What follows belongs to an exercise in optimizing a design on an open flow for small area; a production flow would make more cautious choices. RTL that was checked went through simulation tests only; none was proved equivalent to the original. Some runs may be left out. An edit can pass the tests and still lose a function that they never use. No functional check of the RTL was part of runs 2 and 4 to 7.

--- flow/design.v: outline only ---
// module axis_fraction_divider: 4145 lines
module axis_fraction_divider (
    input  wire        aclk,
    input  wire        aclken,
    input  wire        aresetn,
    input  wire        s_axis_divisor_tvalid,
    input  wire [31:0] s_axis_divisor_tdata,
    input  wire [0:0]  s_axis_divisor_tuser,
    input  wire        s_axis_dividend_tvalid,
    input  wire [31:0] s_axis_dividend_tdata,
    input  wire [0:0]  s_axis_dividend_tuser,
    output wire        m_axis_dout_tvalid,
    output wire [47:0] m_axis_dout_tdata,
    output wire [0:0]  m_axis_dout_tuser
);
  // ...
==> flow/run.sh <==
#!/bin/bash
# synth_recipe.tcl (not shown) runs the flow's synth.tcl, then flattens the netlist and writes it again
# the make line also repeats each setting of config.mk as NAME=value (left out here)
make -C /OpenROAD-flow-scripts/flow DESIGN_CONFIG=/design/flow/config.mk WORK_HOME=/design/flow/orfs CLKGATE_MAP_FILE= SYNTH_SCRIPT=/design/flow/synth_recipe.tcl finish
==> flow/config.mk <==
export PLATFORM = sky130hd
export DESIGN_NAME = axis_fraction_divider
export DESIGN_NICKNAME = axis_fraction_divider
export VERILOG_FILES = /design/flow/design.v
export SDC_FILE = /design/flow/constraint.sdc
export NUM_CORES = 4
export LEC_CHECK = 0
export ABC_AREA = 1
export CAP_MARGIN = 20
export CORE_MARGIN = 2
export CORE_UTILIZATION = 60
export CTS_BUF_LIST = sky130_fd_sc_hd__clkbuf_16
export CTS_CLUSTER_DIAMETER = 80
export CTS_CLUSTER_SIZE = 25
export GPL_TIMING_DRIVEN = 0
export PLACE_DENSITY = 0.75
export SLEW_MARGIN = 20
==> flow/constraint.sdc <==
create_clock -name core_clock -period 7.5 [get_ports {aclk}]
set_input_delay 1.5000 -clock core_clock [delete_from_list [all_inputs] [get_ports {aclk}]]
set_output_delay 1.5000 -clock core_clock [all_outputs]
set_load 0.01 [all_outputs]
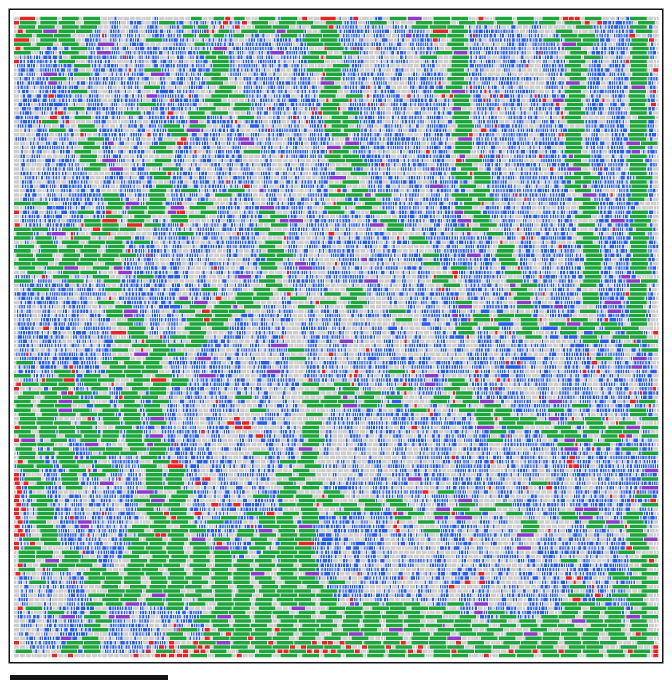
Run 1: cells coloured by class
Scale bar: 100 um. Fill, decap, tap and diode cells in grey.
Green is sequential cells, cells 1,379, share of their area 39%. Purple is clock drivers and dummy loads, cells 159, share of their area 3.2%. Red is remaining buffers and delay cells, cells 397, share of their area 3.1%. Blue is remaining logic cells, cells 12,259, share of their area 54%.

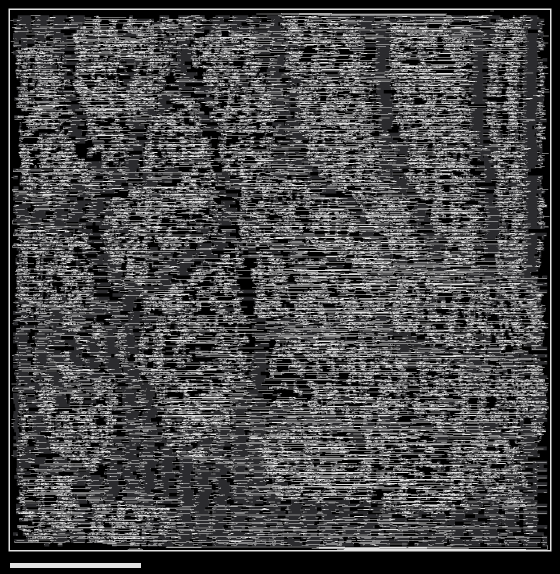
Run 1: M1 wires
Scale bar: 100 um. Cells faint in the background.
The layer holds 41% of the routed length. The longest straight run is 198 um. The wires run mostly horizontal. 13,735 nets have wire on it. The layer carries 115 mm of wire.

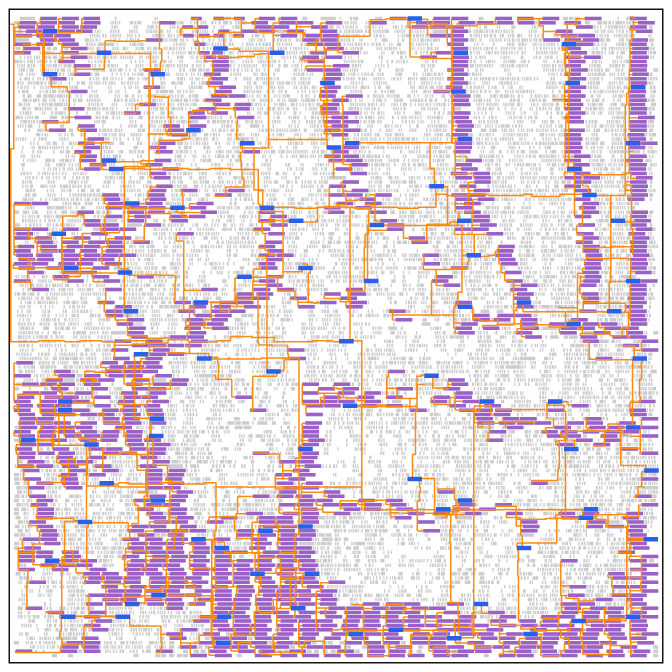
Run 1: routed clock nets over the placement
Orange is clock wires, length 16,100 um. Blue is clock-net drivers, count 95. Purple is flip-flops, count 1,379.
Position of the flops: widely spread.

==> qor.tcl, run 1 <==
set qor(drtIter0Drc) 8366
set qor(vias) 91800
set qor(finalClockSkew_ps) 37.2
set qor(final.period_utilization_pct) 94.6
set qor(yosys_most_used_dff) {sky130_fd_sc_hd__edfxtp_1}
set qor(dpl_cell_area_um2) 104000
set qor(cts_num_sinks) 1379
set qor(mostFrequentLayoutCells) {sky130_fd_sc_hd__nand2_1, sky130_fd_sc_hd__inv_1, sky130_fd_sc_hd__nand3_1}
set qor(dominant_combinational_cell_family_by_area_after_synthesis) {simple AND/OR/NAND/NOR gates}
set qor(multiInputGateArea_um2) 50000
set qor(finish.instance_area_um2) 108000
set qor(hold_viol) 0
set qor(synthTopCellsByCount) {sky130_fd_sc_hd__nand2_1, sky130_fd_sc_hd__inv_1, sky130_fd_sc_hd__nand3_1}
set qor(routed_wire_length_per_instance_um) 17.2
set qor(topRoutingLayerUsed) {met5}
set qor(critical_path_stages) 32
set qor(synthesis.nets) 14000
set qor(run_status) {timing/DRC/antenna clean}
set qor(crit_path_max_fanout) 10
set qor(wl_met1_mm) 115
set qor(post_route_cells_drive_above_1_share_pct) 5.57
set qor(core_um2) 165000
set qor(fillerInstances) 14100
set qor(initial_utilization_pct) 60.5
set qor(max_slew_headroom_pct) 27.1
set qor(drc_errors) 0
set qor(layout.nets) 14200
set qor(gr-usage-all-layers_pct) 32.5
set qor(global_route.overflow_total) 0
set qor(final_max_slew_viol_count) 0
set qor(synth_xor_xnor_area_share_pct) 7.25
set qor(post-synth-top-area-cell) {sky130_fd_sc_hd__edfxtp_1}
set qor(synthesis.instances) 13900
set qor(max_stage_delay_ps) 590
set qor(cts.reportedPaths.clkPinSlew_ps) 90
set qor(wl_mm) 281
set qor(drtAntennaViolNets) 0
set qor(die_area_um2) 170000
set qor(largest_register_ff_count) 47
set qor(grtUsageMet2_pct) 53.6
set qor(max-clock-path-buffers) 3
set qor(critical_path_start_type) {flop}
set qor(hold_path_depth) 0
set qor(min_period_ps) 7100
set qor(synth.mux.area_fraction_pct) 0
set qor(wl_met3_mm) 19.0
set qor(rows) 149
set qor(grt_most_used_layer) {met2}
set qor(boundary_pins) 121
set qor(synth-warning-count) 1
set qor(grt_max_degree) 168
set qor(post_layout_nonfiller_instances) 16400
set qor(avgSynthCellArea_um2) 7.18
set qor(grt_pass1_wl_mm) 437
set qor(worstHoldPathType) {flop to flop}
set qor(synth.top_cells.by_area) {sky130_fd_sc_hd__edfxtp_1, sky130_fd_sc_hd__nand2_1, sky130_fd_sc_hd__nand3_1}
set qor(synth_compound_area_share_pct) 5.92
==> run 1: metrics by stage <==
| step | setup WS [ps] | setup TNS, ps |
|---|---|---|
| floorplan | 2020 | 0 |
| detailed placement | -75.9 | -236 |
| finish | 404 | 0 |
| global placement | -42500 | - |
| global route | 3.67 | 0 |
| CTS | 3.62 | 0 |
==> run 1: area by class of cell <==
class / instances / share of cell area, %
Multi-Input combinational cell: 10400 / 46.4
Sequential cell: 1379 / 38.3
Inverter: 1879 / 6.55
Tap cell: 2189 / 2.54
Clock buffer: 96 / 2.23
Buffer: 260 / 1.61
Timing Repair Buffer: 137 / 1.41
Clock inverter: 63 / 0.929
Antenna cell: 5 / 0.0116
==> run 1: repair_timing <==
item                                    CTS  global route
endpoints found under the setup margin   12            31
gates resized for setup                  12            15
endpoints found under the hold margin     0             0
buffers inserted                          0             8
Run 1, the metal 4 layer:
Scale bar: 100 um. Cells faint in the background.
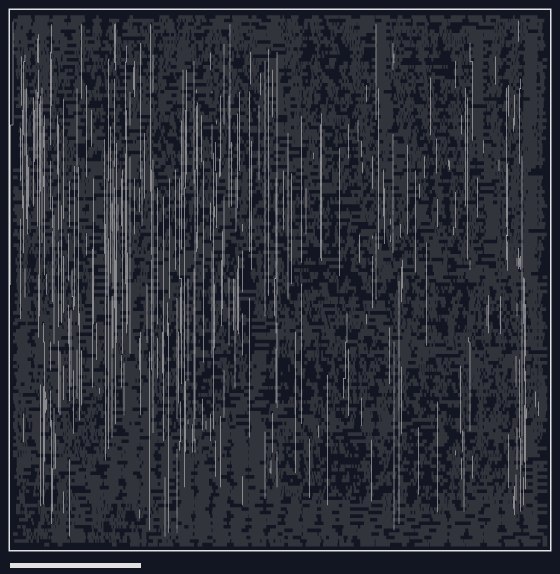

==> run 2: too many edits to list; what changed since run 1 <==
flow/design.v: 4146 -> 4080 lines; modules unchanged: 0
  axis_fraction_divider: edited, 4145 -> 4079 lines
--- a/flow/config.mk
+++ b/flow/config.mk
@@ -9,9 +9,6 @@
 export CAP_MARGIN = 20
 export CORE_MARGIN = 2
-export CORE_UTILIZATION = 60
-export CTS_BUF_LIST = sky130_fd_sc_hd__clkbuf_16
-export CTS_CLUSTER_DIAMETER = 80
-export CTS_CLUSTER_SIZE = 25
+export CORE_UTILIZATION = 45
 export GPL_TIMING_DRIVEN = 0
-export PLACE_DENSITY = 0.75
+export PLACE_DENSITY = 0.6
 export SLEW_MARGIN = 20
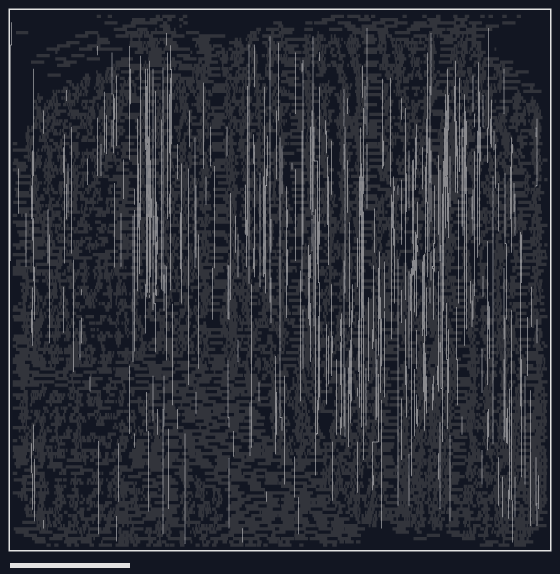
Run 2: the metal 4 layer
Scale bar: 100 um. Cells faint in the background.
The layer holds 8.3% of the routed length. The wires run mostly vertical. 293 nets have wire on it.

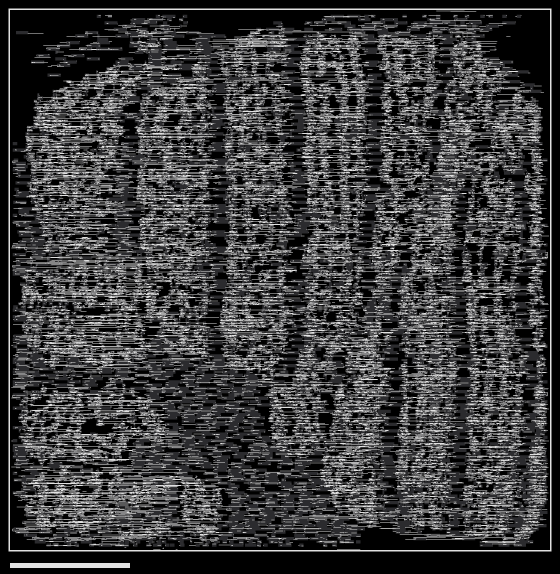
Run 2: M1 wires
Scale bar: 100 um. Cells faint in the background.
The wires run mostly horizontal. The longest straight run is 87.9 um. 14,370 nets have wire on it.

==> run 2 against run 1 <==
The layout now fails its checks (setup timing). Critical path depth up 11. Global-route usage down 6.0 points. Flip-flop and latch count down 378. Highest routed layer is now met4.
==> qor.tcl, run 2 <==
set qor(run_status) {finished with violations}
set qor(so_faults) {setup timing}
set qor(yosys_most_used_dff) {sky130_fd_sc_hd__edfxtp_1}
set qor(worstMarginPinSlew_ps) 1300
set qor(synth_edf_count) 990
set qor(layout_commonest_cell) {sky130_fd_sc_hd__nand2_1}
set qor(ctsResizeCount) 759
set qor(critPathRequiredTime_ps) 6000
set qor(grt_pass1_wl_mm) 437
set qor(antenna_found_initial) 2
set qor(area_growth_pct) 25.8
set qor(hold_viol) 0
set qor(max_slew_headroom_pct) 12.6
set qor(worstHoldPathType) {flop to flop}
set qor(max_stage_delay_ps) 420
set qor(synthesis.instances) 13900
set qor(ys_types) 79
set qor(worst_path_top_cell_family_by_delay) {buffers and inverters}
set qor(grt_max_degree) 147
set qor(io_buffer_count) 115
set qor(via_count_of_the_first_global_routing_pass) 86200
set qor(buffering_stage_count_on_the_worst_path_with_inverters_included) 25
set qor(min_period_ps) 7720
set qor(netlist_area_um2) 89500
set qor(synthAdderAreaFrac_pct) 0.103
set qor(critical_path_stages) 43
set qor(asyncSetResetFlopFracSynth_pct) 0
set qor(avgSynthCellArea_um2) 6.46
set qor(finalClockSkew_ps) 92.8
set qor(clock_tree_from_tritoncts) {built}
set qor(grtUsageMet2_pct) 51.2
set qor(synthTopCellsByCount) {sky130_fd_sc_hd__nand2_1, sky130_fd_sc_hd__nand3_1, sky130_fd_sc_hd__inv_1}
set qor(path_common_cell) {sky130_fd_sc_hd__buf_4}
set qor(post-route-util_pct) 57.0
set qor(gr-usage-all-layers_pct) 26.5
set qor(finish.instance_area_um2) 113000
set qor(total_clock_buffers_created_by_cts) 116
set qor(final_max_slew_viol_count) 0
set qor(initial_utilization_pct) 45.3
set qor(synth.top_cells.by_area) {sky130_fd_sc_hd__edfxtp_1, sky130_fd_sc_hd__nand2_1, sky130_fd_sc_hd__nand3_1}
set qor(core_um2) 198000
set qor(postLayoutSetupSlackWorst_ps) -217
set qor(routed_wire_length_per_instance_um) 16.7
set qor(groute.layer.met1.usage_pct) 26.8
set qor(drc_errors) 0
set qor(yosysSeqAreaShare_pct) 33.4
set qor(die_area_um2) 203000
set qor(cts_num_sinks) 1001
set qor(clk_latency_ps) 840
set qor(synth_xor_xnor_area_share_pct) 7.23
set qor(die_height_um) 450
set qor(synth.mux.area_fraction_pct) 0
set qor(setup-violations-final) 1
set qor(synth_simple_gate_area_share_pct) 43.1
set qor(hpwlAfterDp_mm) 216
set qor(vias) 93000
set qor(hold_path_depth) 0
set qor(topRoutingLayerUsed) {met4}
set qor(cts.reportedPaths.clkPinSlew_ps) 60
set qor(synth.most_common_cell) {sky130_fd_sc_hd__nand2_1}
set qor(dpl_cell_area_um2) 94300
set qor(synth_top_cell_area_share_pct) 33.2
set qor(wl_met1_mm) 104
set qor(drtIter0Drc) 5727
set qor(final.period_utilization_pct) 103
set qor(cts-hold-fix-buffers) 0
set qor(rsz_0062_raised_after_global_routing) {yes}
set qor(worst_r2r_path_depth) 59
set qor(totalNegativeSetupSlack_ps) -217
set qor(dp_worst_setup_slack_ps) -2430
set qor(critical_path_class) {flop to output port}
set qor(rows) 163
set qor(post_route_cells_drive_above_1_share_pct) 19.4
set qor(wl_met3_mm) 9.60
set qor(critical_path_start_type) {flop}
set qor(gr-usage-met3_pct) 2.49
set qor(post_synthesis_register_bit_count) 1001
set qor(largest_register_ff_count) 46
set qor(whs_ps) 351
set qor(setup.worst_path.end_class) {output port}
set qor(synthesis.nets) 13900
set qor(global_route.overflow_total) 0
set qor(layout.nets) 14900
set qor(clock.fmax_ghz) 0.130
set qor(met2_length_mm) 154
set qor(firstDrtPassIters) 9
set qor(wl_mm) 292
set qor(synth-warning-count) 1
set qor(max-clock-path-buffers) 3
set qor(post-synth-top-area-cell) {sky130_fd_sc_hd__edfxtp_1}
set qor(cts.repair_timing.setup_buffer_count) 293
set qor(boundary_pins) 121
set qor(post_layout_nonfiller_instances) 17500
set qor(crit_path_max_fanout) 3
set qor(fillerInstances) 18400
set qor(routed_via_density) 5.31
set qor(numPlacedInstances) 16600
set qor(drtAntennaViolNets) 0
set qor(synth_compound_area_share_pct) 6.05
set qor(mostFrequentLayoutCells) {sky130_fd_sc_hd__nand2_1, sky130_fd_sc_hd__inv_1, sky130_fd_sc_hd__nand3_1}
set qor(dominant_combinational_cell_family_by_area_after_synthesis) {simple AND/OR/NAND/NOR gates}
set qor(worstPathArrival_ps) 6220
set qor(die_width_um) 450
set qor(htree_num_levels) 3
set qor(grt_most_used_layer) {met2}
set qor(gp_congestion) 0.954
set qor(cts_root_buf) {sky130_fd_sc_hd__clkbuf_16}
set qor(timing.critical_path.slowest_stage_cell) {sky130_fd_sc_hd__edfxtp_1}
set qor(max_cap_viol_count) 0
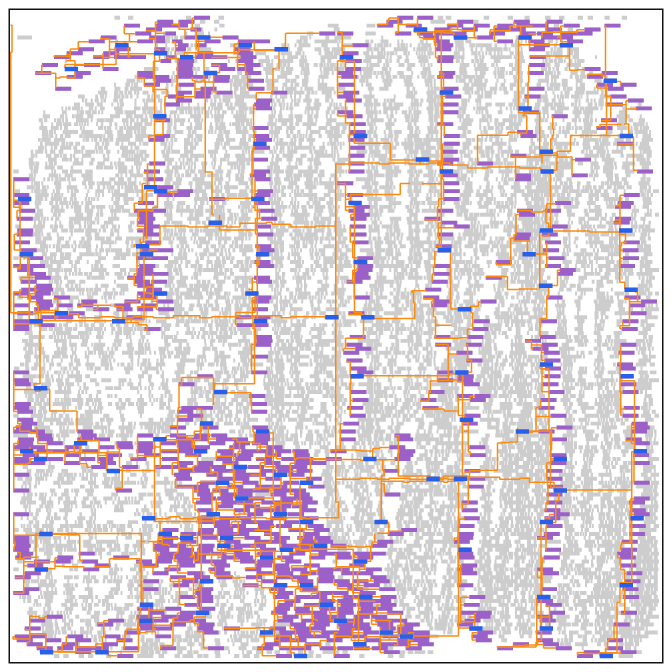
Run 2: routed clock nets over the placement
Purple is flip-flops, count 1,001. Blue is clock-net drivers, count 116. Orange is clock wires, length 14,600 um.
Position of the flops: widely spread. There are 117 routed clock nets.

==> run 2: cell count changes after synthesis, sizes merged, moves of 34 or more <==
cell / previous run / this run
nand2: 5095 / 5488
buf: 178 / 227
a21oi: 389 / 290
edfxtp: 1364 / 990
nand3: 1598 / 1754
nand4: 405 / 445
nor2: 1122 / 1045
clkbuf: 81 / 115
o21ai: 444 / 480
clkinv: 32 / 85
xor2: 751 / 670
inv: 1847 / 1709
==> run 2: area by class of cell <==
type	instances	area (um^2)	share of cell area, %
antenna	3	7.51	0.00666
buffer	332	3490	3.10
clock buffer	139	3000	2.66
clock inverter	77	903	0.802
inverter	1794	6930	6.15
multi-input combinational	10700	57300	50.8
sequential	1001	29900	26.6
tap	2640	3300	2.93
timing repair buffer	795	7830	6.95
==> run 2: worst reg2reg max path: cells and delay by family (launching register included) <==
kind / cells / cell delay, ps
simple gates: 39 / 4230
compound gates: 3 / 250
flops: 1 / 410
buf+inv: 17 / 2320
Run 2, cells coloured by class:
Scale bar: 100 um. Fill, decap, tap and diode cells in grey.
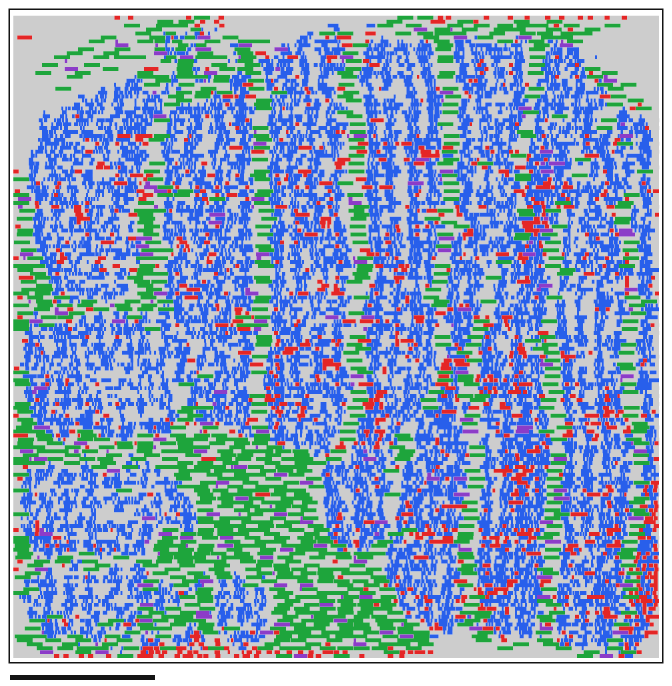

## Run 3: what changed since run 2
--- a/flow/design.v
+++ b/flow/design.v
@@ -613,8 +613,26 @@
 wire [16:0] u16 = {17{g16}} & (e16 ^ ci16);
 wire [16:0] r16 = t16[16:0] ^ u16[16:0];
 wire [16:0] q16 = {q15, g16};
-wire [17:0] t17 = {r16, A13[14]};
-wire [17:0] e17 = R_d13[17:0];
+reg [16:0] R_r16;
+reg [31:0] R_d16;
+reg [16:0] R_q16;
+reg R_v16;
+reg [14:0] R_a16;
+always @(posedge aclk) begin
+    if (~aresetn) R_v16 <= 1'b0;
+    else if (aclken) R_v16 <= R_v13;
+end
+always @(posedge aclk) begin
+    if (aclken) begin
+        R_r16 <= r16;
+        R_d16 <= R_d13;
+        R_q16 <= q16;
+        R_a16 <= A13[14:0];
+    end
+end
+wire [31:0] A16 = {17'b0, R_a16};
+wire [17:0] t17 = {R_r16, A16[14]};
+wire [17:0] e17 = R_d16[17:0];
 wire c17_g0 = (t17[1] & e17[1]) | ((t17[1] | e17[1]) & (t17[0] | e17[0]));
 wire c17_p0 = (t17[1] | e17[1]) & 1'b0;
 wire c17_g1 = (t17[3] & e17[3]) | ((t17[3] | e17[3]) & (t17[2] & e17[2]));
@@ -674,30 +692,12 @@
 wire c17_g28 = (t17[16] & e17[16]) | ((t17[16] | e17[16]) & c17_g15);
 wire c17_p28 = (t17[16] | e17[16]) & c17_p15;
 wire [17:0] ci17 = {c17_g28, c17_g15, c17_g27, c17_g19, c17_g26, c17_g16, c17_g25, c17_g18, c17_g24, c17_g13, c17_g23, c17_g17, c17_g22, c17_g9, c17_g21, c17_g0, (t17[0] | e17[0]), 1'b1};
-wire g17 = c17_g20 & &R_d13[31:18];
+wire g17 = c17_g20 & &R_d16[31:18];
 wire [17:0] u17 = {18{g17}} & (e17 ^ ci17);
 wire [17:0] r17 = t17[17:0] ^ u17[17:0];
-wire [17:0] q17 = {q16, g17};
-reg [17:0] R_r17;
-reg [31:0] R_d17;
-reg [17:0] R_q17;
-reg R_v17;
-reg [13:0] R_a17;
-always @(posedge aclk) begin
-    if (~aresetn) R_v17 <= 1'b0;
-    else if (aclken) R_v17 <= R_v13;
-end
-always @(posedge aclk) begin
-    if (aclken) begin
-        R_r17 <= r17;
-        R_d17 <= R_d13;
-        R_q17 <= q17;
-        R_a17 <= A13[13:0];
-    end
-end
-wire [31:0] A17 = {18'b0, R_a17};
-wire [18:0] t18 = {R_r17, A17[13]};
-wire [18:0] e18 = R_d17[18:0];
+wire [17:0] q17 = {R_q16, g17};
+wire [18:0] t18 = {r17, A16[13]};
+wire [18:0] e18 = R_d16[18:0];
 wire c18_g0 = (t18[1] & e18[1]) | ((t18[1] | e18[1]) & (t18[0] | e18[0]));
 wire c18_p0 = (t18[1] | e18[1]) & 1'b0;
 wire c18_g1 = (t18[3] & e18[3]) | ((t18[3] | e18[3]) & (t18[2] & e18[2]));
@@ -759,12 +759,12 @@
 wire c18_g29 = (t18[18] & e18[18]) | ((t18[18] | e18[18]) & c18_g20);
 wire c18_p29 = (t18[18] | e18[18]) & c18_p20;
 wire [18:0] ci18 = {c18_g20, c18_g28, c18_g15, c18_g27, c18_g19, c18_g26, c18_g16, c18_g25, c18_g18, c18_g24, c18_g13, c18_g23, c18_g17, c18_g22, c18_g9, c18_g21, c18_g0, (t18[0] | e18[0]), 1'b1};
-wire g18 = c18_g29 & &R_d17[31:19];
+wire g18 = c18_g29 & &R_d16[31:19];
 wire [18:0] u18 = {19{g18}} & (e18 ^ ci18);
 wire [18:0] r18 = t18[18:0] ^ u18[18:0];
-wire [18:0] q18 = {R_q17, g18};
-wire [19:0] t19 = {r18, A17[12]};
-wire [19:0] e19 = R_d17[19:0];
+wire [18:0] q18 = {q17, g18};
+wire [19:0] t19 = {r18, A16[12]};
+wire [19:0] e19 = R_d16[19:0];
 wire c19_g0 = (t19[1] & e19[1]) | ((t19[1] | e19[1]) & (t19[0] | e19[0]));
 wire c19_p0 = (t19[1] | e19[1]) & 1'b0;
 wire c19_g1 = (t19[3] & e19[3]) | ((t19[3] | e19[3]) & (t19[2] & e19[2]));
@@ -832,12 +832,30 @@
 wire c19_g32 = (t19[18] & e19[18]) | ((t19[18] | e19[18]) & c19_g23);
 wire c19_p32 = (t19[18] | e19[18]) & c19_p23;
 wire [19:0] ci19 = {c19_g32, c19_g23, c19_g31, c19_g17, c19_g30, c19_g22, c19_g29, c19_g18, c19_g28, c19_g21, c19_g27, c19_g15, c19_g26, c19_g20, c19_g25, c19_g10, c19_g24, c19_g0, (t19[0] | e19[0]), 1'b1};
-wire g19 = c19_g19 & &R_d17[31:20];
+wire g19 = c19_g19 & &R_d16[31:20];
 wire [19:0] u19 = {20{g19}} & (e19 ^ ci19);
 wire [19:0] r19 = t19[19:0] ^ u19[19:0];
 wire [19:0] q19 = {q18, g19};
-wire [20:0] t20 = {r19, A17[11]};
-wire [20:0] e20 = R_d17[20:0];
+reg [19:0] R_r19;
+reg [31:0] R_d19;
+reg [19:0] R_q19;
+reg R_v19;
+reg [11:0] R_a19;
+always @(posedge aclk) begin
+    if (~aresetn) R_v19 <= 1'b0;
+    else if (aclken) R_v19 <= R_v16;
+end
+always @(posedge aclk) begin
+    if (aclken) begin
+        R_r19 <= r19;
+        R_d19 <= R_d16;
+        R_q19 <= q19;
+        R_a19 <= A16[11:0];
+    end
+end
+wire [31:0] A19 = {20'b0, R_a19};
+wire [20:0] t20 = {R_r19, A19[11]};
+wire [20:0] e20 = R_d19[20:0];
 wire c20_g0 = (t20[1] & e20[1]) | ((t20[1] | e20[1]) & (t20[0] | e20[0]));
 wire c20_p0 = (t20[1] | e20[1]) & 1'b0;
 wire c20_g1 = (t20[3] & e20[3]) | ((t20[3] | e20[3]) & (t20[2] & e20[2]));
@@ -907,12 +925,12 @@
 wire c20_g33 = (t20[20] & e20[20]) | ((t20[20] | e20[20]) & c20_g19);
 wire c20_p33 = (t20[20] | e20[20]) & c20_p19;
 wire [20:0] ci20 = {c20_g19, c20_g32, c20_g23, c20_g31, c20_g17, c20_g30, c20_g22, c20_g29, c20_g18, c20_g28, c20_g21, c20_g27, c20_g15, c20_g26, c20_g20, c20_g25, c20_g10, c20_g24, c20_g0, (t20[0] | e20[0]), 1'b1};
-wire g20 = c20_g33 & &R_d17[31:21];
+wire g20 = c20_g33 & &R_d19[31:21];
 wire [20:0] u20 = {21{g20}} & (e20 ^ ci20);
 wire [20:0] r20 = t20[20:0] ^ u20[20:0];
-wire [20:0] q20 = {q19, g20};
-wire [21:0] t21 = {r20, A17[10]};
-wire [21:0] e21 = R_d17[21:0];
+wire [20:0] q20 = {R_q19, g20};
+wire [21:0] t21 = {r20, A19[10]};
+wire [21:0] e21 = R_d19[21:0];
 wire c21_g0 = (t21[1] & e21[1]) | ((t21[1] | e21[1]) & (t21[0] | e21[0]));
 wire c21_p0 = (t21[1] | e21[1]) & 1'b0;
 wire c21_g1 = (t21[3] & e21[3]) | ((t21[3] | e21[3]) & (t21[2] & e21[2]));
@@ -986,30 +1004,12 @@
 wire c21_g35 = (t21[20] & e21[20]) | ((t21[20] | e21[20]) & c21_g20);
 wire c21_p35 = (t21[20] | e21[20]) & c21_p20;
 wire [21:0] ci21 = {c21_g35, c21_g20, c21_g34, c21_g24, c21_g33, c21_g18, c21_g32, c21_g23, c21_g31, c21_g19, c21_g30, c21_g22, c21_g29, c21_g16, c21_g28, c21_g21, c21_g27, c21_g11, c21_g26, c21_g0, (t21[0] | e21[0]), 1'b1};
-wire g21 = c21_g25 & &R_d17[31:22];
+wire g21 = c21_g25 & &R_d19[31:22];
 wire [21:0] u21 = {22{g21}} & (e21 ^ ci21);
 wire [21:0] r21 = t21[21:0] ^ u21[21:0];
 wire [21:0] q21 = {q20, g21};
-reg [21:0] R_r21;
-reg [31:0] R_d21;
-reg [21:0] R_q21;
-reg R_v21;
-reg [9:0] R_a21;
-always @(posedge aclk) begin
-    if (~aresetn) R_v21 <= 1'b0;
-    else if (aclken) R_v21 <= R_v17;
-end
-always @(posedge aclk) begin
-    if (aclken) begin
-        R_r21 <= r21;
-        R_d21 <= R_d17;
-        R_q21 <= q21;
-        R_a21 <= A17[9:0];
-    end
-end
-wire [31:0] A21 = {22'b0, R_a21};
-wire [22:0] t22 = {R_r21, A21[9]};
-wire [22:0] e22 = R_d21[22:0];
+wire [22:0] t22 = {r21, A19[9]};
+wire [22:0] e22 = R_d19[22:0];
 wire c22_g0 = (t22[1] & e22[1]) | ((t22[1] | e22[1]) & (t22[0] | e22[0]));
 wire c22_p0 = (t22[1] | e22[1]) & 1'b0;
 wire c22_g1 = (t22[3] & e22[3]) | ((t22[3] | e22[3]) & (t22[2] & e22[2]));
@@ -1085,12 +1085,30 @@
 wire c22_g36 = (t22[22] & e22[22]) | ((t22[22] | e22[22]) & c22_g25);
 wire c22_p36 = (t22[22] | e22[22]) & c22_p25;
 wire [22:0] ci22 = {c22_g25, c22_g35, c22_g20, c22_g34, c22_g24, c22_g33, c22_g18, c22_g32, c22_g23, c22_g31, c22_g19, c22_g30, c22_g22, c22_g29, c22_g16, c22_g28, c22_g21, c22_g27, c22_g11, c22_g26, c22_g0, (t22[0] | e22[0]), 1'b1};
-wire g22 = c22_g36 & &R_d21[31:23];
+wire g22 = c22_g36 & &R_d19[31:23];
 wire [22:0] u22 = {23{g22}} & (e22 ^ ci22);
 wire [22:0] r22 = t22[22:0] ^ u22[22:0];
-wire [22:0] q22 = {R_q21, g22};
-wire [23:0] t23 = {r22, A21[8]};
-wire [23:0] e23 = R_d21[23:0];
+wire [22:0] q22 = {q21, g22};
+reg [22:0] R_r22;
+reg [31:0] R_d22;
+reg [22:0] R_q22;
+reg R_v22;
+reg [8:0] R_a22;
+always @(posedge aclk) begin
+    if (~aresetn) R_v22 <= 1'b0;
+    else if (aclken) R_v22 <= R_v19;
+end
+always @(posedge aclk) begin
+    if (aclken) begin
+        R_r22 <= r22;
+        R_d22 <= R_d19;
+        R_q22 <= q22;
+        R_a22 <= A19[8:0];
+    end
+end
+wire [31:0] A22 = {23'b0, R_a22};
+wire [23:0] t23 = {R_r22, A22[8]};
+wire [23:0] e23 = R_d22[23:0];
 wire c23_g0 = (t23[1] & e23[1]) | ((t23[1] | e23[1]) & (t23[0] | e23[0]));
 wire c23_p0 = (t23[1] | e23[1]) & 1'b0;
 wire c23_g1 = (t23[3] & e23[3]) | ((t23[3] | e23[3]) & (t23[2] & e23[2]));
@@ -1174,12 +1192,12 @@
 wire c23_g40 = (t23[22] & e23[22]) | ((t23[22] | e23[22]) & c23_g29);
 wire c23_p40 = (t23[22] | e23[22]) & c23_p29;
 wire [23:0] ci23 = {c23_g40, c23_g29, c23_g39, c23_g24, c23_g38, c23_g28, c23_g37, c23_g21, c23_g36, c23_g27, c23_g35, c23_g23, c23_g34, c23_g26, c23_g33, c23_g18, c23_g32, c23_g25, c23_g31, c23_g12, c23_g30, c23_g0, (t23[0] | e23[0]), 1'b1};
-wire g23 = c23_g22 & &R_d21[31:24];
+wire g23 = c23_g22 & &R_d22[31:24];
 wire [23:0] u23 = {24{g23}} & (e23 ^ ci23);
 wire [23:0] r23 = t23[23:0] ^ u23[23:0];
-wire [23:0] q23 = {q22, g23};
-wire [24:0] t24 = {r23, A21[7]};
-wire [24:0] e24 = R_d21[24:0];
+wire [23:0] q23 = {R_q22, g23};
+wire [24:0] t24 = {r23, A22[7]};
+wire [24:0] e24 = R_d22[24:0];
 wire c24_g0 = (t24[1] & e24[1]) | ((t24[1] | e24[1]) & (t24[0] | e24[0]));
 wire c24_p0 = (t24[1] | e24[1]) & 1'b0;
 wire c24_g1 = (t24[3] & e24[3]) | ((t24[3] | e24[3]) & (t24[2] & e24[2]));
@@ -1265,12 +1283,12 @@
 wire c24_g41 = (t24[24] & e24[24]) | ((t24[24] | e24[24]) & c24_g22);
 wire c24_p41 = (t24[24] | e24[24]) & c24_p22;
 wire [24:0] ci24 = {c24_g22, c24_g40, c24_g29, c24_g39, c24_g24, c24_g38, c24_g28, c24_g37, c24_g21, c24_g36, c24_g27, c24_g35, c24_g23, c24_g34, c24_g26, c24_g33, c24_g18, c24_g32, c24_g25, c24_g31, c24_g12, c24_g30, c24_g0, (t24[0] | e24[0]), 1'b1};
-wire g24 = c24_g41 & &R_d21[31:25];
+wire g24 = c24_g41 & &R_d22[31:25];
 wire [24:0] u24 = {25{g24}} & (e24 ^ ci24);
 wire [24:0] r24 = t24[24:0] ^ u24[24:0];
 wire [24:0] q24 = {q23, g24};
-wire [25:0] t25 = {r24, A21[6]};
-wire [25:0] e25 = R_d21[25:0];
+wire [25:0] t25 = {r24, A22[6]};
+wire [25:0] e25 = R_d22[25:0];
 wire c25_g0 = (t25[1] & e25[1]) | ((t25[1] | e25[1]) & (t25[0] | e25[0]));
 wire c25_p0 = (t25[1] | e25[1]) & 1'b0;
 wire c25_g1 = (t25[3] & e25[3]) | ((t25[3] | e25[3]) & (t25[2] & e25[2]));
@@ -1360,7 +1378,7 @@
 wire c25_g43 = (t25[24] & e25[24]) | ((t25[24] | e25[24]) & c25_g23);
 wire c25_p43 = (t25[24] | e25[24]) & c25_p23;
 wire [25:0] ci25 = {c25_g43, c25_g23, c25_g42, c25_g30, c25_g41, c25_g25, c25_g40, c25_g29, c25_g39, c25_g22, c25_g38, c25_g28, c25_g37, c25_g24, c25_g36, c25_g27, c25_g35, c25_g19, c25_g34, c25_g26, c25_g33, c25_g13, c25_g32, c25_g0, (t25[0] | e25[0]), 1'b1};
-wire g25 = c25_g31 & &R_d21[31:26];
+wire g25 = c25_g31 & &R_d22[31:26];
 wire [25:0] u25 = {26{g25}} & (e25 ^ ci25);
 wire [25:0] r25 = t25[25:0] ^ u25[25:0];
 wire [25:0] q25 = {q24, g25};
@@ -1371,14 +1389,14 @@
 reg [5:0] R_a25;
 always @(posedge aclk) begin
     if (~aresetn) R_v25 <= 1'b0;
-    else if (aclken) R_v25 <= R_v21;
+    else if (aclken) R_v25 <= R_v22;
 end
 always @(posedge aclk) begin
     if (aclken) begin
         R_r25 <= r25;
-        R_d25 <= R_d21;
+        R_d25 <= R_d22;
         R_q25 <= q25;
-        R_a25 <= A21[5:0];
+        R_a25 <= A22[5:0];
     end
 end
 wire [31:0] A25 = {26'b0, R_a25};
@@ -1687,8 +1705,26 @@
 wire [28:0] u28 = {29{g28}} & (e28 ^ ci28);
 wire [28:0] r28 = t28[28:0] ^ u28[28:0];
 wire [28:0] q28 = {q27, g28};
-wire [29:0] t29 = {r28, A25[2]};
-wire [29:0] e29 = R_d25[29:0];
+reg [28:0] R_r28;
+reg [31:0] R_d28;
+reg [28:0] R_q28;
+reg R_v28;
+reg [2:0] R_a28;
+always @(posedge aclk) begin
+    if (~aresetn) R_v28 <= 1'b0;
+    else if (aclken) R_v28 <= R_v25;
+end
+always @(posedge aclk) begin
+    if (aclken) begin
+        R_r28 <= r28;
+        R_d28 <= R_d25;
+        R_q28 <= q28;
+        R_a28 <= A25[2:0];
+    end
+end
+wire [31:0] A28 = {29'b0, R_a28};
+wire [29:0] t29 = {R_r28, A28[2]};
+wire [29:0] e29 = R_d28[29:0];
 wire c29_g0 = (t29[1] & e29[1]) | ((t29[1] | e29[1]) & (t29[0] | e29[0]));
 wire c29_p0 = (t29[1] | e29[1]) & 1'b0;
 wire c29_g1 = (t29[3] & e29[3]) | ((t29[3] | e29[3]) & (t29[2] & e29[2]));
@@ -1792,30 +1828,12 @@
 wire c29_g50 = (t29[28] & e29[28]) | ((t29[28] | e29[28]) & c29_g29);
 wire c29_p50 = (t29[28] | e29[28]) & c29_p29;
 wire [29:0] ci29 = {c29_g50, c29_g29, c29_g49, c29_g35, c29_g48, c29_g26, c29_g47, c29_g34, c29_g46, c29_g28, c29_g45, c29_g33, c29_g44, c29_g25, c29_g43, c29_g32, c29_g42, c29_g27, c29_g41, c29_g31, c29_g40, c29_g22, c29_g39, c29_g30, c29_g38, c29_g15, c29_g37, c29_g0, (t29[0] | e29[0]), 1'b1};
-wire g29 = c29_g36 & &R_d25[31:30];
+wire g29 = c29_g36 & &R_d28[31:30];
 wire [29:0] u29 = {30{g29}} & (e29 ^ ci29);
 wire [29:0] r29 = t29[29:0] ^ u29[29:0];
-wire [29:0] q29 = {q28, g29};
-reg [29:0] R_r29;
-reg [31:0] R_d29;
-reg [29:0] R_q29;
-reg R_v29;
-reg [1:0] R_a29;
-always @(posedge aclk) begin
-    if (~aresetn) R_v29 <= 1'b0;
-    else if (aclken) R_v29 <= R_v25;
-end
-always @(posedge aclk) begin
-    if (aclken) begin
-        R_r29 <= r29;
-        R_d29 <= R_d25;
-        R_q29 <= q29;
-        R_a29 <= A25[1:0];
-    end
-end
-wire [31:0] A29 = {30'b0, R_a29};
-wire [30:0] t30 = {R_r29, A29[1]};
-wire [30:0] e30 = R_d29[30:0];
+wire [29:0] q29 = {R_q28, g29};
+wire [30:0] t30 = {r29, A28[1]};
+wire [30:0] e30 = R_d28[30:0];
 wire c30_g0 = (t30[1] & e30[1]) | ((t30[1] | e30[1]) & (t30[0] | e30[0]));
 wire c30_p0 = (t30[1] | e30[1]) & 1'b0;
 wire c30_g1 = (t30[3] & e30[3]) | ((t30[3] | e30[3]) & (t30[2] & e30[2]));
@@ -1921,12 +1939,12 @@
 wire c30_g51 = (t30[30] & e30[30]) | ((t30[30] | e30[30]) & c30_g36);
 wire c30_p51 = (t30[30] | e30[30]) & c30_p36;
 wire [30:0] ci30 = {c30_g36, c30_g50, c30_g29, c30_g49, c30_g35, c30_g48, c30_g26, c30_g47, c30_g34, c30_g46, c30_g28, c30_g45, c30_g33, c30_g44, c30_g25, c30_g43, c30_g32, c30_g42, c30_g27, c30_g41, c30_g31, c30_g40, c30_g22, c30_g39, c30_g30, c30_g38, c30_g15, c30_g37, c30_g0, (t30[0] | e30[0]), 1'b1};
-wire g30 = c30_g51 & &R_d29[31:31];
+wire g30 = c30_g51 & &R_d28[31:31];
 wire [30:0] u30 = {31{g30}} & (e30 ^ ci30);
 wire [30:0] r30 = t30[30:0] ^ u30[30:0];
-wire [30:0] q30 = {R_q29, g30};
-wire [31:0] t31 = {r30, A29[0]};
-wire [31:0] e31 = R_d29[31:0];
+wire [30:0] q30 = {q29, g30};
+wire [31:0] t31 = {r30, A28[0]};
+wire [31:0] e31 = R_d28[31:0];
 wire c31_g0 = (t31[1] & e31[1]) | ((t31[1] | e31[1]) & (t31[0] | e31[0]));
 wire c31_p0 = (t31[1] | e31[1]) & 1'b0;
 wire c31_g1 = (t31[3] & e31[3]) | ((t31[3] | e31[3]) & (t31[2] & e31[2]));
@@ -2046,8 +2064,23 @@
 wire [31:0] u31 = {32{g31}} & (e31 ^ ci31);
 wire [31:0] r31 = t31[31:0] ^ u31[31:0];
 wire [31:0] q31 = {q30, g31};
-wire [32:0] t32 = {r31, 1'b0};
-wire [32:0] e32 = {1'b1, R_d29};
+reg [31:0] R_r31;
+reg [31:0] R_d31;
+reg [31:0] R_q31;
+reg R_v31;
+always @(posedge aclk) begin
+    if (~aresetn) R_v31 <= 1'b0;
+    else if (aclken) R_v31 <= R_v28;
+end
+always @(posedge aclk) begin
+    if (aclken) begin
+        R_r31 <= r31;
+        R_d31 <= R_d28;
+        R_q31 <= q31;
+    end
+end
+wire [32:0] t32 = {R_r31, 1'b0};
+wire [32:0] e32 = {1'b1, R_d31};
 wire c32_g0 = (t32[1] & e32[1]) | ((t32[1] | e32[1]) & (t32[0] | e32[0]));
 wire c32_p0 = (t32[1] | e32[1]) & 1'b0;
 wire c32_g1 = (t32[3] & e32[3]) | ((t32[3] | e32[3]) & (t32[2] & e32[2]));
@@ -2168,9 +2201,9 @@
 wire g32 = c32_g57 & 1'b1;
 wire [32:0] u32 = {33{g32}} & (e32 ^ ci32);
 wire [31:0] r32 = t32[31:0] ^ u32[31:0];
-wire [32:0] q32 = {q31, g32};
+wire [32:0] q32 = {R_q31, g32};
 wire [32:0] t33 = {r32, 1'b0};
-wire [32:0] e33 = {1'b1, R_d29};
+wire [32:0] e33 = {1'b1, R_d31};
 wire c33_g0 = (t33[1] & e33[1]) | ((t33[1] | e33[1]) & (t33[0] | e33[0]));
 wire c33_p0 = (t33[1] | e33[1]) & 1'b0;
 wire c33_g1 = (t33[3] & e33[3]) | ((t33[3] | e33[3]) & (t33[2] & e33[2]));
@@ -2292,23 +2325,8 @@
 wire [32:0] u33 = {33{g33}} & (e33 ^ ci33);
 wire [31:0] r33 = t33[31:0] ^ u33[31:0];
 wire [33:0] q33 = {q32, g33};
-reg [31:0] R_r33;
-reg [31:0] R_d33;
-reg [33:0] R_q33;
-reg R_v33;
-always @(posedge aclk) begin
-    if (~aresetn) R_v33 <= 1'b0;
-    else if (aclken) R_v33 <= R_v29;
-end
-always @(posedge aclk) begin
-    if (aclken) begin
-        R_r33 <= r33;
-        R_d33 <= R_d29;
-        R_q33 <= q33;
-    end
-end
-wire [32:0] t34 = {R_r33, 1'b0};
-wire [32:0] e34 = {1'b1, R_d33};
+wire [32:0] t34 = {r33, 1'b0};
+wire [32:0] e34 = {1'b1, R_d31};
 wire c34_g0 = (t34[1] & e34[1]) | ((t34[1] | e34[1]) & (t34[0] | e34[0]));
 wire c34_p0 = (t34[1] | e34[1]) & 1'b0;
 wire c34_g1 = (t34[3] & e34[3]) | ((t34[3] | e34[3]) & (t34[2] & e34[2]));
@@ -2429,9 +2447,24 @@
 wire g34 = c34_g57 & 1'b1;
 wire [32:0] u34 = {33{g34}} & (e34 ^ ci34);
 wire [31:0] r34 = t34[31:0] ^ u34[31:0];
-wire [34:0] q34 = {R_q33, g34};
-wire [32:0] t35 = {r34, 1'b0};
-wire [32:0] e35 = {1'b1, R_d33};
+wire [34:0] q34 = {q33, g34};
+reg [31:0] R_r34;
+reg [31:0] R_d34;
+reg [34:0] R_q34;
+reg R_v34;
+always @(posedge aclk) begin
+    if (~aresetn) R_v34 <= 1'b0;
+    else if (aclken) R_v34 <= R_v31;
+end
+always @(posedge aclk) begin
+    if (aclken) begin
+        R_r34 <= r34;
+        R_d34 <= R_d31;
+        R_q34 <= q34;
+    end
+end
+wire [32:0] t35 = {R_r34, 1'b0};
+wire [32:0] e35 = {1'b1, R_d34};
 wire c35_g0 = (t35[1] & e35[1]) | ((t35[1] | e35[1]) & (t35[0] | e35[0]));
 wire c35_p0 = (t35[1] | e35[1]) & 1'b0;
 wire c35_g1 = (t35[3] & e35[3]) | ((t35[3] | e35[3]) & (t35[2] & e35[2]));
@@ -2552,9 +2585,9 @@
 wire g35 = c35_g57 & 1'b1;
 wire [32:0] u35 = {33{g35}} & (e35 ^ ci35);
 wire [31:0] r35 = t35[31:0] ^ u35[31:0];
-wire [35:0] q35 = {q34, g35};
+wire [35:0] q35 = {R_q34, g35};
 wire [32:0] t36 = {r35, 1'b0};
-wire [32:0] e36 = {1'b1, R_d33};
+wire [32:0] e36 = {1'b1, R_d34};
 wire c36_g0 = (t36[1] & e36[1]) | ((t36[1] | e36[1]) & (t36[0] | e36[0]));
 wire c36_p0 = (t36[1] | e36[1]) & 1'b0;
 wire c36_g1 = (t36[3] & e36[3]) | ((t36[3] | e36[3]) & (t36[2] & e36[2]));
@@ -2677,7 +2710,7 @@
 wire [31:0] r36 = t36[31:0] ^ u36[31:0];
 wire [36:0] q36 = {q35, g36};
 wire [32:0] t37 = {r36, 1'b0};
-wire [32:0] e37 = {1'b1, R_d33};
+wire [32:0] e37 = {1'b1, R_d34};
 wire c37_g0 = (t37[1] & e37[1]) | ((t37[1] | e37[1]) & (t37[0] | e37[0]));
 wire c37_p0 = (t37[1] | e37[1]) & 1'b0;
 wire c37_g1 = (t37[3] & e37[3]) | ((t37[3] | e37[3]) & (t37[2] & e37[2]));
@@ -2805,12 +2838,12 @@
 reg R_v37;
 always @(posedge aclk) begin
     if (~aresetn) R_v37 <= 1'b0;
-    else if (aclken) R_v37 <= R_v33;
+    else if (aclken) R_v37 <= R_v34;
 end
 always @(posedge aclk) begin
     if (aclken) begin
         R_r37 <= r37;
-        R_d37 <= R_d33;
+        R_d37 <= R_d34;
         R_q37 <= q37;
     end
 end
@@ -3183,8 +3216,23 @@
 wire [32:0] u40 = {33{g40}} & (e40 ^ ci40);
 wire [31:0] r40 = t40[31:0] ^ u40[31:0];
 wire [40:0] q40 = {q39, g40};
-wire [32:0] t41 = {r40, 1'b0};
-wire [32:0] e41 = {1'b1, R_d37};
+reg [31:0] R_r40;
+reg [31:0] R_d40;
+reg [40:0] R_q40;
+reg R_v40;
+always @(posedge aclk) begin
+    if (~aresetn) R_v40 <= 1'b0;
+    else if (aclken) R_v40 <= R_v37;
+end
+always @(posedge aclk) begin
+    if (aclken) begin
+        R_r40 <= r40;
+        R_d40 <= R_d37;
+        R_q40 <= q40;
+    end
+end
+wire [32:0] t41 = {R_r40, 1'b0};
+wire [32:0] e41 = {1'b1, R_d40};
 wire c41_g0 = (t41[1] & e41[1]) | ((t41[1] | e41[1]) & (t41[0] | e41[0]));
 wire c41_p0 = (t41[1] | e41[1]) & 1'b0;
 wire c41_g1 = (t41[3] & e41[3]) | ((t41[3] | e41[3]) & (t41[2] & e41[2]));
@@ -3305,24 +3353,9 @@
 wire g41 = c41_g57 & 1'b1;
 wire [32:0] u41 = {33{g41}} & (e41 ^ ci41);
 wire [31:0] r41 = t41[31:0] ^ u41[31:0];
-wire [41:0] q41 = {q40, g41};
-reg [31:0] R_r41;
-reg [31:0] R_d41;
-reg [41:0] R_q41;
-reg R_v41;
-always @(posedge aclk) begin
-    if (~aresetn) R_v41 <= 1'b0;
-    else if (aclken) R_v41 <= R_v37;
-end
-always @(posedge aclk) begin
-    if (aclken) begin
-        R_r41 <= r41;
-        R_d41 <= R_d37;
-        R_q41 <= q41;
-    end
-end
-wire [32:0] t42 = {R_r41, 1'b0};
-wire [32:0] e42 = {1'b1, R_d41};
+wire [41:0] q41 = {R_q40, g41};
+wire [32:0] t42 = {r41, 1'b0};
+wire [32:0] e42 = {1'b1, R_d40};
 wire c42_g0 = (t42[1] & e42[1]) | ((t42[1] | e42[1]) & (t42[0] | e42[0]));
 wire c42_p0 = (t42[1] | e42[1]) & 1'b0;
 wire c42_g1 = (t42[3] & e42[3]) | ((t42[3] | e42[3]) & (t42[2] & e42[2]));
@@ -3443,9 +3476,9 @@
 wire g42 = c42_g57 & 1'b1;
 wire [32:0] u42 = {33{g42}} & (e42 ^ ci42);
 wire [31:0] r42 = t42[31:0] ^ u42[31:0];
-wire [42:0] q42 = {R_q41, g42};
+wire [42:0] q42 = {q41, g42};
 wire [32:0] t43 = {r42, 1'b0};
-wire [32:0] e43 = {1'b1, R_d41};
+wire [32:0] e43 = {1'b1, R_d40};
 wire c43_g0 = (t43[1] & e43[1]) | ((t43[1] | e43[1]) & (t43[0] | e43[0]));
 wire c43_p0 = (t43[1] | e43[1]) & 1'b0;
 wire c43_g1 = (t43[3] & e43[3]) | ((t43[3] | e43[3]) & (t43[2] & e43[2]));
@@ -3567,8 +3600,23 @@
 wire [32:0] u43 = {33{g43}} & (e43 ^ ci43);
 wire [31:0] r43 = t43[31:0] ^ u43[31:0];
 wire [43:0] q43 = {q42, g43};
-wire [32:0] t44 = {r43, 1'b0};
-wire [32:0] e44 = {1'b1, R_d41};
+reg [31:0] R_r43;
+reg [31:0] R_d43;
+reg [43:0] R_q43;
+reg R_v43;
+always @(posedge aclk) begin
+    if (~aresetn) R_v43 <= 1'b0;
+    else if (aclken) R_v43 <= R_v40;
+end
+always @(posedge aclk) begin
+    if (aclken) begin
+        R_r43 <= r43;
+        R_d43 <= R_d40;
+        R_q43 <= q43;
+    end
+end
+wire [32:0] t44 = {R_r43, 1'b0};
+wire [32:0] e44 = {1'b1, R_d43};
 wire c44_g0 = (t44[1] & e44[1]) | ((t44[1] | e44[1]) & (t44[0] | e44[0]));
 wire c44_p0 = (t44[1] | e44[1]) & 1'b0;
 wire c44_g1 = (t44[3] & e44[3]) | ((t44[3] | e44[3]) & (t44[2] & e44[2]));
@@ -3689,9 +3737,9 @@
 wire g44 = c44_g57 & 1'b1;
 wire [32:0] u44 = {33{g44}} & (e44 ^ ci44);
 wire [31:0] r44 = t44[31:0] ^ u44[31:0];
-wire [44:0] q44 = {q43, g44};
+wire [44:0] q44 = {R_q43, g44};
 wire [32:0] t45 = {r44, 1'b0};
-wire [32:0] e45 = {1'b1, R_d41};
+wire [32:0] e45 = {1'b1, R_d43};
 wire c45_g0 = (t45[1] & e45[1]) | ((t45[1] | e45[1]) & (t45[0] | e45[0]));
 wire c45_p0 = (t45[1] | e45[1]) & 1'b0;
 wire c45_g1 = (t45[3] & e45[3]) | ((t45[3] | e45[3]) & (t45[2] & e45[2]));
@@ -3819,12 +3867,12 @@
 reg R_v45;
 always @(posedge aclk) begin
     if (~aresetn) R_v45 <= 1'b0;
-    else if (aclken) R_v45 <= R_v41;
+    else if (aclken) R_v45 <= R_v43;
 end
 always @(posedge aclk) begin
     if (aclken) begin
         R_r45 <= r45;
-        R_d45 <= R_d41;
+        R_d45 <= R_d43;
         R_q45 <= q45;
     end
 end
--- a/flow/config.mk
+++ b/flow/config.mk
@@ -8,7 +8,10 @@
 export ABC_AREA = 1
 export CAP_MARGIN = 20
 export CORE_MARGIN = 2
-export CORE_UTILIZATION = 45
+export CORE_UTILIZATION = 70
+export CTS_BUF_LIST = sky130_fd_sc_hd__clkbuf_16
+export CTS_CLUSTER_DIAMETER = 80
+export CTS_CLUSTER_SIZE = 25
 export GPL_TIMING_DRIVEN = 0
-export PLACE_DENSITY = 0.6
+export PLACE_DENSITY = 0.85
 export SLEW_MARGIN = 20
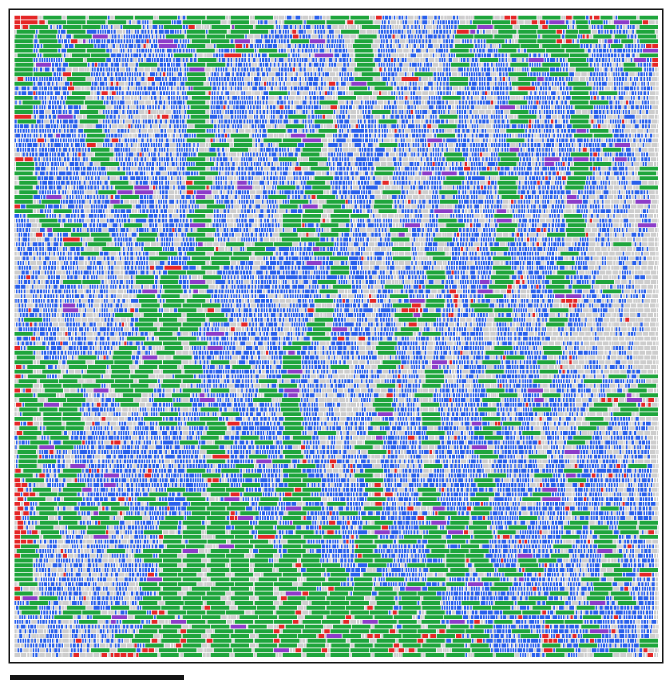
Run 3: cells coloured by class
Scale bar: 100 um. Fill, decap, tap and diode cells in grey.
Purple is clock drivers and dummy loads, cells 134, share of their area 2.8%. Green is sequential cells, cells 1,291, share of their area 38%. Blue is remaining logic cells, cells 11,936, share of their area 56%. Red is remaining buffers and delay cells, cells 424, share of their area 3.3%.

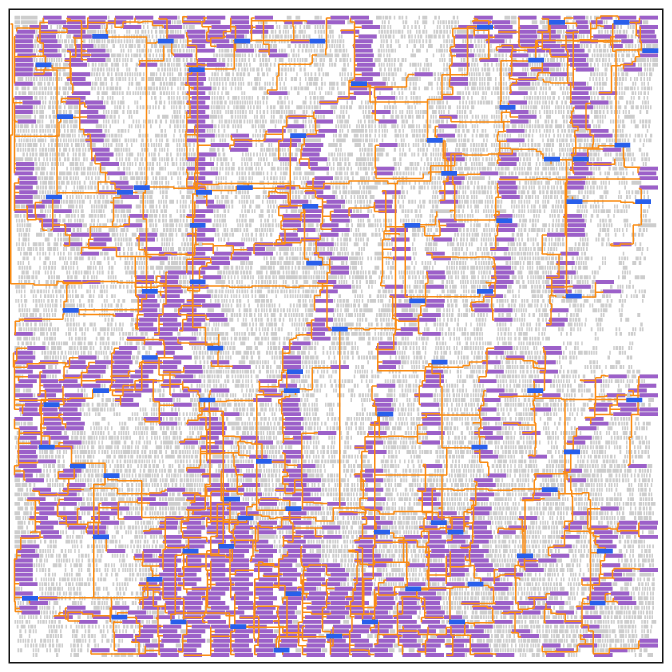
Run 3: routed clock nets over the placement
Purple is flip-flops, count 1,291. Blue is clock-net drivers, count 81. Orange is clock wires, length 15,000 um.
There are 82 routed clock nets.

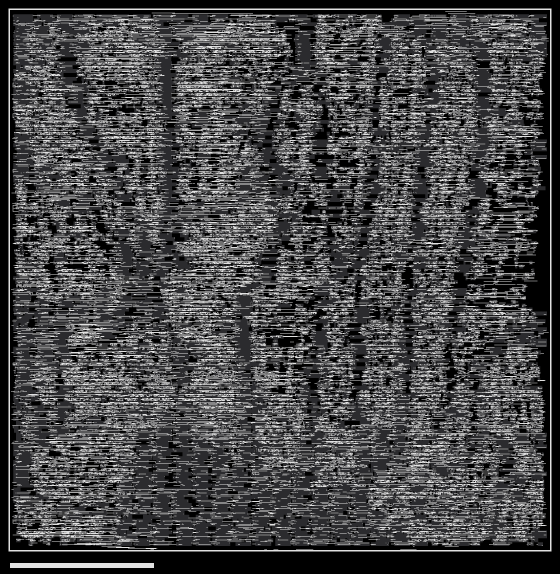
Run 3: M1 wires
Scale bar: 100 um. Cells faint in the background.
The longest straight run is 87.2 um. The layer carries 94.0 mm of wire. The layer holds 34% of the routed length. The wires run mostly horizontal. 13,345 nets have wire on it.

==> run 3 against run 2 <==
Sequential share of layout area increased by 11 points. Now clean on timing, DRC and antenna. Via count about the same. Hold slack improved by 56 ps. Critical path type unchanged. Critical endpoint unchanged. Die area decreased by 30%.
==> qor.tcl, run 3 <==
set qor(hpwlAfterDp_mm) 217
set qor(die_height_um) 376
set qor(fillerInstances) 10000
set qor(non_clock_inverter_count) 1712
set qor(clk_latency_ps) 790
set qor(worst_path_top_cell_family_by_delay) {compound AO/OA/AOI/OAI gates}
set qor(rows) 136
set qor(synthesis.instances) 13500
set qor(max_stage_delay_ps) 460
set qor(buf_share_pct) 3.25
set qor(yosysSeqAreaShare_pct) 39.9
set qor(wl_met3_mm) 18.7
set qor(yosys_most_used_dff) {sky130_fd_sc_hd__edfxtp_1}
set qor(post-route-util_pct) 75.4
set qor(critical_path_class) {flop to output port}
set qor(synthTopCellsByCount) {sky130_fd_sc_hd__nand2_1, sky130_fd_sc_hd__inv_1, sky130_fd_sc_hd__nand3_1}
set qor(cts.reportedPaths.clkPinSlew_ps) 90
set qor(asyncSetResetFlopFracSynth_pct) 0
set qor(final-clk-cell-share_pct) 2.75
set qor(synth.top_cells.by_area) {sky130_fd_sc_hd__edfxtp_1, sky130_fd_sc_hd__nand2_1, sky130_fd_sc_hd__nand3_1}
set qor(min_period_ps) 7270
set qor(flops_and_latches) 1291
set qor(setup-violations-final) 0
set qor(numPlacedInstances) 15400
set qor(htree_num_levels) 3
set qor(critical_path_start_type) {flop}
set qor(layout_commonest_cell) {sky130_fd_sc_hd__nand2_1}
set qor(post_synthesis_register_bit_count) 1291
set qor(routed_wire_length_per_instance_um) 17.9
set qor(synth.most_common_cell) {sky130_fd_sc_hd__nand2_1}
set qor(netlist_area_um2) 96700
set qor(gp_congestion) 0.991
set qor(die_width_um) 376
set qor(multi_input_area_share_pct) 48.3
set qor(final_max_slew_viol_count) 0
set qor(n_clock_buffer) 81
set qor(dp_worst_setup_slack_ps) -696
set qor(wl_mm) 279
set qor(sequential_cell_area_share_pct) 37.3
set qor(topRoutingLayerUsed) {met5}
set qor(run_status) {timing/DRC/antenna clean}
set qor(worstMarginPinSlew_ps) 1010
set qor(dpl_cell_area_um2) 100000
set qor(clock.fmax_ghz) 0.137
set qor(grt_pass1_wl_mm) 439
set qor(firstDrtPassIters) 10
set qor(crit_path_max_fanout) 7
set qor(hold_viol) 0
set qor(path_common_cell) {sky130_fd_sc_hd__nand2_1}
set qor(clock_tree_from_tritoncts) {built}
set qor(critPathRequiredTime_ps) 6000
set qor(groute.layer.met1.usage_pct) 39.7
set qor(max_cap_viol_count) 0
set qor(cts_num_sinks) 1291
set qor(met2_length_mm) 137
set qor(routed_via_density) 5.97
set qor(finish.instance_area_um2) 104000
set qor(vias) 93100
set qor(synthesis.nets) 13600
set qor(cts-hold-fix-buffers) 0
set qor(global_route.overflow_total) 0
set qor(drtAntennaViolNets) 0
set qor(largest_register_ff_count) 46
set qor(grtUsageMet2_pct) 68.8
set qor(totalNegativeSetupSlack_ps) 0
set qor(buffering_stage_count_on_the_worst_path_with_inverters_included) 8
set qor(die_area_um2) 141000
set qor(worstHoldPathType) {flop to flop}
set qor(core_um2) 137000
set qor(gr-usage-all-layers_pct) 38.7
set qor(cts_root_buf) {sky130_fd_sc_hd__clkbuf_16}
set qor(via_count_of_the_first_global_routing_pass) 88500
set qor(final.period_utilization_pct) 97.0
set qor(initial_utilization_pct) 70.4
set qor(max-clock-path-buffers) 3
set qor(grt_most_used_layer) {met2}
set qor(antenna_found_initial) 7
set qor(synth_edf_count) 1277
set qor(max_slew_headroom_pct) 32.8
set qor(final.signal_buffer_count) 424
set qor(avgSynthCellArea_um2) 7.16
set qor(whs_ps) 407
set qor(postLayoutSetupSlackWorst_ps) 227
set qor(nMultiInputCombCells) 10200
set qor(worstPathArrival_ps) 5770
set qor(layout.nets) 13800
set qor(wl_met1_mm) 94.0
set qor(post_route_cells_drive_above_1_share_pct) 6.15
set qor(worst_r2r_path_depth) 38
set qor(synth_top_cell_area_share_pct) 39.7
set qor(drtIter0Drc) 9284
set qor(layout.area.seq_um2) 38600
set qor(biggestCellCategory) {multi-input combinational cells}
set qor(io_buffer_count) 116
set qor(hold_path_depth) 0
set qor(boundary_pins) 121
set qor(finalClockSkew_ps) 50.0
==> run 3: cell types whose count changed after synthesis, sizes merged, moves of 12 or more <==
cell,change
nand3,-209
or2,+38
xnor2,+34
o21ai,+23
edfxtp,+287
nand2,-568
nand4,-56
a21oi,+39
clkinv,-57
xor2,+87
nor2,+96
nand3b,-12
inv,-25
buf,-52
==> run 3: what timing repair did <==
item                       in CTS  in global routing
buffers inserted                1                 14
gates resized for setup        20                 30
cloned                          1                  0
setup endpoints to repair       2                 66
pin swaps                       2                 11
==> run 3: logic make-up (layout without fill, tap and decap cells) <==
logic type	count (synthesis)	after routing	share of synthesized area [%]
buf+inv	1992	2270	8.48
flops	1291	1291	39.9
compound gates	1053	1053	6.27
simple gates	8308	8308	37.3
other cells	0	7	0
xor+xnor	857	857	7.91
fa+ha+maj	6	6	0.0776
Run 3, the metal 4 layer:
Scale bar: 100 um. Cells faint in the background.
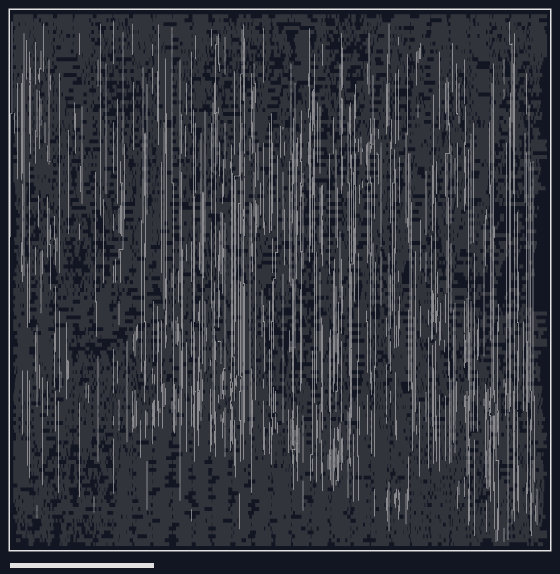

--- run 4: outline of the changes from run 3 ---
flow/design.v: 4128 -> 4062 lines; modules unchanged: 0
  axis_fraction_divider: edited, 4127 -> 4061 lines
--- a/flow/config.mk
+++ b/flow/config.mk
@@ -9,9 +9,6 @@
 export CAP_MARGIN = 20
 export CORE_MARGIN = 2
-export CORE_UTILIZATION = 70
-export CTS_BUF_LIST = sky130_fd_sc_hd__clkbuf_16
-export CTS_CLUSTER_DIAMETER = 80
-export CTS_CLUSTER_SIZE = 25
+export CORE_UTILIZATION = 45
 export GPL_TIMING_DRIVEN = 0
-export PLACE_DENSITY = 0.85
+export PLACE_DENSITY = 0.6
 export SLEW_MARGIN = 20
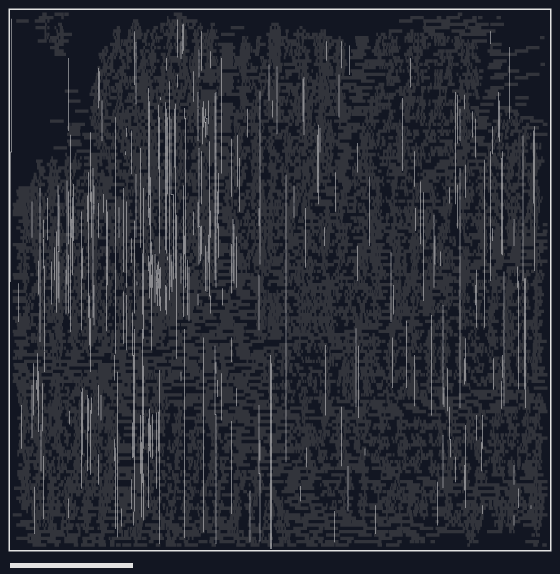
Run 4: the metal 4 layer
Scale bar: 100 um. Cells faint in the background.
The layer holds 5.3% of the routed length. 242 nets have wire on it. The longest straight run is 234 um.

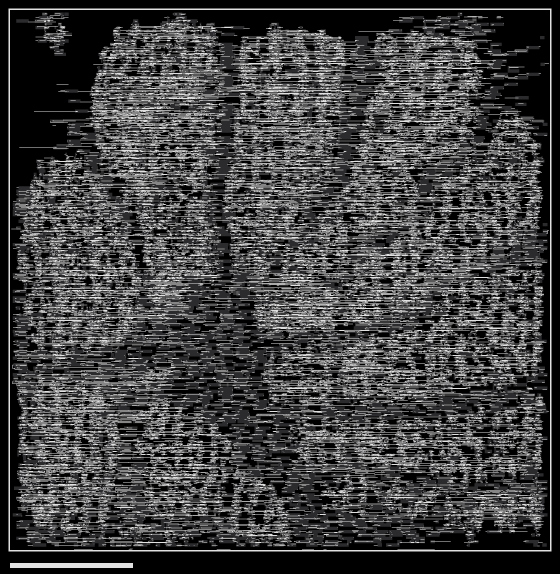
Run 4: M1 wires
Scale bar: 100 um. Cells faint in the background.
14,114 nets have wire on it. The layer carries 115 mm of wire. The wires run mostly horizontal. The longest straight run is 122 um.

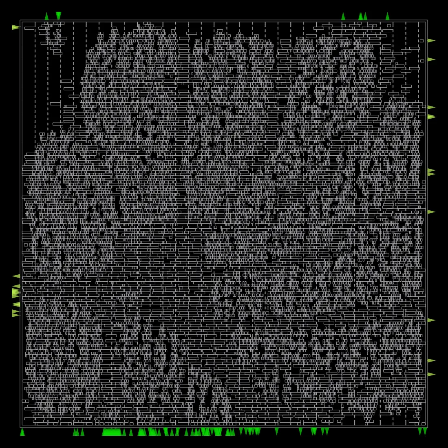
Run 4: cell placement
final core utilization: 58.9%
non-filler instance count after layout: 17,100
Core ar.: 190,000 um^2
# rows: 160
Seq cells: 929

==> run 4 against run 3 <==
Now fails the layout checks on setup timing. Critical path depth rose by 24. Largest cell class unchanged. Area after synthesis is 12% lower. Synthesized cell count decreased by 0.97%. First-iteration DRC count is 37% lower. Via count down 2.5%. Clock-buffer cell count grew 45. Flip-flop and latch count down 362. Highest routed layer unchanged.
==> qor.tcl, run 4 <==
set qor(yosys_most_used_dff) {sky130_fd_sc_hd__edfxtp_1}
set qor(clock_tree_from_tritoncts) {built}
set qor(synth.mux.area_fraction_pct) 0
set qor(critical_path_stages) 60
set qor(setup.worst_path.end_class) {flop}
set qor(final-clk-cell-share_pct) 3.43
set qor(buffering_stage_count_on_the_worst_path_with_inverters_included) 14
set qor(cts.reportedPaths.clkPinSlew_ps) 70
set qor(synth_compound_area_share_pct) 6.30
set qor(boundary_pins) 121
set qor(layout_commonest_cell) {sky130_fd_sc_hd__nand2_1}
set qor(so_faults) {setup timing}
set qor(n_clock_buffer) 126
set qor(gr-usage-all-layers_pct) 27.5
set qor(setup-violations-final) 205
set qor(drc_errors) 0
set qor(groute.layer.met1.usage_pct) 32.7
set qor(non_clock_inverter_count) 1672
set qor(antenna_found_initial) 9
set qor(layout.area.seq_um2) 27800
set qor(finalClockSkew_ps) 43.9
set qor(largest_register_ff_count) 46
set qor(vias) 90800
set qor(synth_xor_xnor_area_share_pct) 7.98
set qor(gp_congestion) 0.921
set qor(max_slew_headroom_pct) 30.3
set qor(worst_r2r_path_depth) 60
set qor(synth.top_cells.by_area) {sky130_fd_sc_hd__edfxtp_1, sky130_fd_sc_hd__nand2_1, sky130_fd_sc_hd__nand3_1}
set qor(grt_max_degree) 160
set qor(worstMarginPinSlew_ps) 1030
set qor(final.period_utilization_pct) 111
set qor(max_stage_delay_ps) 670
set qor(synthAdderAreaFrac_pct) 0.0848
set qor(grt_most_used_layer) {met2}
set qor(whs_ps) 390
set qor(max-clock-path-buffers) 3
set qor(critical_path_class) {flop to flop}
set qor(die_area_um2) 194000
set qor(post_route_cells_drive_above_1_share_pct) 22.5
set qor(topRoutingLayerUsed) {met5}
set qor(postLayoutSetupSlackWorst_ps) -833
set qor(via_count_of_the_first_global_routing_pass) 83300
set qor(final.signal_buffer_count) 1429
set qor(tapcell.inserted) 2511
set qor(critical_path_start_type) {flop}
set qor(numPlacedInstances) 16000
set qor(initial_utilization_pct) 45.1
set qor(min_period_ps) 8330
set qor(timing.critical_path.slowest_stage_cell) {sky130_fd_sc_hd__edfxtp_1}
set qor(nMultiInputCombCells) 10400
set qor(cts_num_sinks) 929
set qor(path_common_cell) {sky130_fd_sc_hd__nand2_4}
set qor(drtIter0Drc) 5883
set qor(die_height_um) 440
set qor(wl_met1_mm) 115
set qor(mostFrequentLayoutCells) {sky130_fd_sc_hd__nand2_1, sky130_fd_sc_hd__inv_1, sky130_fd_sc_hd__nand3_1}
set qor(drtAntennaViolNets) 0
set qor(gr-usage-met3_pct) 2.77
set qor(hold_viol) 0
set qor(worst_path_top_cell_family_by_delay) {simple AND/OR/NAND/NOR gates}
set qor(critPathRequiredTime_ps) 7990
set qor(yosysSeqAreaShare_pct) 32.5
set qor(buf_share_pct) 12.0
set qor(dp_worst_setup_slack_ps) -2360
set qor(post_synthesis_register_bit_count) 929
set qor(total_clock_buffers_created_by_cts) 108
set qor(wl_met3_mm) 12.3
set qor(sequential_cell_area_share_pct) 24.9
set qor(worstPathArrival_ps) 8830
set qor(synth.most_common_cell) {sky130_fd_sc_hd__nand2_1}
set qor(firstDrtPassIters) 7
set qor(cts-hold-fix-buffers) 0
set qor(met2_length_mm) 139
set qor(synth_simple_gate_area_share_pct) 43.4
set qor(io_buffer_count) 114
set qor(multiInputGateArea_um2) 57000
set qor(routed_wire_length_per_instance_um) 16.4
set qor(dominant_combinational_cell_family_by_area_after_synthesis) {simple AND/OR/NAND/NOR gates}
set qor(worstHoldPathType) {flop to flop}
set qor(rsz_0062_raised_after_global_routing) {yes}
set qor(synthesis.nets) 13500
set qor(run_status) {finished with violations}
set qor(synth_edf_count) 919
set qor(synth-warning-count) 1
set qor(synth_top_cell_area_share_pct) 32.3
set qor(area_growth_pct) 30.4
set qor(final_max_slew_viol_count) 0
set qor(cts_root_buf) {sky130_fd_sc_hd__clkbuf_16}
set qor(routed_via_density) 5.29
set qor(netlist_area_um2) 85600
set qor(insertedDiodeCount) 2
set qor(post-synth-top-area-cell) {sky130_fd_sc_hd__edfxtp_1}
set qor(grtUsageMet2_pct) 49.5
set qor(avgSynthCellArea_um2) 6.40
set qor(synthTopCellsByCount) {sky130_fd_sc_hd__nand2_1, sky130_fd_sc_hd__nand3_1, sky130_fd_sc_hd__inv_1}
set qor(synthesis.instances) 13400
set qor(ys_types) 74
set qor(die_width_um) 440
set qor(multi_input_area_share_pct) 51.1
set qor(htree_num_levels) 3
set qor(asyncSetResetFlopFracSynth_pct) 0
set qor(crit_path_max_fanout) 10
set qor(clock.fmax_ghz) 0.120
set qor(wl_mm) 281
set qor(fillerInstances) 17300
set qor(hold_path_depth) 0
set qor(biggestCellCategory) {multi-input combinational cells}
set qor(max_cap_viol_count) 0
set qor(hpwlAfterDp_mm) 205
set qor(grt_pass1_wl_mm) 430
set qor(layout.nets) 14600
set qor(clk_latency_ps) 780
set qor(global_route.overflow_total) 0
-- run 4: cell count changes in the layout (fill, tap and decap cells not counted), sizes merged, moves of 31 or more --
cell,previous run,this run
o21ai,503,471
inv,1715,1602
buf,202,1134
xor2,757,713
nor2,1141,1110
nand2,4920,5194
a21oi,329,295
xnor2,100,66
clkinv,47,108
clkbuf,189,302
edfxtp,1277,919
nand3,1545,1663
-- run 4: timing repair --
item                                   4_1_cts  5_1_grt
buffers inserted                           635      233
pin swaps                                  546      491
gates cloned                                54       23
resized for setup                         1562     1054
setup endpoints to repair                  259      257
endpoints found under the hold margin        0        0
-- run 4: stage by stage --
stage | TNS (ps) | area [um^2]
2_1_floorplan | 0 | 85600
3_3_place_gp | - | 89800
3_5_place_dp | -441120 | 90100
4_1_cts | -58910 | 106000
5_1_grt | -193030 | 112000
6_report | -61640 | 112000
Run 4, cells coloured by class:
Scale bar: 100 um. Fill, decap, tap and diode cells in grey.
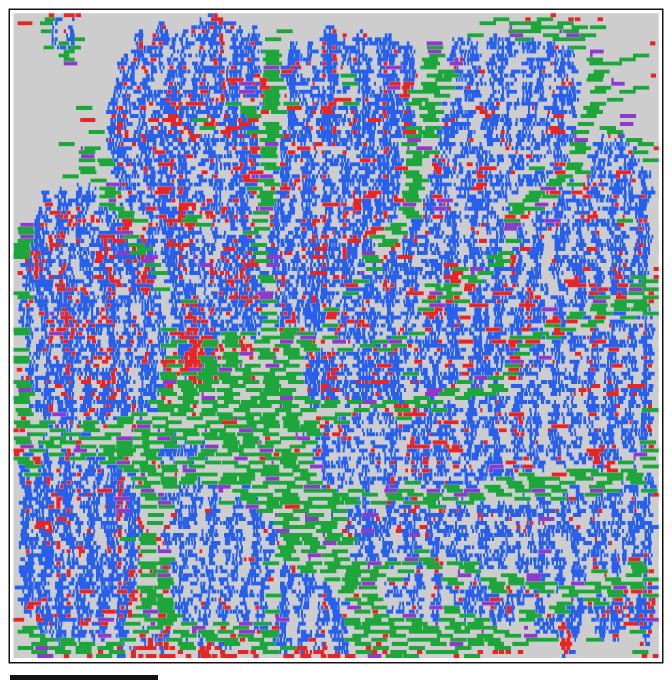

## Run 5: large edit since run 4, in outline
flow/design.v: 4062 -> 4095 lines; modules unchanged: 0
  axis_fraction_divider: edited, 4061 -> 4094 lines
--- a/flow/config.mk
+++ b/flow/config.mk
@@ -9,6 +9,9 @@
 export CAP_MARGIN = 20
 export CORE_MARGIN = 2
-export CORE_UTILIZATION = 45
+export CORE_UTILIZATION = 70
+export CTS_BUF_LIST = sky130_fd_sc_hd__clkbuf_16
+export CTS_CLUSTER_DIAMETER = 80
+export CTS_CLUSTER_SIZE = 25
 export GPL_TIMING_DRIVEN = 0
-export PLACE_DENSITY = 0.6
+export PLACE_DENSITY = 0.85
 export SLEW_MARGIN = 20
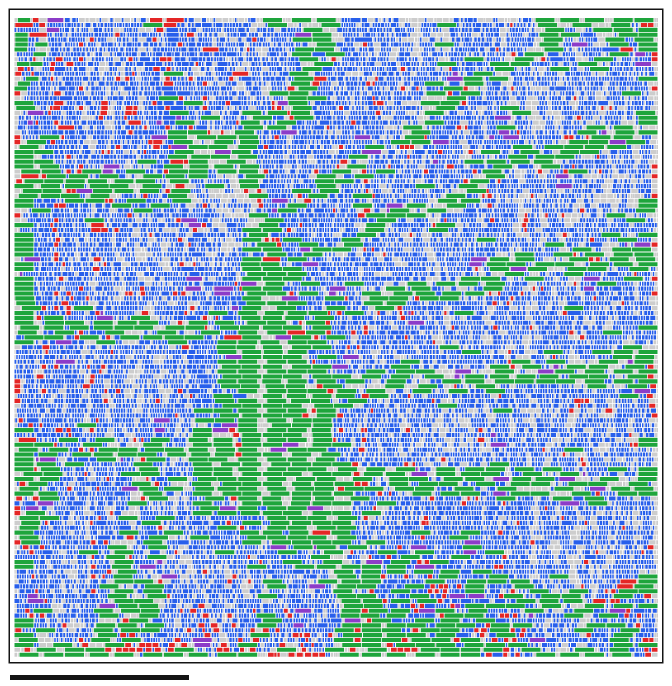
Run 5: cells coloured by class
Scale bar: 100 um. Fill, decap, tap and diode cells in grey.
Purple is clock drivers and dummy loads, cells 124, share of their area 2.6%. Blue is remaining logic cells, cells 11,895, share of their area 58%. Red is remaining buffers and delay cells, cells 647, share of their area 5.2%. Green is sequential cells, cells 1,118, share of their area 34%.

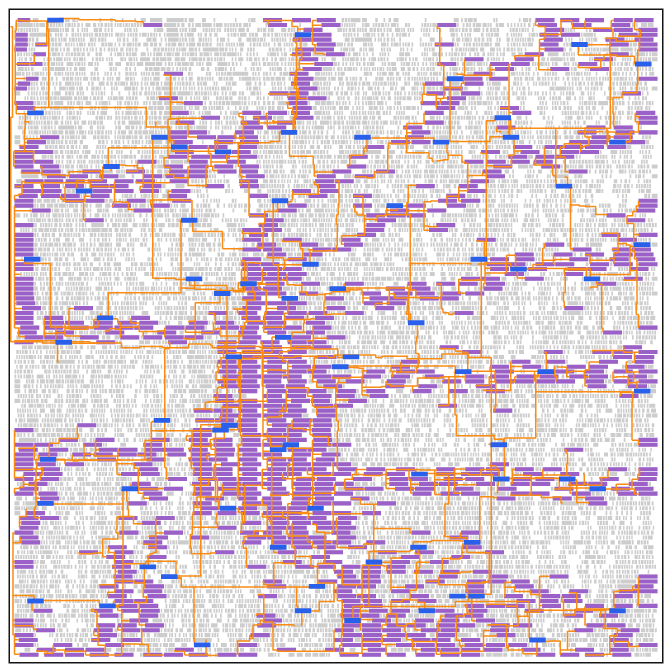
Run 5: routed clock nets over the placement
Purple is flip-flops, count 1,118. Blue is clock-net drivers, count 74. Orange is clock wires, length 13,500 um.
There are 75 routed clock nets. Position of the flops: widely spread.

==> run 5 against run 4 <==
Still fails the layout checks on setup timing. Die area is 32% lower. Core utilization is 20 points higher. Final cell count is 9.9% lower. Worst setup slack better by 670 ps. Wire length is 7.5% lower. Via count is 0.48% higher. Flip-flop and latch count is 189 higher. Register-to-register slack better by 830 ps. Highest routed layer unchanged. Critical endpoint is now m_axis_dout_tdata[0].
==> qor.tcl, run 5 <==
set qor(crit_path_max_fanout) 3
set qor(critical_path_start_type) {flop}
set qor(cts_num_sinks) 1118
set qor(dp_worst_setup_slack_ps) -1630
set qor(critPathRequiredTime_ps) 6000
set qor(wl_met1_mm) 99.5
set qor(synthTopCellsByCount) {sky130_fd_sc_hd__nand2_1, sky130_fd_sc_hd__inv_1, sky130_fd_sc_hd__nand3_1}
set qor(post_layout_nonfiller_instances) 15500
set qor(postLayoutSetupSlackWorst_ps) -163
set qor(buffering_stage_count_on_the_worst_path_with_inverters_included) 7
set qor(fillerInstances) 9149
set qor(yosysSeqAreaShare_pct) 37.0
set qor(routed_wire_length_per_instance_um) 16.8
set qor(gr-usage-met3_pct) 5.03
set qor(hpwlAfterDp_mm) 193
set qor(synth-warning-count) 1
set qor(die_height_um) 363
set qor(timing.critical_path.slowest_stage_cell) {sky130_fd_sc_hd__edfxtp_1}
set qor(worst_path_top_cell_family_by_delay) {compound AO/OA/AOI/OAI gates}
set qor(synth.most_common_cell) {sky130_fd_sc_hd__nand2_1}
set qor(clock_tree_from_tritoncts) {built}
set qor(max_cap_viol_count) 0
set qor(worst_r2r_path_depth) 49
set qor(rows) 131
set qor(clk_latency_ps) 740
set qor(finalClockSkew_ps) 40.2
set qor(numPlacedInstances) 15100
set qor(synth.top_cells.by_area) {sky130_fd_sc_hd__edfxtp_1, sky130_fd_sc_hd__nand2_1, sky130_fd_sc_hd__nand3_1}
set qor(min_period_ps) 7660
set qor(wl_mm) 260
set qor(final_max_slew_viol_count) 0
set qor(global_route.overflow_total) 0
set qor(die_width_um) 363
set qor(firstDrtPassIters) 10
set qor(grt_max_degree) 171
set qor(via_count_of_the_first_global_routing_pass) 81800
set qor(cts.repair_timing.setup_buffer_count) 52
set qor(post_synthesis_register_bit_count) 1118
set qor(run_status) {finished with violations}
set qor(so_faults) {setup timing}
set qor(cts_root_buf) {sky130_fd_sc_hd__clkbuf_16}
set qor(worstMarginPinSlew_ps) 1030
set qor(initial_utilization_pct) 70.7
set qor(path_common_cell) {sky130_fd_sc_hd__nand2_1}
set qor(topRoutingLayerUsed) {met5}
set qor(drc_errors) 0
set qor(post-synth-top-area-cell) {sky130_fd_sc_hd__edfxtp_1}
set qor(synth_top_cell_area_share_pct) 36.7
set qor(htree_num_levels) 3
set qor(gr-usage-all-layers_pct) 36.8
set qor(max_slew_headroom_pct) 30.9
set qor(antenna_found_initial) 15
set qor(core_um2) 128000
set qor(setup-violations-final) 3
set qor(routed_via_density) 5.90
set qor(synthesis.instances) 13300
set qor(totalNegativeSetupSlack_ps) -168
set qor(grtUsageMet2_pct) 62.8
set qor(rsz_0062_raised_after_global_routing) {yes}
set qor(worstPathArrival_ps) 6160
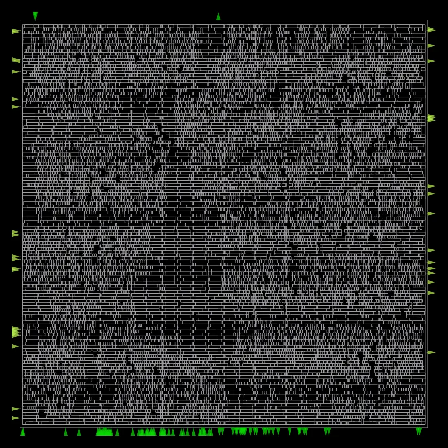
Run 5: cell placement
final core utilization: 78.5%
Seq cells: 1,118

[run 5: kinds of logic (layout without fill, tap and decap cells)]
family                   Yosys count  in the layout  synth area share [%]
AO/OA/AOI/OAI                   1012           1012                  6.35
XOR/XNOR                         845            845                  8.21
adder cells (fa/ha/maj)            9              9                 0.118
buffers and inverters           1985           2454                  8.72
flip-flops                      1118           1118                  37.0
other                              0              7                     0
AND/OR/NAND/NOR                 8341           8346                  39.6
[run 5: cell type report]
cell class	instances	area (um^2)	share of cell area, %
tap	1662	2080	2.07
clock buffer	75	1880	1.87
sequential	1118	33500	33.3
buffer	298	1870	1.86
multi-input combinational	10200	50800	50.6
clock inverter	49	662	0.659
antenna	7	17.5	0.0174
inverter	1683	6390	6.36
timing repair buffer	349	3210	3.20
Run 5, the metal 4 layer:
Scale bar: 100 um. Cells faint in the background.
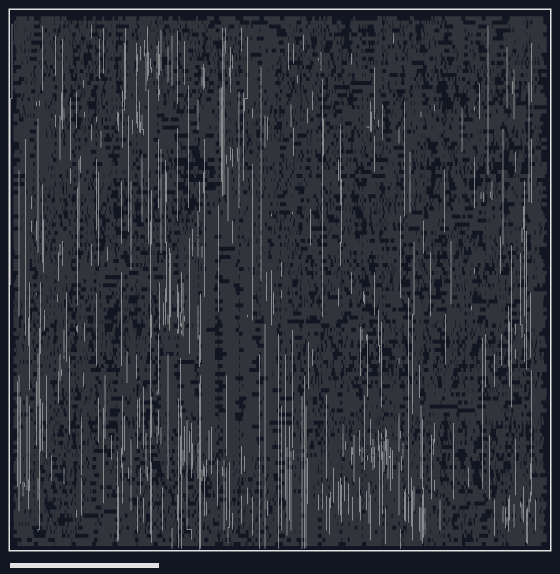

## Run 6: what changed since run 5
==> flow/flow/run.sh (new file) <==
#!/bin/bash
set -euo pipefail
bash standard.sh 'BUFFER_PORTS_ARGS=-buffer_cell sky130_fd_sc_hd__buf_2' finish > run_make.log 2>&1
==> flow/standard.sh (new file) <==
#!/bin/bash
# synth_recipe.tcl (not shown) runs the flow's synth.tcl, then flattens the netlist and writes it again
# the make line also repeats each setting of config.mk as NAME=value (left out here)
make -C /OpenROAD-flow-scripts/flow DESIGN_CONFIG=/design/flow/config.mk WORK_HOME=/design/flow/orfs CLKGATE_MAP_FILE= SYNTH_SCRIPT=/design/flow/synth_recipe.tcl "${@:-finish}"
removed: flow/run.sh
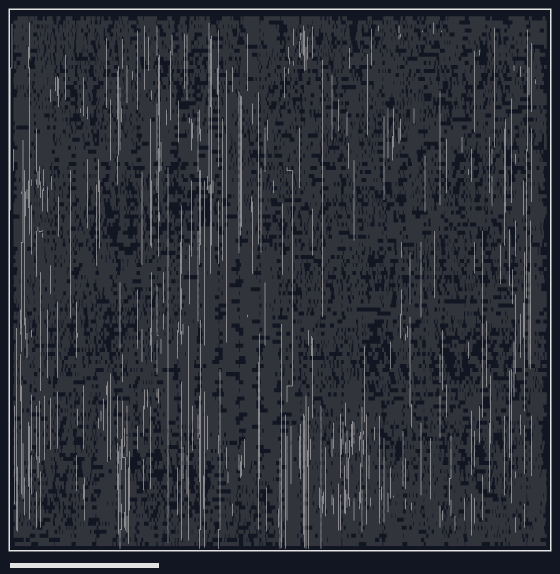
Run 6: the metal 4 layer
Scale bar: 100 um. Cells faint in the background.
371 nets have wire on it. The layer carries 14,000 um of wire.

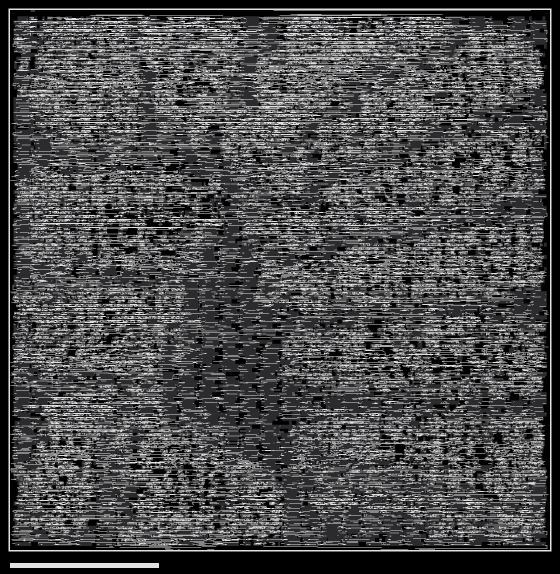
Run 6: M1 wires
Scale bar: 100 um. Cells faint in the background.
The longest straight run is 173 um. 13,299 nets have wire on it.

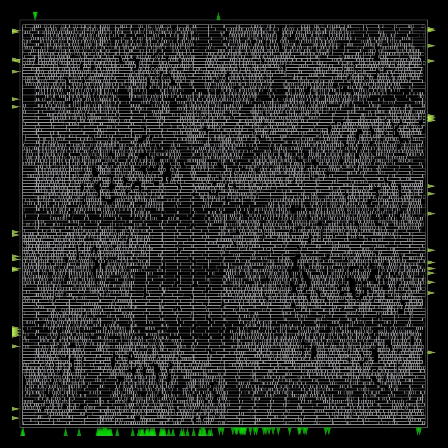
Run 6: cell placement
number of well taps: 1,662
sequential cell area share: 33.6%
non-filler instance count after layout: 15,400

==> run 6 against run 5 <==
The layout still fails its checks (setup timing). First-iteration DRC count shrank 8.4%. Global-route usage shrank 0.24 points. Clock-buffer cell count down 3. Critical path depth increased by 1. Sequential share of layout area up 0.32 points. Via count is 0.66% lower. Synthesized cell count is the same. Worst setup slack improved by 37 ps. Wire length down 1.3%. Hold slack got worse by 5.1 ps. Area after synthesis stayed put. Highest routed layer unchanged.
==> qor.tcl, run 6 <==
set qor(finish.instance_area_um2) 99400
set qor(final.period_utilization_pct) 102
set qor(fillerInstances) 9354
set qor(setup-violations-final) 1
set qor(drtAntennaViolNets) 0
set qor(firstDrtPassIters) 7
set qor(dpl_cell_area_um2) 93300
set qor(gp_congestion) 0.961
set qor(synthAdderAreaFrac_pct) 0.118
set qor(final_max_slew_viol_count) 0
set qor(htree_num_levels) 3
set qor(synth-warning-count) 1
set qor(via_count_of_the_first_global_routing_pass) 82600
set qor(setup.worst_path.end_class) {output port}
set qor(synth.most_common_cell) {sky130_fd_sc_hd__nand2_1}
set qor(multiInputGateArea_um2) 50800
set qor(grt_pass1_wl_mm) 395
set qor(totalNegativeSetupSlack_ps) -126
set qor(max_stage_delay_ps) 470
set qor(worst_r2r_path_depth) 52
set qor(asyncSetResetFlopFracSynth_pct) 0
set qor(mostFrequentLayoutCells) {sky130_fd_sc_hd__nand2_1, sky130_fd_sc_hd__inv_1, sky130_fd_sc_hd__nand3_1}
set qor(postLayoutSetupSlackWorst_ps) -126
set qor(rsz_0062_raised_after_global_routing) {yes}
set qor(final-clk-cell-share_pct) 2.48
set qor(synth.mux.area_fraction_pct) 0
set qor(grt_max_degree) 161
set qor(so_faults) {setup timing}
set qor(io_buffer_count) 116
set qor(critical_path_class) {flop to output port}
set qor(critical_path_start_type) {flop}
set qor(core_um2) 128000
set qor(layout_commonest_cell) {sky130_fd_sc_hd__nand2_1}
set qor(cts_root_buf) {sky130_fd_sc_hd__clkbuf_16}
set qor(boundary_pins) 121
set qor(clk_latency_ps) 720
set qor(n_clock_buffer) 72
set qor(run_status) {finished with violations}
set qor(path_common_cell) {sky130_fd_sc_hd__nand2_1}
set qor(total_clock_buffers_created_by_cts) 71
set qor(cts.repair_timing.setup_buffer_count) 23
set qor(layout.area.seq_um2) 33500
set qor(worstPathArrival_ps) 6130
set qor(yosysSeqAreaShare_pct) 37.0
set qor(post-synth-top-area-cell) {sky130_fd_sc_hd__edfxtp_1}
set qor(avgSynthCellArea_um2) 6.79
set qor(die_width_um) 363
set qor(post_route_cells_drive_above_1_share_pct) 8.93
set qor(hpwlAfterDp_mm) 195
set qor(post_synthesis_register_bit_count) 1118
set qor(global_route.overflow_total) 0
set qor(initial_utilization_pct) 70.7
set qor(finalClockSkew_ps) 45.0
set qor(numPlacedInstances) 15100
set qor(clock_tree_from_tritoncts) {built}
set qor(ys_types) 77
set qor(gr-usage-all-layers_pct) 36.5
set qor(die_area_um2) 132000
set qor(nMultiInputCombCells) 10200
set qor(routed_wire_length_per_instance_um) 16.7
set qor(area_growth_pct) 10.0
set qor(synthTopCellsByCount) {sky130_fd_sc_hd__nand2_1, sky130_fd_sc_hd__inv_1, sky130_fd_sc_hd__nand3_1}
set qor(rows) 131
set qor(vias) 90600
set qor(cts-hold-fix-buffers) 0
set qor(worstHoldPathType) {flop to flop}
set qor(critPathRequiredTime_ps) 6000
set qor(layout.nets) 13800
set qor(buf_share_pct) 4.29
set qor(non_clock_inverter_count) 1683
set qor(synth_simple_gate_area_share_pct) 39.6
set qor(max_cap_viol_count) 0
set qor(synthesis.instances) 13300
set qor(die_height_um) 363
set qor(dominant_combinational_cell_family_by_area_after_synthesis) {simple AND/OR/NAND/NOR gates}
set qor(whs_ps) 405
set qor(netlist_area_um2) 90400
set qor(routed_via_density) 5.88
set qor(final.signal_buffer_count) 619
set qor(max_slew_headroom_pct) 23.6
set qor(timing.critical_path.slowest_stage_cell) {sky130_fd_sc_hd__edfxtp_1}
set qor(hold_viol) 0
set qor(insertedDiodeCount) 6
set qor(min_period_ps) 7630
set qor(drtIter0Drc) 9618
-- run 6: cell count changes in the layout (fill, tap and decap cells not counted), moves of 6 or more --
cell                              previous run  this run
sky130_fd_sc_hd__buf_2                      45       157
sky130_fd_sc_hd__a21oi_1                   257       251
sky130_fd_sc_hd__clkbuf_4                   37        31
sky130_fd_sc_hd__nand2_2                   152       143
sky130_fd_sc_hd__clkdlybuf4s50_1           114         0
sky130_fd_sc_hd__o21ai_1                    93       103
sky130_fd_sc_hd__buf_4                     244       219
sky130_fd_sc_hd__nand2_1                  4768      4774
sky130_fd_sc_hd__o21ai_0                   375       366
-- run 6: worst max-delay path: cells and delay by family (launching register included) --
kind	cells	cell delay [ps]
AO/OA/AOI/OAI	17	2000
flip-flops	1	470
buffers and inverters	6	660
AND/OR/NAND/NOR	24	2230
-- run 6: routing by layer --
metal / global-route usage, % / routed length, um / vias up
met5: 0 / 34 / -
met2: 62.7 / 122000 / 4320
li1: - / - / 44000
met4: 18.9 / 14000 / 6
met3: 4.70 / 21700 / 874
met1: 45.2 / 98800 / 41400
Run 6, cells coloured by class:
Scale bar: 100 um. Fill, decap, tap and diode cells in grey.
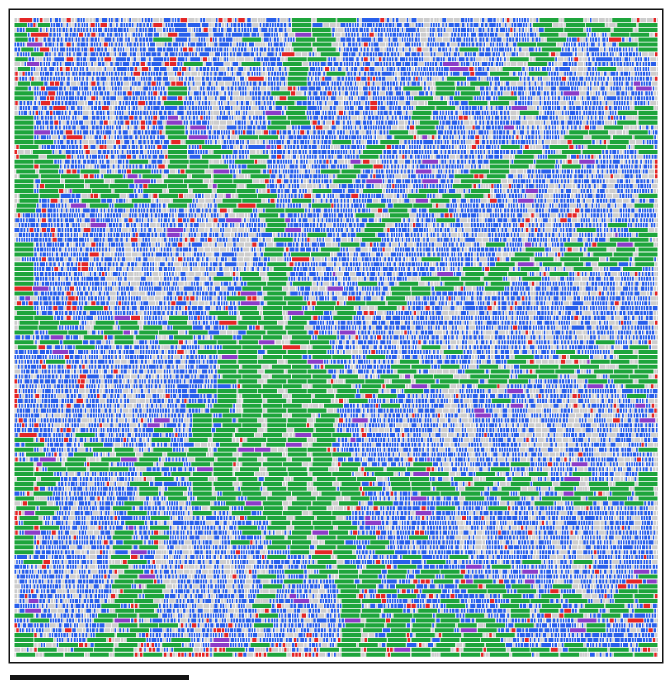

## Run 7: what changed since run 6
--- a/flow/design.v
+++ b/flow/design.v
@@ -96,8 +96,26 @@
 wire [5:0] u5 = {6{g5}} & (e5 ^ ci5);
 wire [5:0] r5 = t5[5:0] ^ u5[5:0];
 wire [5:0] q5 = {q4, g5};
-wire [6:0] t6 = {r5, a_in[25]};
-wire [6:0] e6 = d_in[6:0];
+reg [5:0] R_r5;
+reg [31:0] R_d5;
+reg [5:0] R_q5;
+reg R_v5;
+reg [25:0] R_a5;
+always @(posedge aclk) begin
+    if (~aresetn) R_v5 <= 1'b0;
+    else if (aclken) R_v5 <= v_in;
+end
+always @(posedge aclk) begin
+    if (aclken) begin
+        R_r5 <= r5;
+        R_d5 <= d_in;
+        R_q5 <= q5;
+        R_a5 <= a_in[25:0];
+    end
+end
+wire [31:0] A5 = {6'b0, R_a5};
+wire [6:0] t6 = {R_r5, A5[25]};
+wire [6:0] e6 = R_d5[6:0];
 wire c6_g0 = (t6[1] & e6[1]) | ((t6[1] | e6[1]) & (t6[0] | e6[0]));
 wire c6_p0 = (t6[1] | e6[1]) & 1'b0;
 wire c6_g1 = (t6[3] & e6[3]) | ((t6[3] | e6[3]) & (t6[2] & e6[2]));
@@ -115,30 +133,12 @@
 wire c6_g7 = (t6[6] & e6[6]) | ((t6[6] | e6[6]) & c6_g4);
 wire c6_p7 = (t6[6] | e6[6]) & c6_p4;
 wire [6:0] ci6 = {c6_g4, c6_g6, c6_g3, c6_g5, c6_g0, (t6[0] | e6[0]), 1'b1};
-wire g6 = c6_g7 & &d_in[31:7];
+wire g6 = c6_g7 & &R_d5[31:7];
 wire [6:0] u6 = {7{g6}} & (e6 ^ ci6);
 wire [6:0] r6 = t6[6:0] ^ u6[6:0];
-wire [6:0] q6 = {q5, g6};
-reg [6:0] R_r6;
-reg [31:0] R_d6;
-reg [6:0] R_q6;
-reg R_v6;
-reg [24:0] R_a6;
-always @(posedge aclk) begin
-    if (~aresetn) R_v6 <= 1'b0;
-    else if (aclken) R_v6 <= v_in;
-end
-always @(posedge aclk) begin
-    if (aclken) begin
-        R_r6 <= r6;
-        R_d6 <= d_in;
-        R_q6 <= q6;
-        R_a6 <= a_in[24:0];
-    end
-end
-wire [31:0] A6 = {7'b0, R_a6};
-wire [7:0] t7 = {R_r6, A6[24]};
-wire [7:0] e7 = R_d6[7:0];
+wire [6:0] q6 = {R_q5, g6};
+wire [7:0] t7 = {r6, A5[24]};
+wire [7:0] e7 = R_d5[7:0];
 wire c7_g0 = (t7[1] & e7[1]) | ((t7[1] | e7[1]) & (t7[0] | e7[0]));
 wire c7_p0 = (t7[1] | e7[1]) & 1'b0;
 wire c7_g1 = (t7[3] & e7[3]) | ((t7[3] | e7[3]) & (t7[2] & e7[2]));
@@ -162,12 +162,12 @@
 wire c7_g10 = (t7[6] & e7[6]) | ((t7[6] | e7[6]) & c7_g7);
 wire c7_p10 = (t7[6] | e7[6]) & c7_p7;
 wire [7:0] ci7 = {c7_g10, c7_g7, c7_g9, c7_g4, c7_g8, c7_g0, (t7[0] | e7[0]), 1'b1};
-wire g7 = c7_g6 & &R_d6[31:8];
+wire g7 = c7_g6 & &R_d5[31:8];
 wire [7:0] u7 = {8{g7}} & (e7 ^ ci7);
 wire [7:0] r7 = t7[7:0] ^ u7[7:0];
-wire [7:0] q7 = {R_q6, g7};
-wire [8:0] t8 = {r7, A6[23]};
-wire [8:0] e8 = R_d6[8:0];
+wire [7:0] q7 = {q6, g7};
+wire [8:0] t8 = {r7, A5[23]};
+wire [8:0] e8 = R_d5[8:0];
 wire c8_g0 = (t8[1] & e8[1]) | ((t8[1] | e8[1]) & (t8[0] | e8[0]));
 wire c8_p0 = (t8[1] | e8[1]) & 1'b0;
 wire c8_g1 = (t8[3] & e8[3]) | ((t8[3] | e8[3]) & (t8[2] & e8[2]));
@@ -193,12 +193,12 @@
 wire c8_g11 = (t8[8] & e8[8]) | ((t8[8] | e8[8]) & c8_g6);
 wire c8_p11 = (t8[8] | e8[8]) & c8_p6;
 wire [8:0] ci8 = {c8_g6, c8_g10, c8_g7, c8_g9, c8_g4, c8_g8, c8_g0, (t8[0] | e8[0]), 1'b1};
-wire g8 = c8_g11 & &R_d6[31:9];
+wire g8 = c8_g11 & &R_d5[31:9];
 wire [8:0] u8 = {9{g8}} & (e8 ^ ci8);
 wire [8:0] r8 = t8[8:0] ^ u8[8:0];
 wire [8:0] q8 = {q7, g8};
-wire [9:0] t9 = {r8, A6[22]};
-wire [9:0] e9 = R_d6[9:0];
+wire [9:0] t9 = {r8, A5[22]};
+wire [9:0] e9 = R_d5[9:0];
 wire c9_g0 = (t9[1] & e9[1]) | ((t9[1] | e9[1]) & (t9[0] | e9[0]));
 wire c9_p0 = (t9[1] | e9[1]) & 1'b0;
 wire c9_g1 = (t9[3] & e9[3]) | ((t9[3] | e9[3]) & (t9[2] & e9[2]));
@@ -228,12 +228,12 @@
 wire c9_g13 = (t9[8] & e9[8]) | ((t9[8] | e9[8]) & c9_g7);
 wire c9_p13 = (t9[8] | e9[8]) & c9_p7;
 wire [9:0] ci9 = {c9_g13, c9_g7, c9_g12, c9_g8, c9_g11, c9_g5, c9_g10, c9_g0, (t9[0] | e9[0]), 1'b1};
-wire g9 = c9_g9 & &R_d6[31:10];
+wire g9 = c9_g9 & &R_d5[31:10];
 wire [9:0] u9 = {10{g9}} & (e9 ^ ci9);
 wire [9:0] r9 = t9[9:0] ^ u9[9:0];
 wire [9:0] q9 = {q8, g9};
-wire [10:0] t10 = {r9, A6[21]};
-wire [10:0] e10 = R_d6[10:0];
+wire [10:0] t10 = {r9, A5[21]};
+wire [10:0] e10 = R_d5[10:0];
 wire c10_g0 = (t10[1] & e10[1]) | ((t10[1] | e10[1]) & (t10[0] | e10[0]));
 wire c10_p0 = (t10[1] | e10[1]) & 1'b0;
 wire c10_g1 = (t10[3] & e10[3]) | ((t10[3] | e10[3]) & (t10[2] & e10[2]));
@@ -265,12 +265,12 @@
 wire c10_g14 = (t10[10] & e10[10]) | ((t10[10] | e10[10]) & c10_g9);
 wire c10_p14 = (t10[10] | e10[10]) & c10_p9;
 wire [10:0] ci10 = {c10_g9, c10_g13, c10_g7, c10_g12, c10_g8, c10_g11, c10_g5, c10_g10, c10_g0, (t10[0] | e10[0]), 1'b1};
-wire g10 = c10_g14 & &R_d6[31:11];
+wire g10 = c10_g14 & &R_d5[31:11];
 wire [10:0] u10 = {11{g10}} & (e10 ^ ci10);
 wire [10:0] r10 = t10[10:0] ^ u10[10:0];
 wire [10:0] q10 = {q9, g10};
-wire [11:0] t11 = {r10, A6[20]};
-wire [11:0] e11 = R_d6[11:0];
+wire [11:0] t11 = {r10, A5[20]};
+wire [11:0] e11 = R_d5[11:0];
 wire c11_g0 = (t11[1] & e11[1]) | ((t11[1] | e11[1]) & (t11[0] | e11[0]));
 wire c11_p0 = (t11[1] | e11[1]) & 1'b0;
 wire c11_g1 = (t11[3] & e11[3]) | ((t11[3] | e11[3]) & (t11[2] & e11[2]));
@@ -308,7 +308,7 @@
 wire c11_g17 = (t11[10] & e11[10]) | ((t11[10] | e11[10]) & c11_g12);
 wire c11_p17 = (t11[10] | e11[10]) & c11_p12;
 wire [11:0] ci11 = {c11_g17, c11_g12, c11_g16, c11_g9, c11_g15, c11_g11, c11_g14, c11_g6, c11_g13, c11_g0, (t11[0] | e11[0]), 1'b1};
-wire g11 = c11_g10 & &R_d6[31:12];
+wire g11 = c11_g10 & &R_d5[31:12];
 wire [11:0] u11 = {12{g11}} & (e11 ^ ci11);
 wire [11:0] r11 = t11[11:0] ^ u11[11:0];
 wire [11:0] q11 = {q10, g11};
@@ -319,14 +319,14 @@
 reg [19:0] R_a11;
 always @(posedge aclk) begin
     if (~aresetn) R_v11 <= 1'b0;
-    else if (aclken) R_v11 <= R_v6;
+    else if (aclken) R_v11 <= R_v5;
 end
 always @(posedge aclk) begin
     if (aclken) begin
         R_r11 <= r11;
-        R_d11 <= R_d6;
+        R_d11 <= R_d5;
         R_q11 <= q11;
-        R_a11 <= A6[19:0];
+        R_a11 <= A5[19:0];
     end
 end
 wire [31:0] A11 = {12'b0, R_a11};
==> flow/run.sh (new file) <==
#!/bin/bash
# synth_recipe.tcl (not shown) runs the flow's synth.tcl, then flattens the netlist and writes it again
# the make line also repeats each setting of config.mk as NAME=value (left out here)
make -C /OpenROAD-flow-scripts/flow DESIGN_CONFIG=/design/flow/config.mk WORK_HOME=/design/flow/orfs CLKGATE_MAP_FILE= SYNTH_SCRIPT=/design/flow/synth_recipe.tcl finish
removed: flow/flow/run.sh
removed: flow/standard.sh
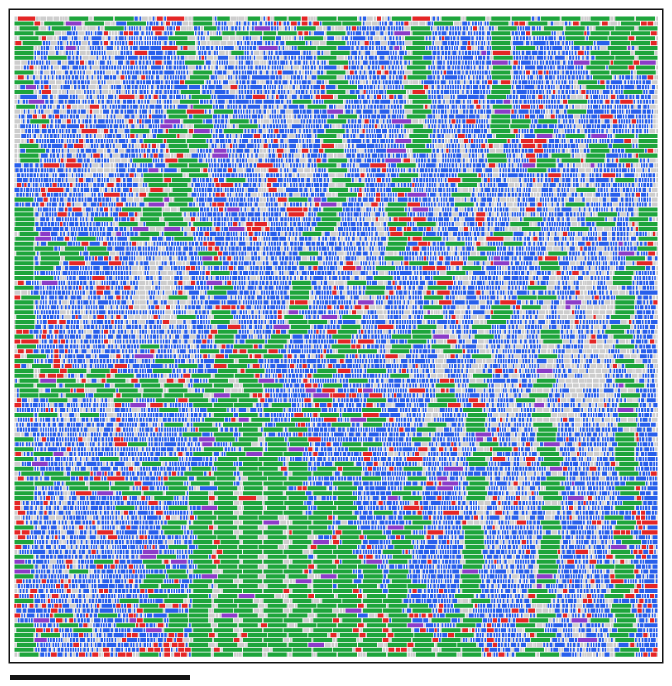
Run 7: cells coloured by class
Scale bar: 100 um. Fill, decap, tap and diode cells in grey.
Red is remaining buffers and delay cells, cells 875, share of their area 8.0%. Purple is clock drivers and dummy loads, cells 121, share of their area 2.5%. Blue is remaining logic cells, cells 11,525, share of their area 57%. Green is sequential cells, cells 1,117, share of their area 32%.

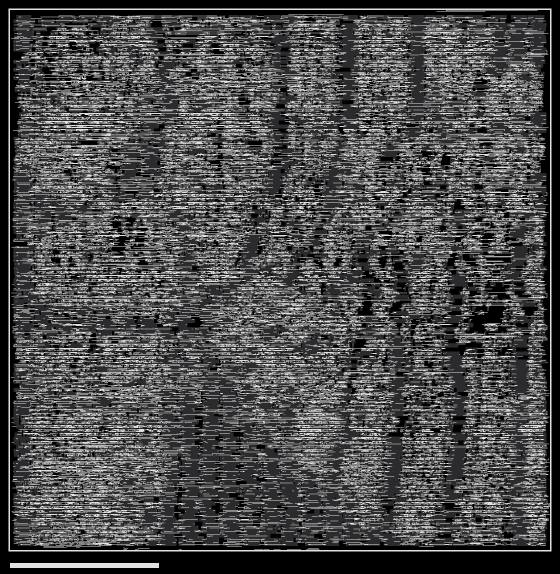
Run 7: M1 wires
Scale bar: 100 um. Cells faint in the background.
The wires run mostly horizontal. 13,193 nets have wire on it. The layer holds 33% of the routed length.

==> run 7 against run 6 <==
The layout still fails its checks (setup timing). Via count up 3.8%. Global-route usage up 1.4 points. Clock-buffer cell count up 1. Die area down 0.46%. Cell area up 5.5%. Maximum frequency down 13%. Core utilization up 4.5 points. Largest cell class unchanged.
==> qor.tcl, run 7 <==
set qor(run_status) {finished with violations}
set qor(so_faults) {setup timing}
set qor(worstPathArrival_ps) 9170
set qor(asyncSetResetFlopFracSynth_pct) 0
set qor(gr-usage-all-layers_pct) 38.0
set qor(hold_path_depth) 0
set qor(post-synth-top-area-cell) {sky130_fd_sc_hd__edfxtp_1}
set qor(firstDrtPassIters) 22
set qor(grt_pass1_wl_mm) 406
set qor(critPathRequiredTime_ps) 7940
set qor(grt_max_degree) 169
set qor(path_common_cell) {sky130_fd_sc_hd__nand2_1}
set qor(met2_length_mm) 137
set qor(synth.top_cells.by_area) {sky130_fd_sc_hd__edfxtp_1, sky130_fd_sc_hd__nand2_1, sky130_fd_sc_hd__xor2_1}
set qor(mostFrequentLayoutCells) {sky130_fd_sc_hd__nand2_1, sky130_fd_sc_hd__inv_1, sky130_fd_sc_hd__nand3_1}
set qor(global_route.overflow_total) 0
set qor(whs_ps) 408
set qor(total_clock_buffers_created_by_cts) 72
set qor(drtAntennaViolNets) 0
set qor(clock_tree_from_tritoncts) {built}
set qor(layout_commonest_cell) {sky130_fd_sc_hd__nand2_1}
set qor(grtUsageMet2_pct) 67.8
set qor(max_stage_delay_ps) 750
set qor(post_synthesis_register_bit_count) 1117
set qor(worst_path_top_cell_family_by_delay) {simple AND/OR/NAND/NOR gates}
set qor(rsz_0062_raised_after_global_routing) {yes}
set qor(synth_simple_gate_area_share_pct) 37.6
set qor(topRoutingLayerUsed) {met5}
set qor(synth.most_common_cell) {sky130_fd_sc_hd__nand2_1}
set qor(numPlacedInstances) 14700
set qor(buffering_stage_count_on_the_worst_path_with_inverters_included) 8
set qor(finish.instance_area_um2) 105000
set qor(final.period_utilization_pct) 116
set qor(max-clock-path-buffers) 3
set qor(dominant_combinational_cell_family_by_area_after_synthesis) {simple AND/OR/NAND/NOR gates}
set qor(grt_most_used_layer) {met2}
set qor(totalNegativeSetupSlack_ps) -54600
set qor(die_height_um) 362
set qor(synth_edf_count) 1105
set qor(via_count_of_the_first_global_routing_pass) 83300
set qor(max_slew_headroom_pct) 8.38
set qor(postLayoutSetupSlackWorst_ps) -1220
set qor(io_buffer_count) 117
set qor(cts_num_sinks) 1117
set qor(synth_compound_area_share_pct) 7.06
set qor(synth-warning-count) 1
set qor(gr-usage-met3_pct) 5.69
set qor(core_um2) 128000
set qor(synthAdderAreaFrac_pct) 0.140
set qor(synth_xor_xnor_area_share_pct) 9.12
set qor(routed_via_density) 6.14
set qor(max_cap_viol_count) 0
set qor(dp_worst_setup_slack_ps) -2010
set qor(synth_top_cell_area_share_pct) 36.9
set qor(cts.reportedPaths.clkPinSlew_ps) 120
set qor(initial_utilization_pct) 70.5
set qor(hpwlAfterDp_mm) 193
set qor(yosys_most_used_dff) {sky130_fd_sc_hd__edfxtp_1}
set qor(wl_mm) 293
set qor(worstHoldPathType) {flop to flop}
set qor(vias) 94100
set qor(hold_viol) 0
set qor(wl_met1_mm) 96.7
set qor(post_layout_nonfiller_instances) 15300
set qor(critical_path_start_type) {flop}
set qor(post-route-util_pct) 82.3
set qor(synth.mux.area_fraction_pct) 0
set qor(min_period_ps) 8720
set qor(area_growth_pct) 16.7
set qor(groute.layer.met1.usage_pct) 40.6
set qor(netlist_area_um2) 90000
set qor(avgSynthCellArea_um2) 6.94
set qor(worstMarginPinSlew_ps) 1360
set qor(wl_met3_mm) 28.0
set qor(critical_path_stages) 44
set qor(final_max_slew_viol_count) 0
set qor(cts_root_buf) {sky130_fd_sc_hd__clkbuf_16}
set qor(yosysSeqAreaShare_pct) 37.2
set qor(setup-violations-final) 144
set qor(die_width_um) 362
set qor(htree_num_levels) 3
set qor(drtIter0Drc) 12400
set qor(synthTopCellsByCount) {sky130_fd_sc_hd__nand2_1, sky130_fd_sc_hd__inv_1, sky130_fd_sc_hd__nand3_1}
set qor(routed_wire_length_per_instance_um) 19.1
set qor(boundary_pins) 121
set qor(antenna_found_initial) 19
set qor(drc_errors) 0
set qor(finalClockSkew_ps) 55.3
set qor(rows) 131
set qor(dpl_cell_area_um2) 93500
set qor(die_area_um2) 131000
set qor(gp_congestion) 0.963
set qor(timing.critical_path.slowest_stage_cell) {sky130_fd_sc_hd__edfxtp_1}
set qor(post_route_cells_drive_above_1_share_pct) 14.2
set qor(setup.worst_path.end_class) {flop}
set qor(clock.fmax_ghz) 0.115
set qor(clk_latency_ps) 770
set qor(crit_path_max_fanout) 10
set qor(synthesis.nets) 13000
set qor(synthesis.instances) 13000
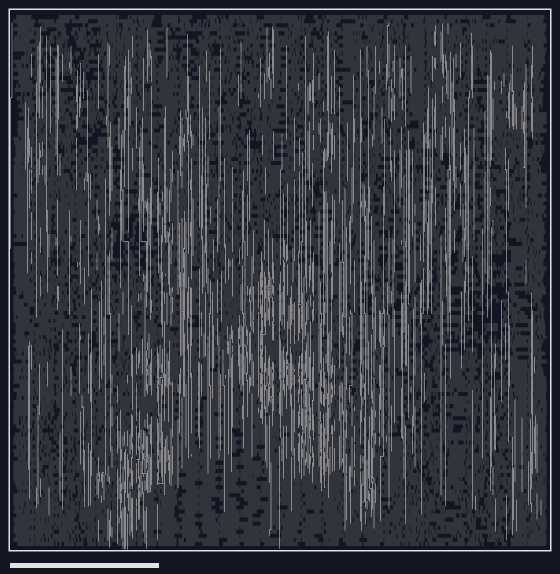
Run 7: the metal 4 layer
Scale bar: 100 um. Cells faint in the background.
The wires run mostly vertical. The longest straight run is 220 um.

==> run 7: changes by cell type after synthesis, sizes merged, moves of 16 or more <==
cell / delta
nand2: -278
and2: -32
inv: -88
a21oi: +36
buf: +16
xor2: +62
o21ai: +78
nand4: -87
nand3: -137
xnor2: +22
nor2: +41
nor4: +22
or2: +16
==> run 7: cell type report <==
class	count	area (um^2)
Clock inverter	48	742
Tap cell	1662	2080
Clock buffer	73	1830
Buffer	314	2880
Fill cell	7853	22600
Inverter	1595	6070
Sequential cell	1117	33400
Timing Repair Buffer	561	5390
Antenna cell	9	22.5
Multi-Input combinational cell	9930	52500
==> run 7: what timing repair did <==
action                                 CTS  global route
resized for setup                      332           978
setup endpoints to repair              302           311
pin swaps                               64           323
gates cloned                             2            36
endpoints found under the hold margin    0             0
hold buffers                             0             0
buffers inserted                        87           313
Run 7, cell placement:
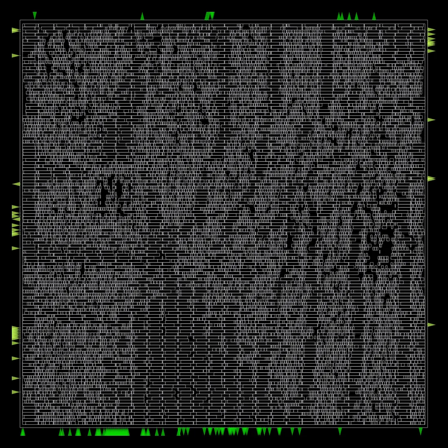

## Run 8: large edit since run 7, in outline
flow/design.v: 4095 -> 4113 lines; modules unchanged: 0
  axis_fraction_divider: edited, 4094 -> 4112 lines
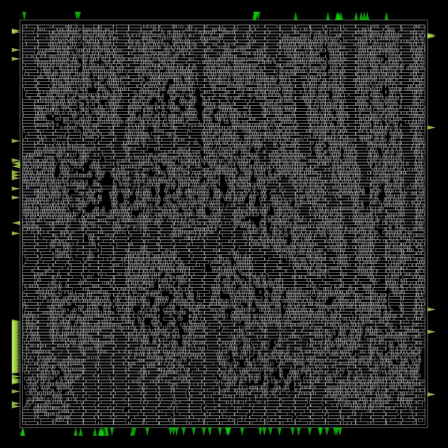
Run 8: cell placement
final core utilization: 75.8%
Seq cells: 1,203
# rows: 134
non-filler instance count after layout: 15,700
sequential cell area share: 35.5%

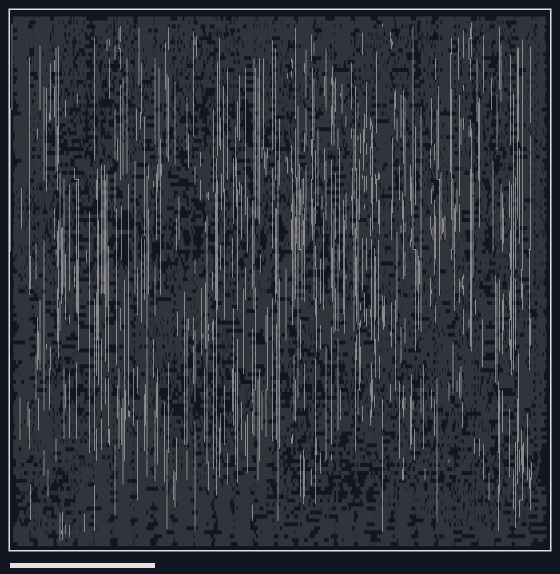
Run 8: the metal 4 layer
Scale bar: 100 um. Cells faint in the background.
The layer holds 8.2% of the routed length. The longest straight run is 248 um. 464 nets have wire on it.

==> run 8 against run 7 <==
The run now finishes clean. Register-to-register slack gained 1500 ps. Worst setup slack better by 1500 ps. Non-clock buffer count is 435 lower. Core utilization is 6.5 points lower. Critical path type unchanged. Largest cell class unchanged.
==> qor.tcl, run 8 <==
set qor(htree_num_levels) 3
set qor(firstDrtPassIters) 10
set qor(total_clock_buffers_created_by_cts) 76
set qor(finish.instance_area_um2) 101000
set qor(cts.reportedPaths.clkPinSlew_ps) 100
set qor(core_um2) 134000
set qor(initial_utilization_pct) 70.8
set qor(final_max_slew_viol_count) 0
set qor(cts_num_sinks) 1203
set qor(timing.critical_path.slowest_stage_cell) {sky130_fd_sc_hd__edfxtp_1}
set qor(totalNegativeSetupSlack_ps) 0
set qor(min_period_ps) 7170
set qor(synth.top_cells.by_area) {sky130_fd_sc_hd__edfxtp_1, sky130_fd_sc_hd__nand2_1, sky130_fd_sc_hd__nand3_1}
set qor(gp_congestion) 1.01
set qor(max_cap_viol_count) 0
set qor(grt_pass1_wl_mm) 433
set qor(post-synth-top-area-cell) {sky130_fd_sc_hd__edfxtp_1}
set qor(routed_via_density) 5.95
set qor(worstPathArrival_ps) 7690
set qor(dp_worst_setup_slack_ps) -813
set qor(groute.layer.met1.usage_pct) 44.8
set qor(io_buffer_count) 117
set qor(mostFrequentLayoutCells) {sky130_fd_sc_hd__nand2_1, sky130_fd_sc_hd__inv_1, sky130_fd_sc_hd__nand3_1}
set qor(routed_wire_length_per_instance_um) 17.7
set qor(synth_compound_area_share_pct) 6.21
set qor(layout_commonest_cell) {sky130_fd_sc_hd__nand2_1}
set qor(dpl_cell_area_um2) 98300
set qor(largest_register_ff_count) 46
set qor(critPathRequiredTime_ps) 8010
set qor(grt_most_used_layer) {met2}
set qor(antenna_found_initial) 8
set qor(crit_path_max_fanout) 10
set qor(path_common_cell) {sky130_fd_sc_hd__nand2_4}
set qor(yosysSeqAreaShare_pct) 38.0
set qor(worst_path_top_cell_family_by_delay) {simple AND/OR/NAND/NOR gates}
set qor(die_height_um) 372
set qor(drtAntennaViolNets) 0
set qor(synthesis.nets) 13800
set qor(hold_viol) 0
set qor(whs_ps) 408
set qor(clk_latency_ps) 770
set qor(post_synthesis_register_bit_count) 1203
set qor(synth_edf_count) 1190
set qor(setup.worst_path.end_class) {flop}
set qor(synth.most_common_cell) {sky130_fd_sc_hd__nand2_1}
set qor(hold_path_depth) 0
set qor(clock_tree_from_tritoncts) {built}
set qor(synth_simple_gate_area_share_pct) 39.2
set qor(wl_mm) 278
set qor(via_count_of_the_first_global_routing_pass) 87000
set qor(layout.nets) 14000
set qor(hpwlAfterDp_mm) 215
set qor(critical_path_start_type) {flop}
set qor(avgSynthCellArea_um2) 6.92
set qor(buffering_stage_count_on_the_worst_path_with_inverters_included) 5
set qor(max_slew_headroom_pct) 29.2
set qor(worstHoldPathType) {flop to flop}
set qor(numPlacedInstances) 15600
set qor(area_growth_pct) 7.18
set qor(synth-warning-count) 1
set qor(netlist_area_um2) 94700
set qor(boundary_pins) 121
set qor(grtUsageMet2_pct) 66.5
set qor(ys_types) 82
set qor(cts_root_buf) {sky130_fd_sc_hd__clkbuf_16}
set qor(gr-usage-all-layers_pct) 39.2
set qor(max_stage_delay_ps) 630
set qor(yosys_most_used_dff) {sky130_fd_sc_hd__edfxtp_1}
set qor(worst_r2r_path_depth) 40
set qor(postLayoutSetupSlackWorst_ps) 326
set qor(die_area_um2) 138000
set qor(drtIter0Drc) 10400
set qor(critical_path_stages) 40
set qor(synth_xor_xnor_area_share_pct) 7.64
set qor(final.period_utilization_pct) 95.7
set qor(grt_max_degree) 175
set qor(synthTopCellsByCount) {sky130_fd_sc_hd__nand2_1, sky130_fd_sc_hd__inv_1, sky130_fd_sc_hd__nand3_1}
set qor(finalClockSkew_ps) 37.7
set qor(worstMarginPinSlew_ps) 1050
set qor(critical_path_class) {flop to flop}
set qor(synth_top_cell_area_share_pct) 37.7
set qor(vias) 93500
set qor(global_route.overflow_total) 0
set qor(drc_errors) 0
set qor(post_route_cells_drive_above_1_share_pct) 5.97
set qor(dominant_combinational_cell_family_by_area_after_synthesis) {simple AND/OR/NAND/NOR gates}
set qor(clock.fmax_ghz) 0.139
set qor(synthAdderAreaFrac_pct) 0.100
set qor(asyncSetResetFlopFracSynth_pct) 0
set qor(cts-hold-fix-buffers) 0
set qor(run_status) {timing/DRC/antenna clean}
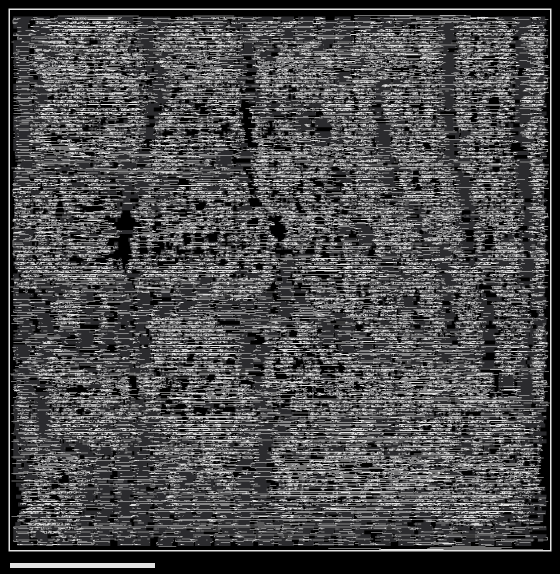
Run 8: M1 wires
Scale bar: 100 um. Cells faint in the background.
The wires run mostly horizontal. The layer carries 101 mm of wire. The layer holds 36% of the routed length. 13,482 nets have wire on it.

==> run 8: area by class of cell <==
cell class / count / area, um^2
timing repair buffer: 142 / 1520
clock inverter: 49 / 763
inverter: 1740 / 6540
sequential: 1203 / 36000
clock buffer: 76 / 1900
multi-input combinational: 10400 / 50600
antenna: 1 / 2.50
tap: 1768 / 2210
buffer: 298 / 1930
fill: 10000 / 32300
==> run 8: what timing repair did <==
item	4_1_cts	5_1_grt
cloned	0	0
endpoints found under the setup margin	8	173
resized for setup	30	69
buffers inserted	7	8
pin swaps	5	13
==> run 8: worst reg2reg max path, delay by kind of cell (launching register included) <==
family / cells / cell delay (ps)
AND/OR/NAND/NOR: 27 / 3030
buffers and inverters: 5 / 1180
AO/OA/AOI/OAI: 5 / 1140
XOR/XNOR: 3 / 960
flip-flops: 1 / 630
==> run 8: routing by layer <==
metal,share of wire (%),up-vias
met1,36,42700
li1,-,44700
met4,8.2,8
met3,8.5,1251
met5,0.019,-
met2,47,4817

==> gallery <==
Cell placement.
picture 1
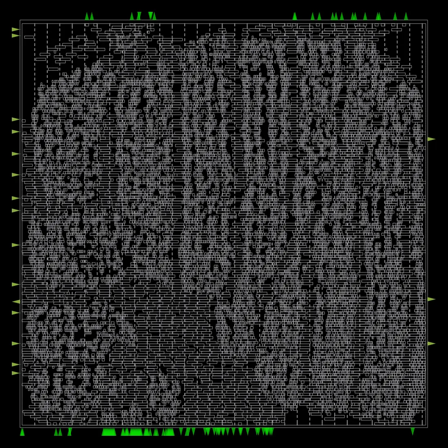
picture 2
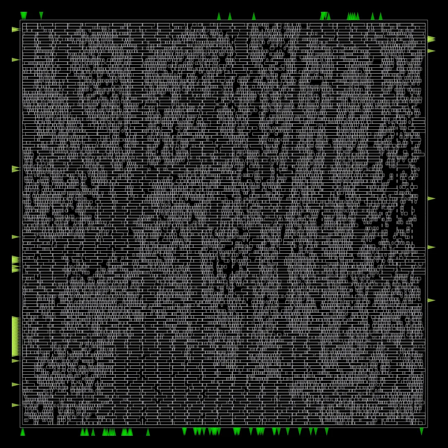
Of these, most sequential cells: picture 2
Of these, highest utilization: picture 2
picture 1: run 2
picture 2: run 3

## separate check: timing with driven ports
How much do the figures lean on ideal ports? The routed layouts below were timed once more, with nothing changed but the port constraints. Step 1: set_driving_cell puts a clkbuf_16 on aclk and a buf_2 on each other input, an assumption about the parent block. Step 2, shift: input delay + t, output delay - t, t = (earliest + latest rising clock arrival at the registers) / 2. This alone moves slack from input paths to output paths. a / b / c = ideal / step 1 / step 2; a / b = the first two.
run	shift t [ns]	setup WS [ns]	worst register clock-pin slew, ns	worst slew at a driven data input, ns	pins driven straight from the clock port
run 1	0.845	0.404 / 0.404 / -0.267	0.10 / 0.10	0.09	1
run 2	0.881	-0.217 / -0.304 / -0.284	0.07 / 0.07	0.08	1
run 3	0.846	0.227 / 0.141 / 0.135	0.11 / 0.11	0.11	1
run 4	0.851	-0.833 / -0.833 / -1.061	0.07 / 0.07	0.12	1
run 5	0.806	-0.163 / -0.250 / -0.279	0.11 / 0.11	0.14	1
run 6	0.790	-0.126 / -0.211 / -0.183	0.11 / 0.11	0.15	1
run 7	0.835	-1.224 / -1.224 / -1.224	0.12 / 0.12	0.10	1
run 8	0.839	0.326 / 0.283 / -0.333	0.10 / 0.10	0.08	1
With both steps, setup timing fails in run 1 and run 8, where it was met with ideal ports. For run 1, which loses most, drivers alone change the setup slack by 0.000 ns; drivers and shift together by -0.671 ns.
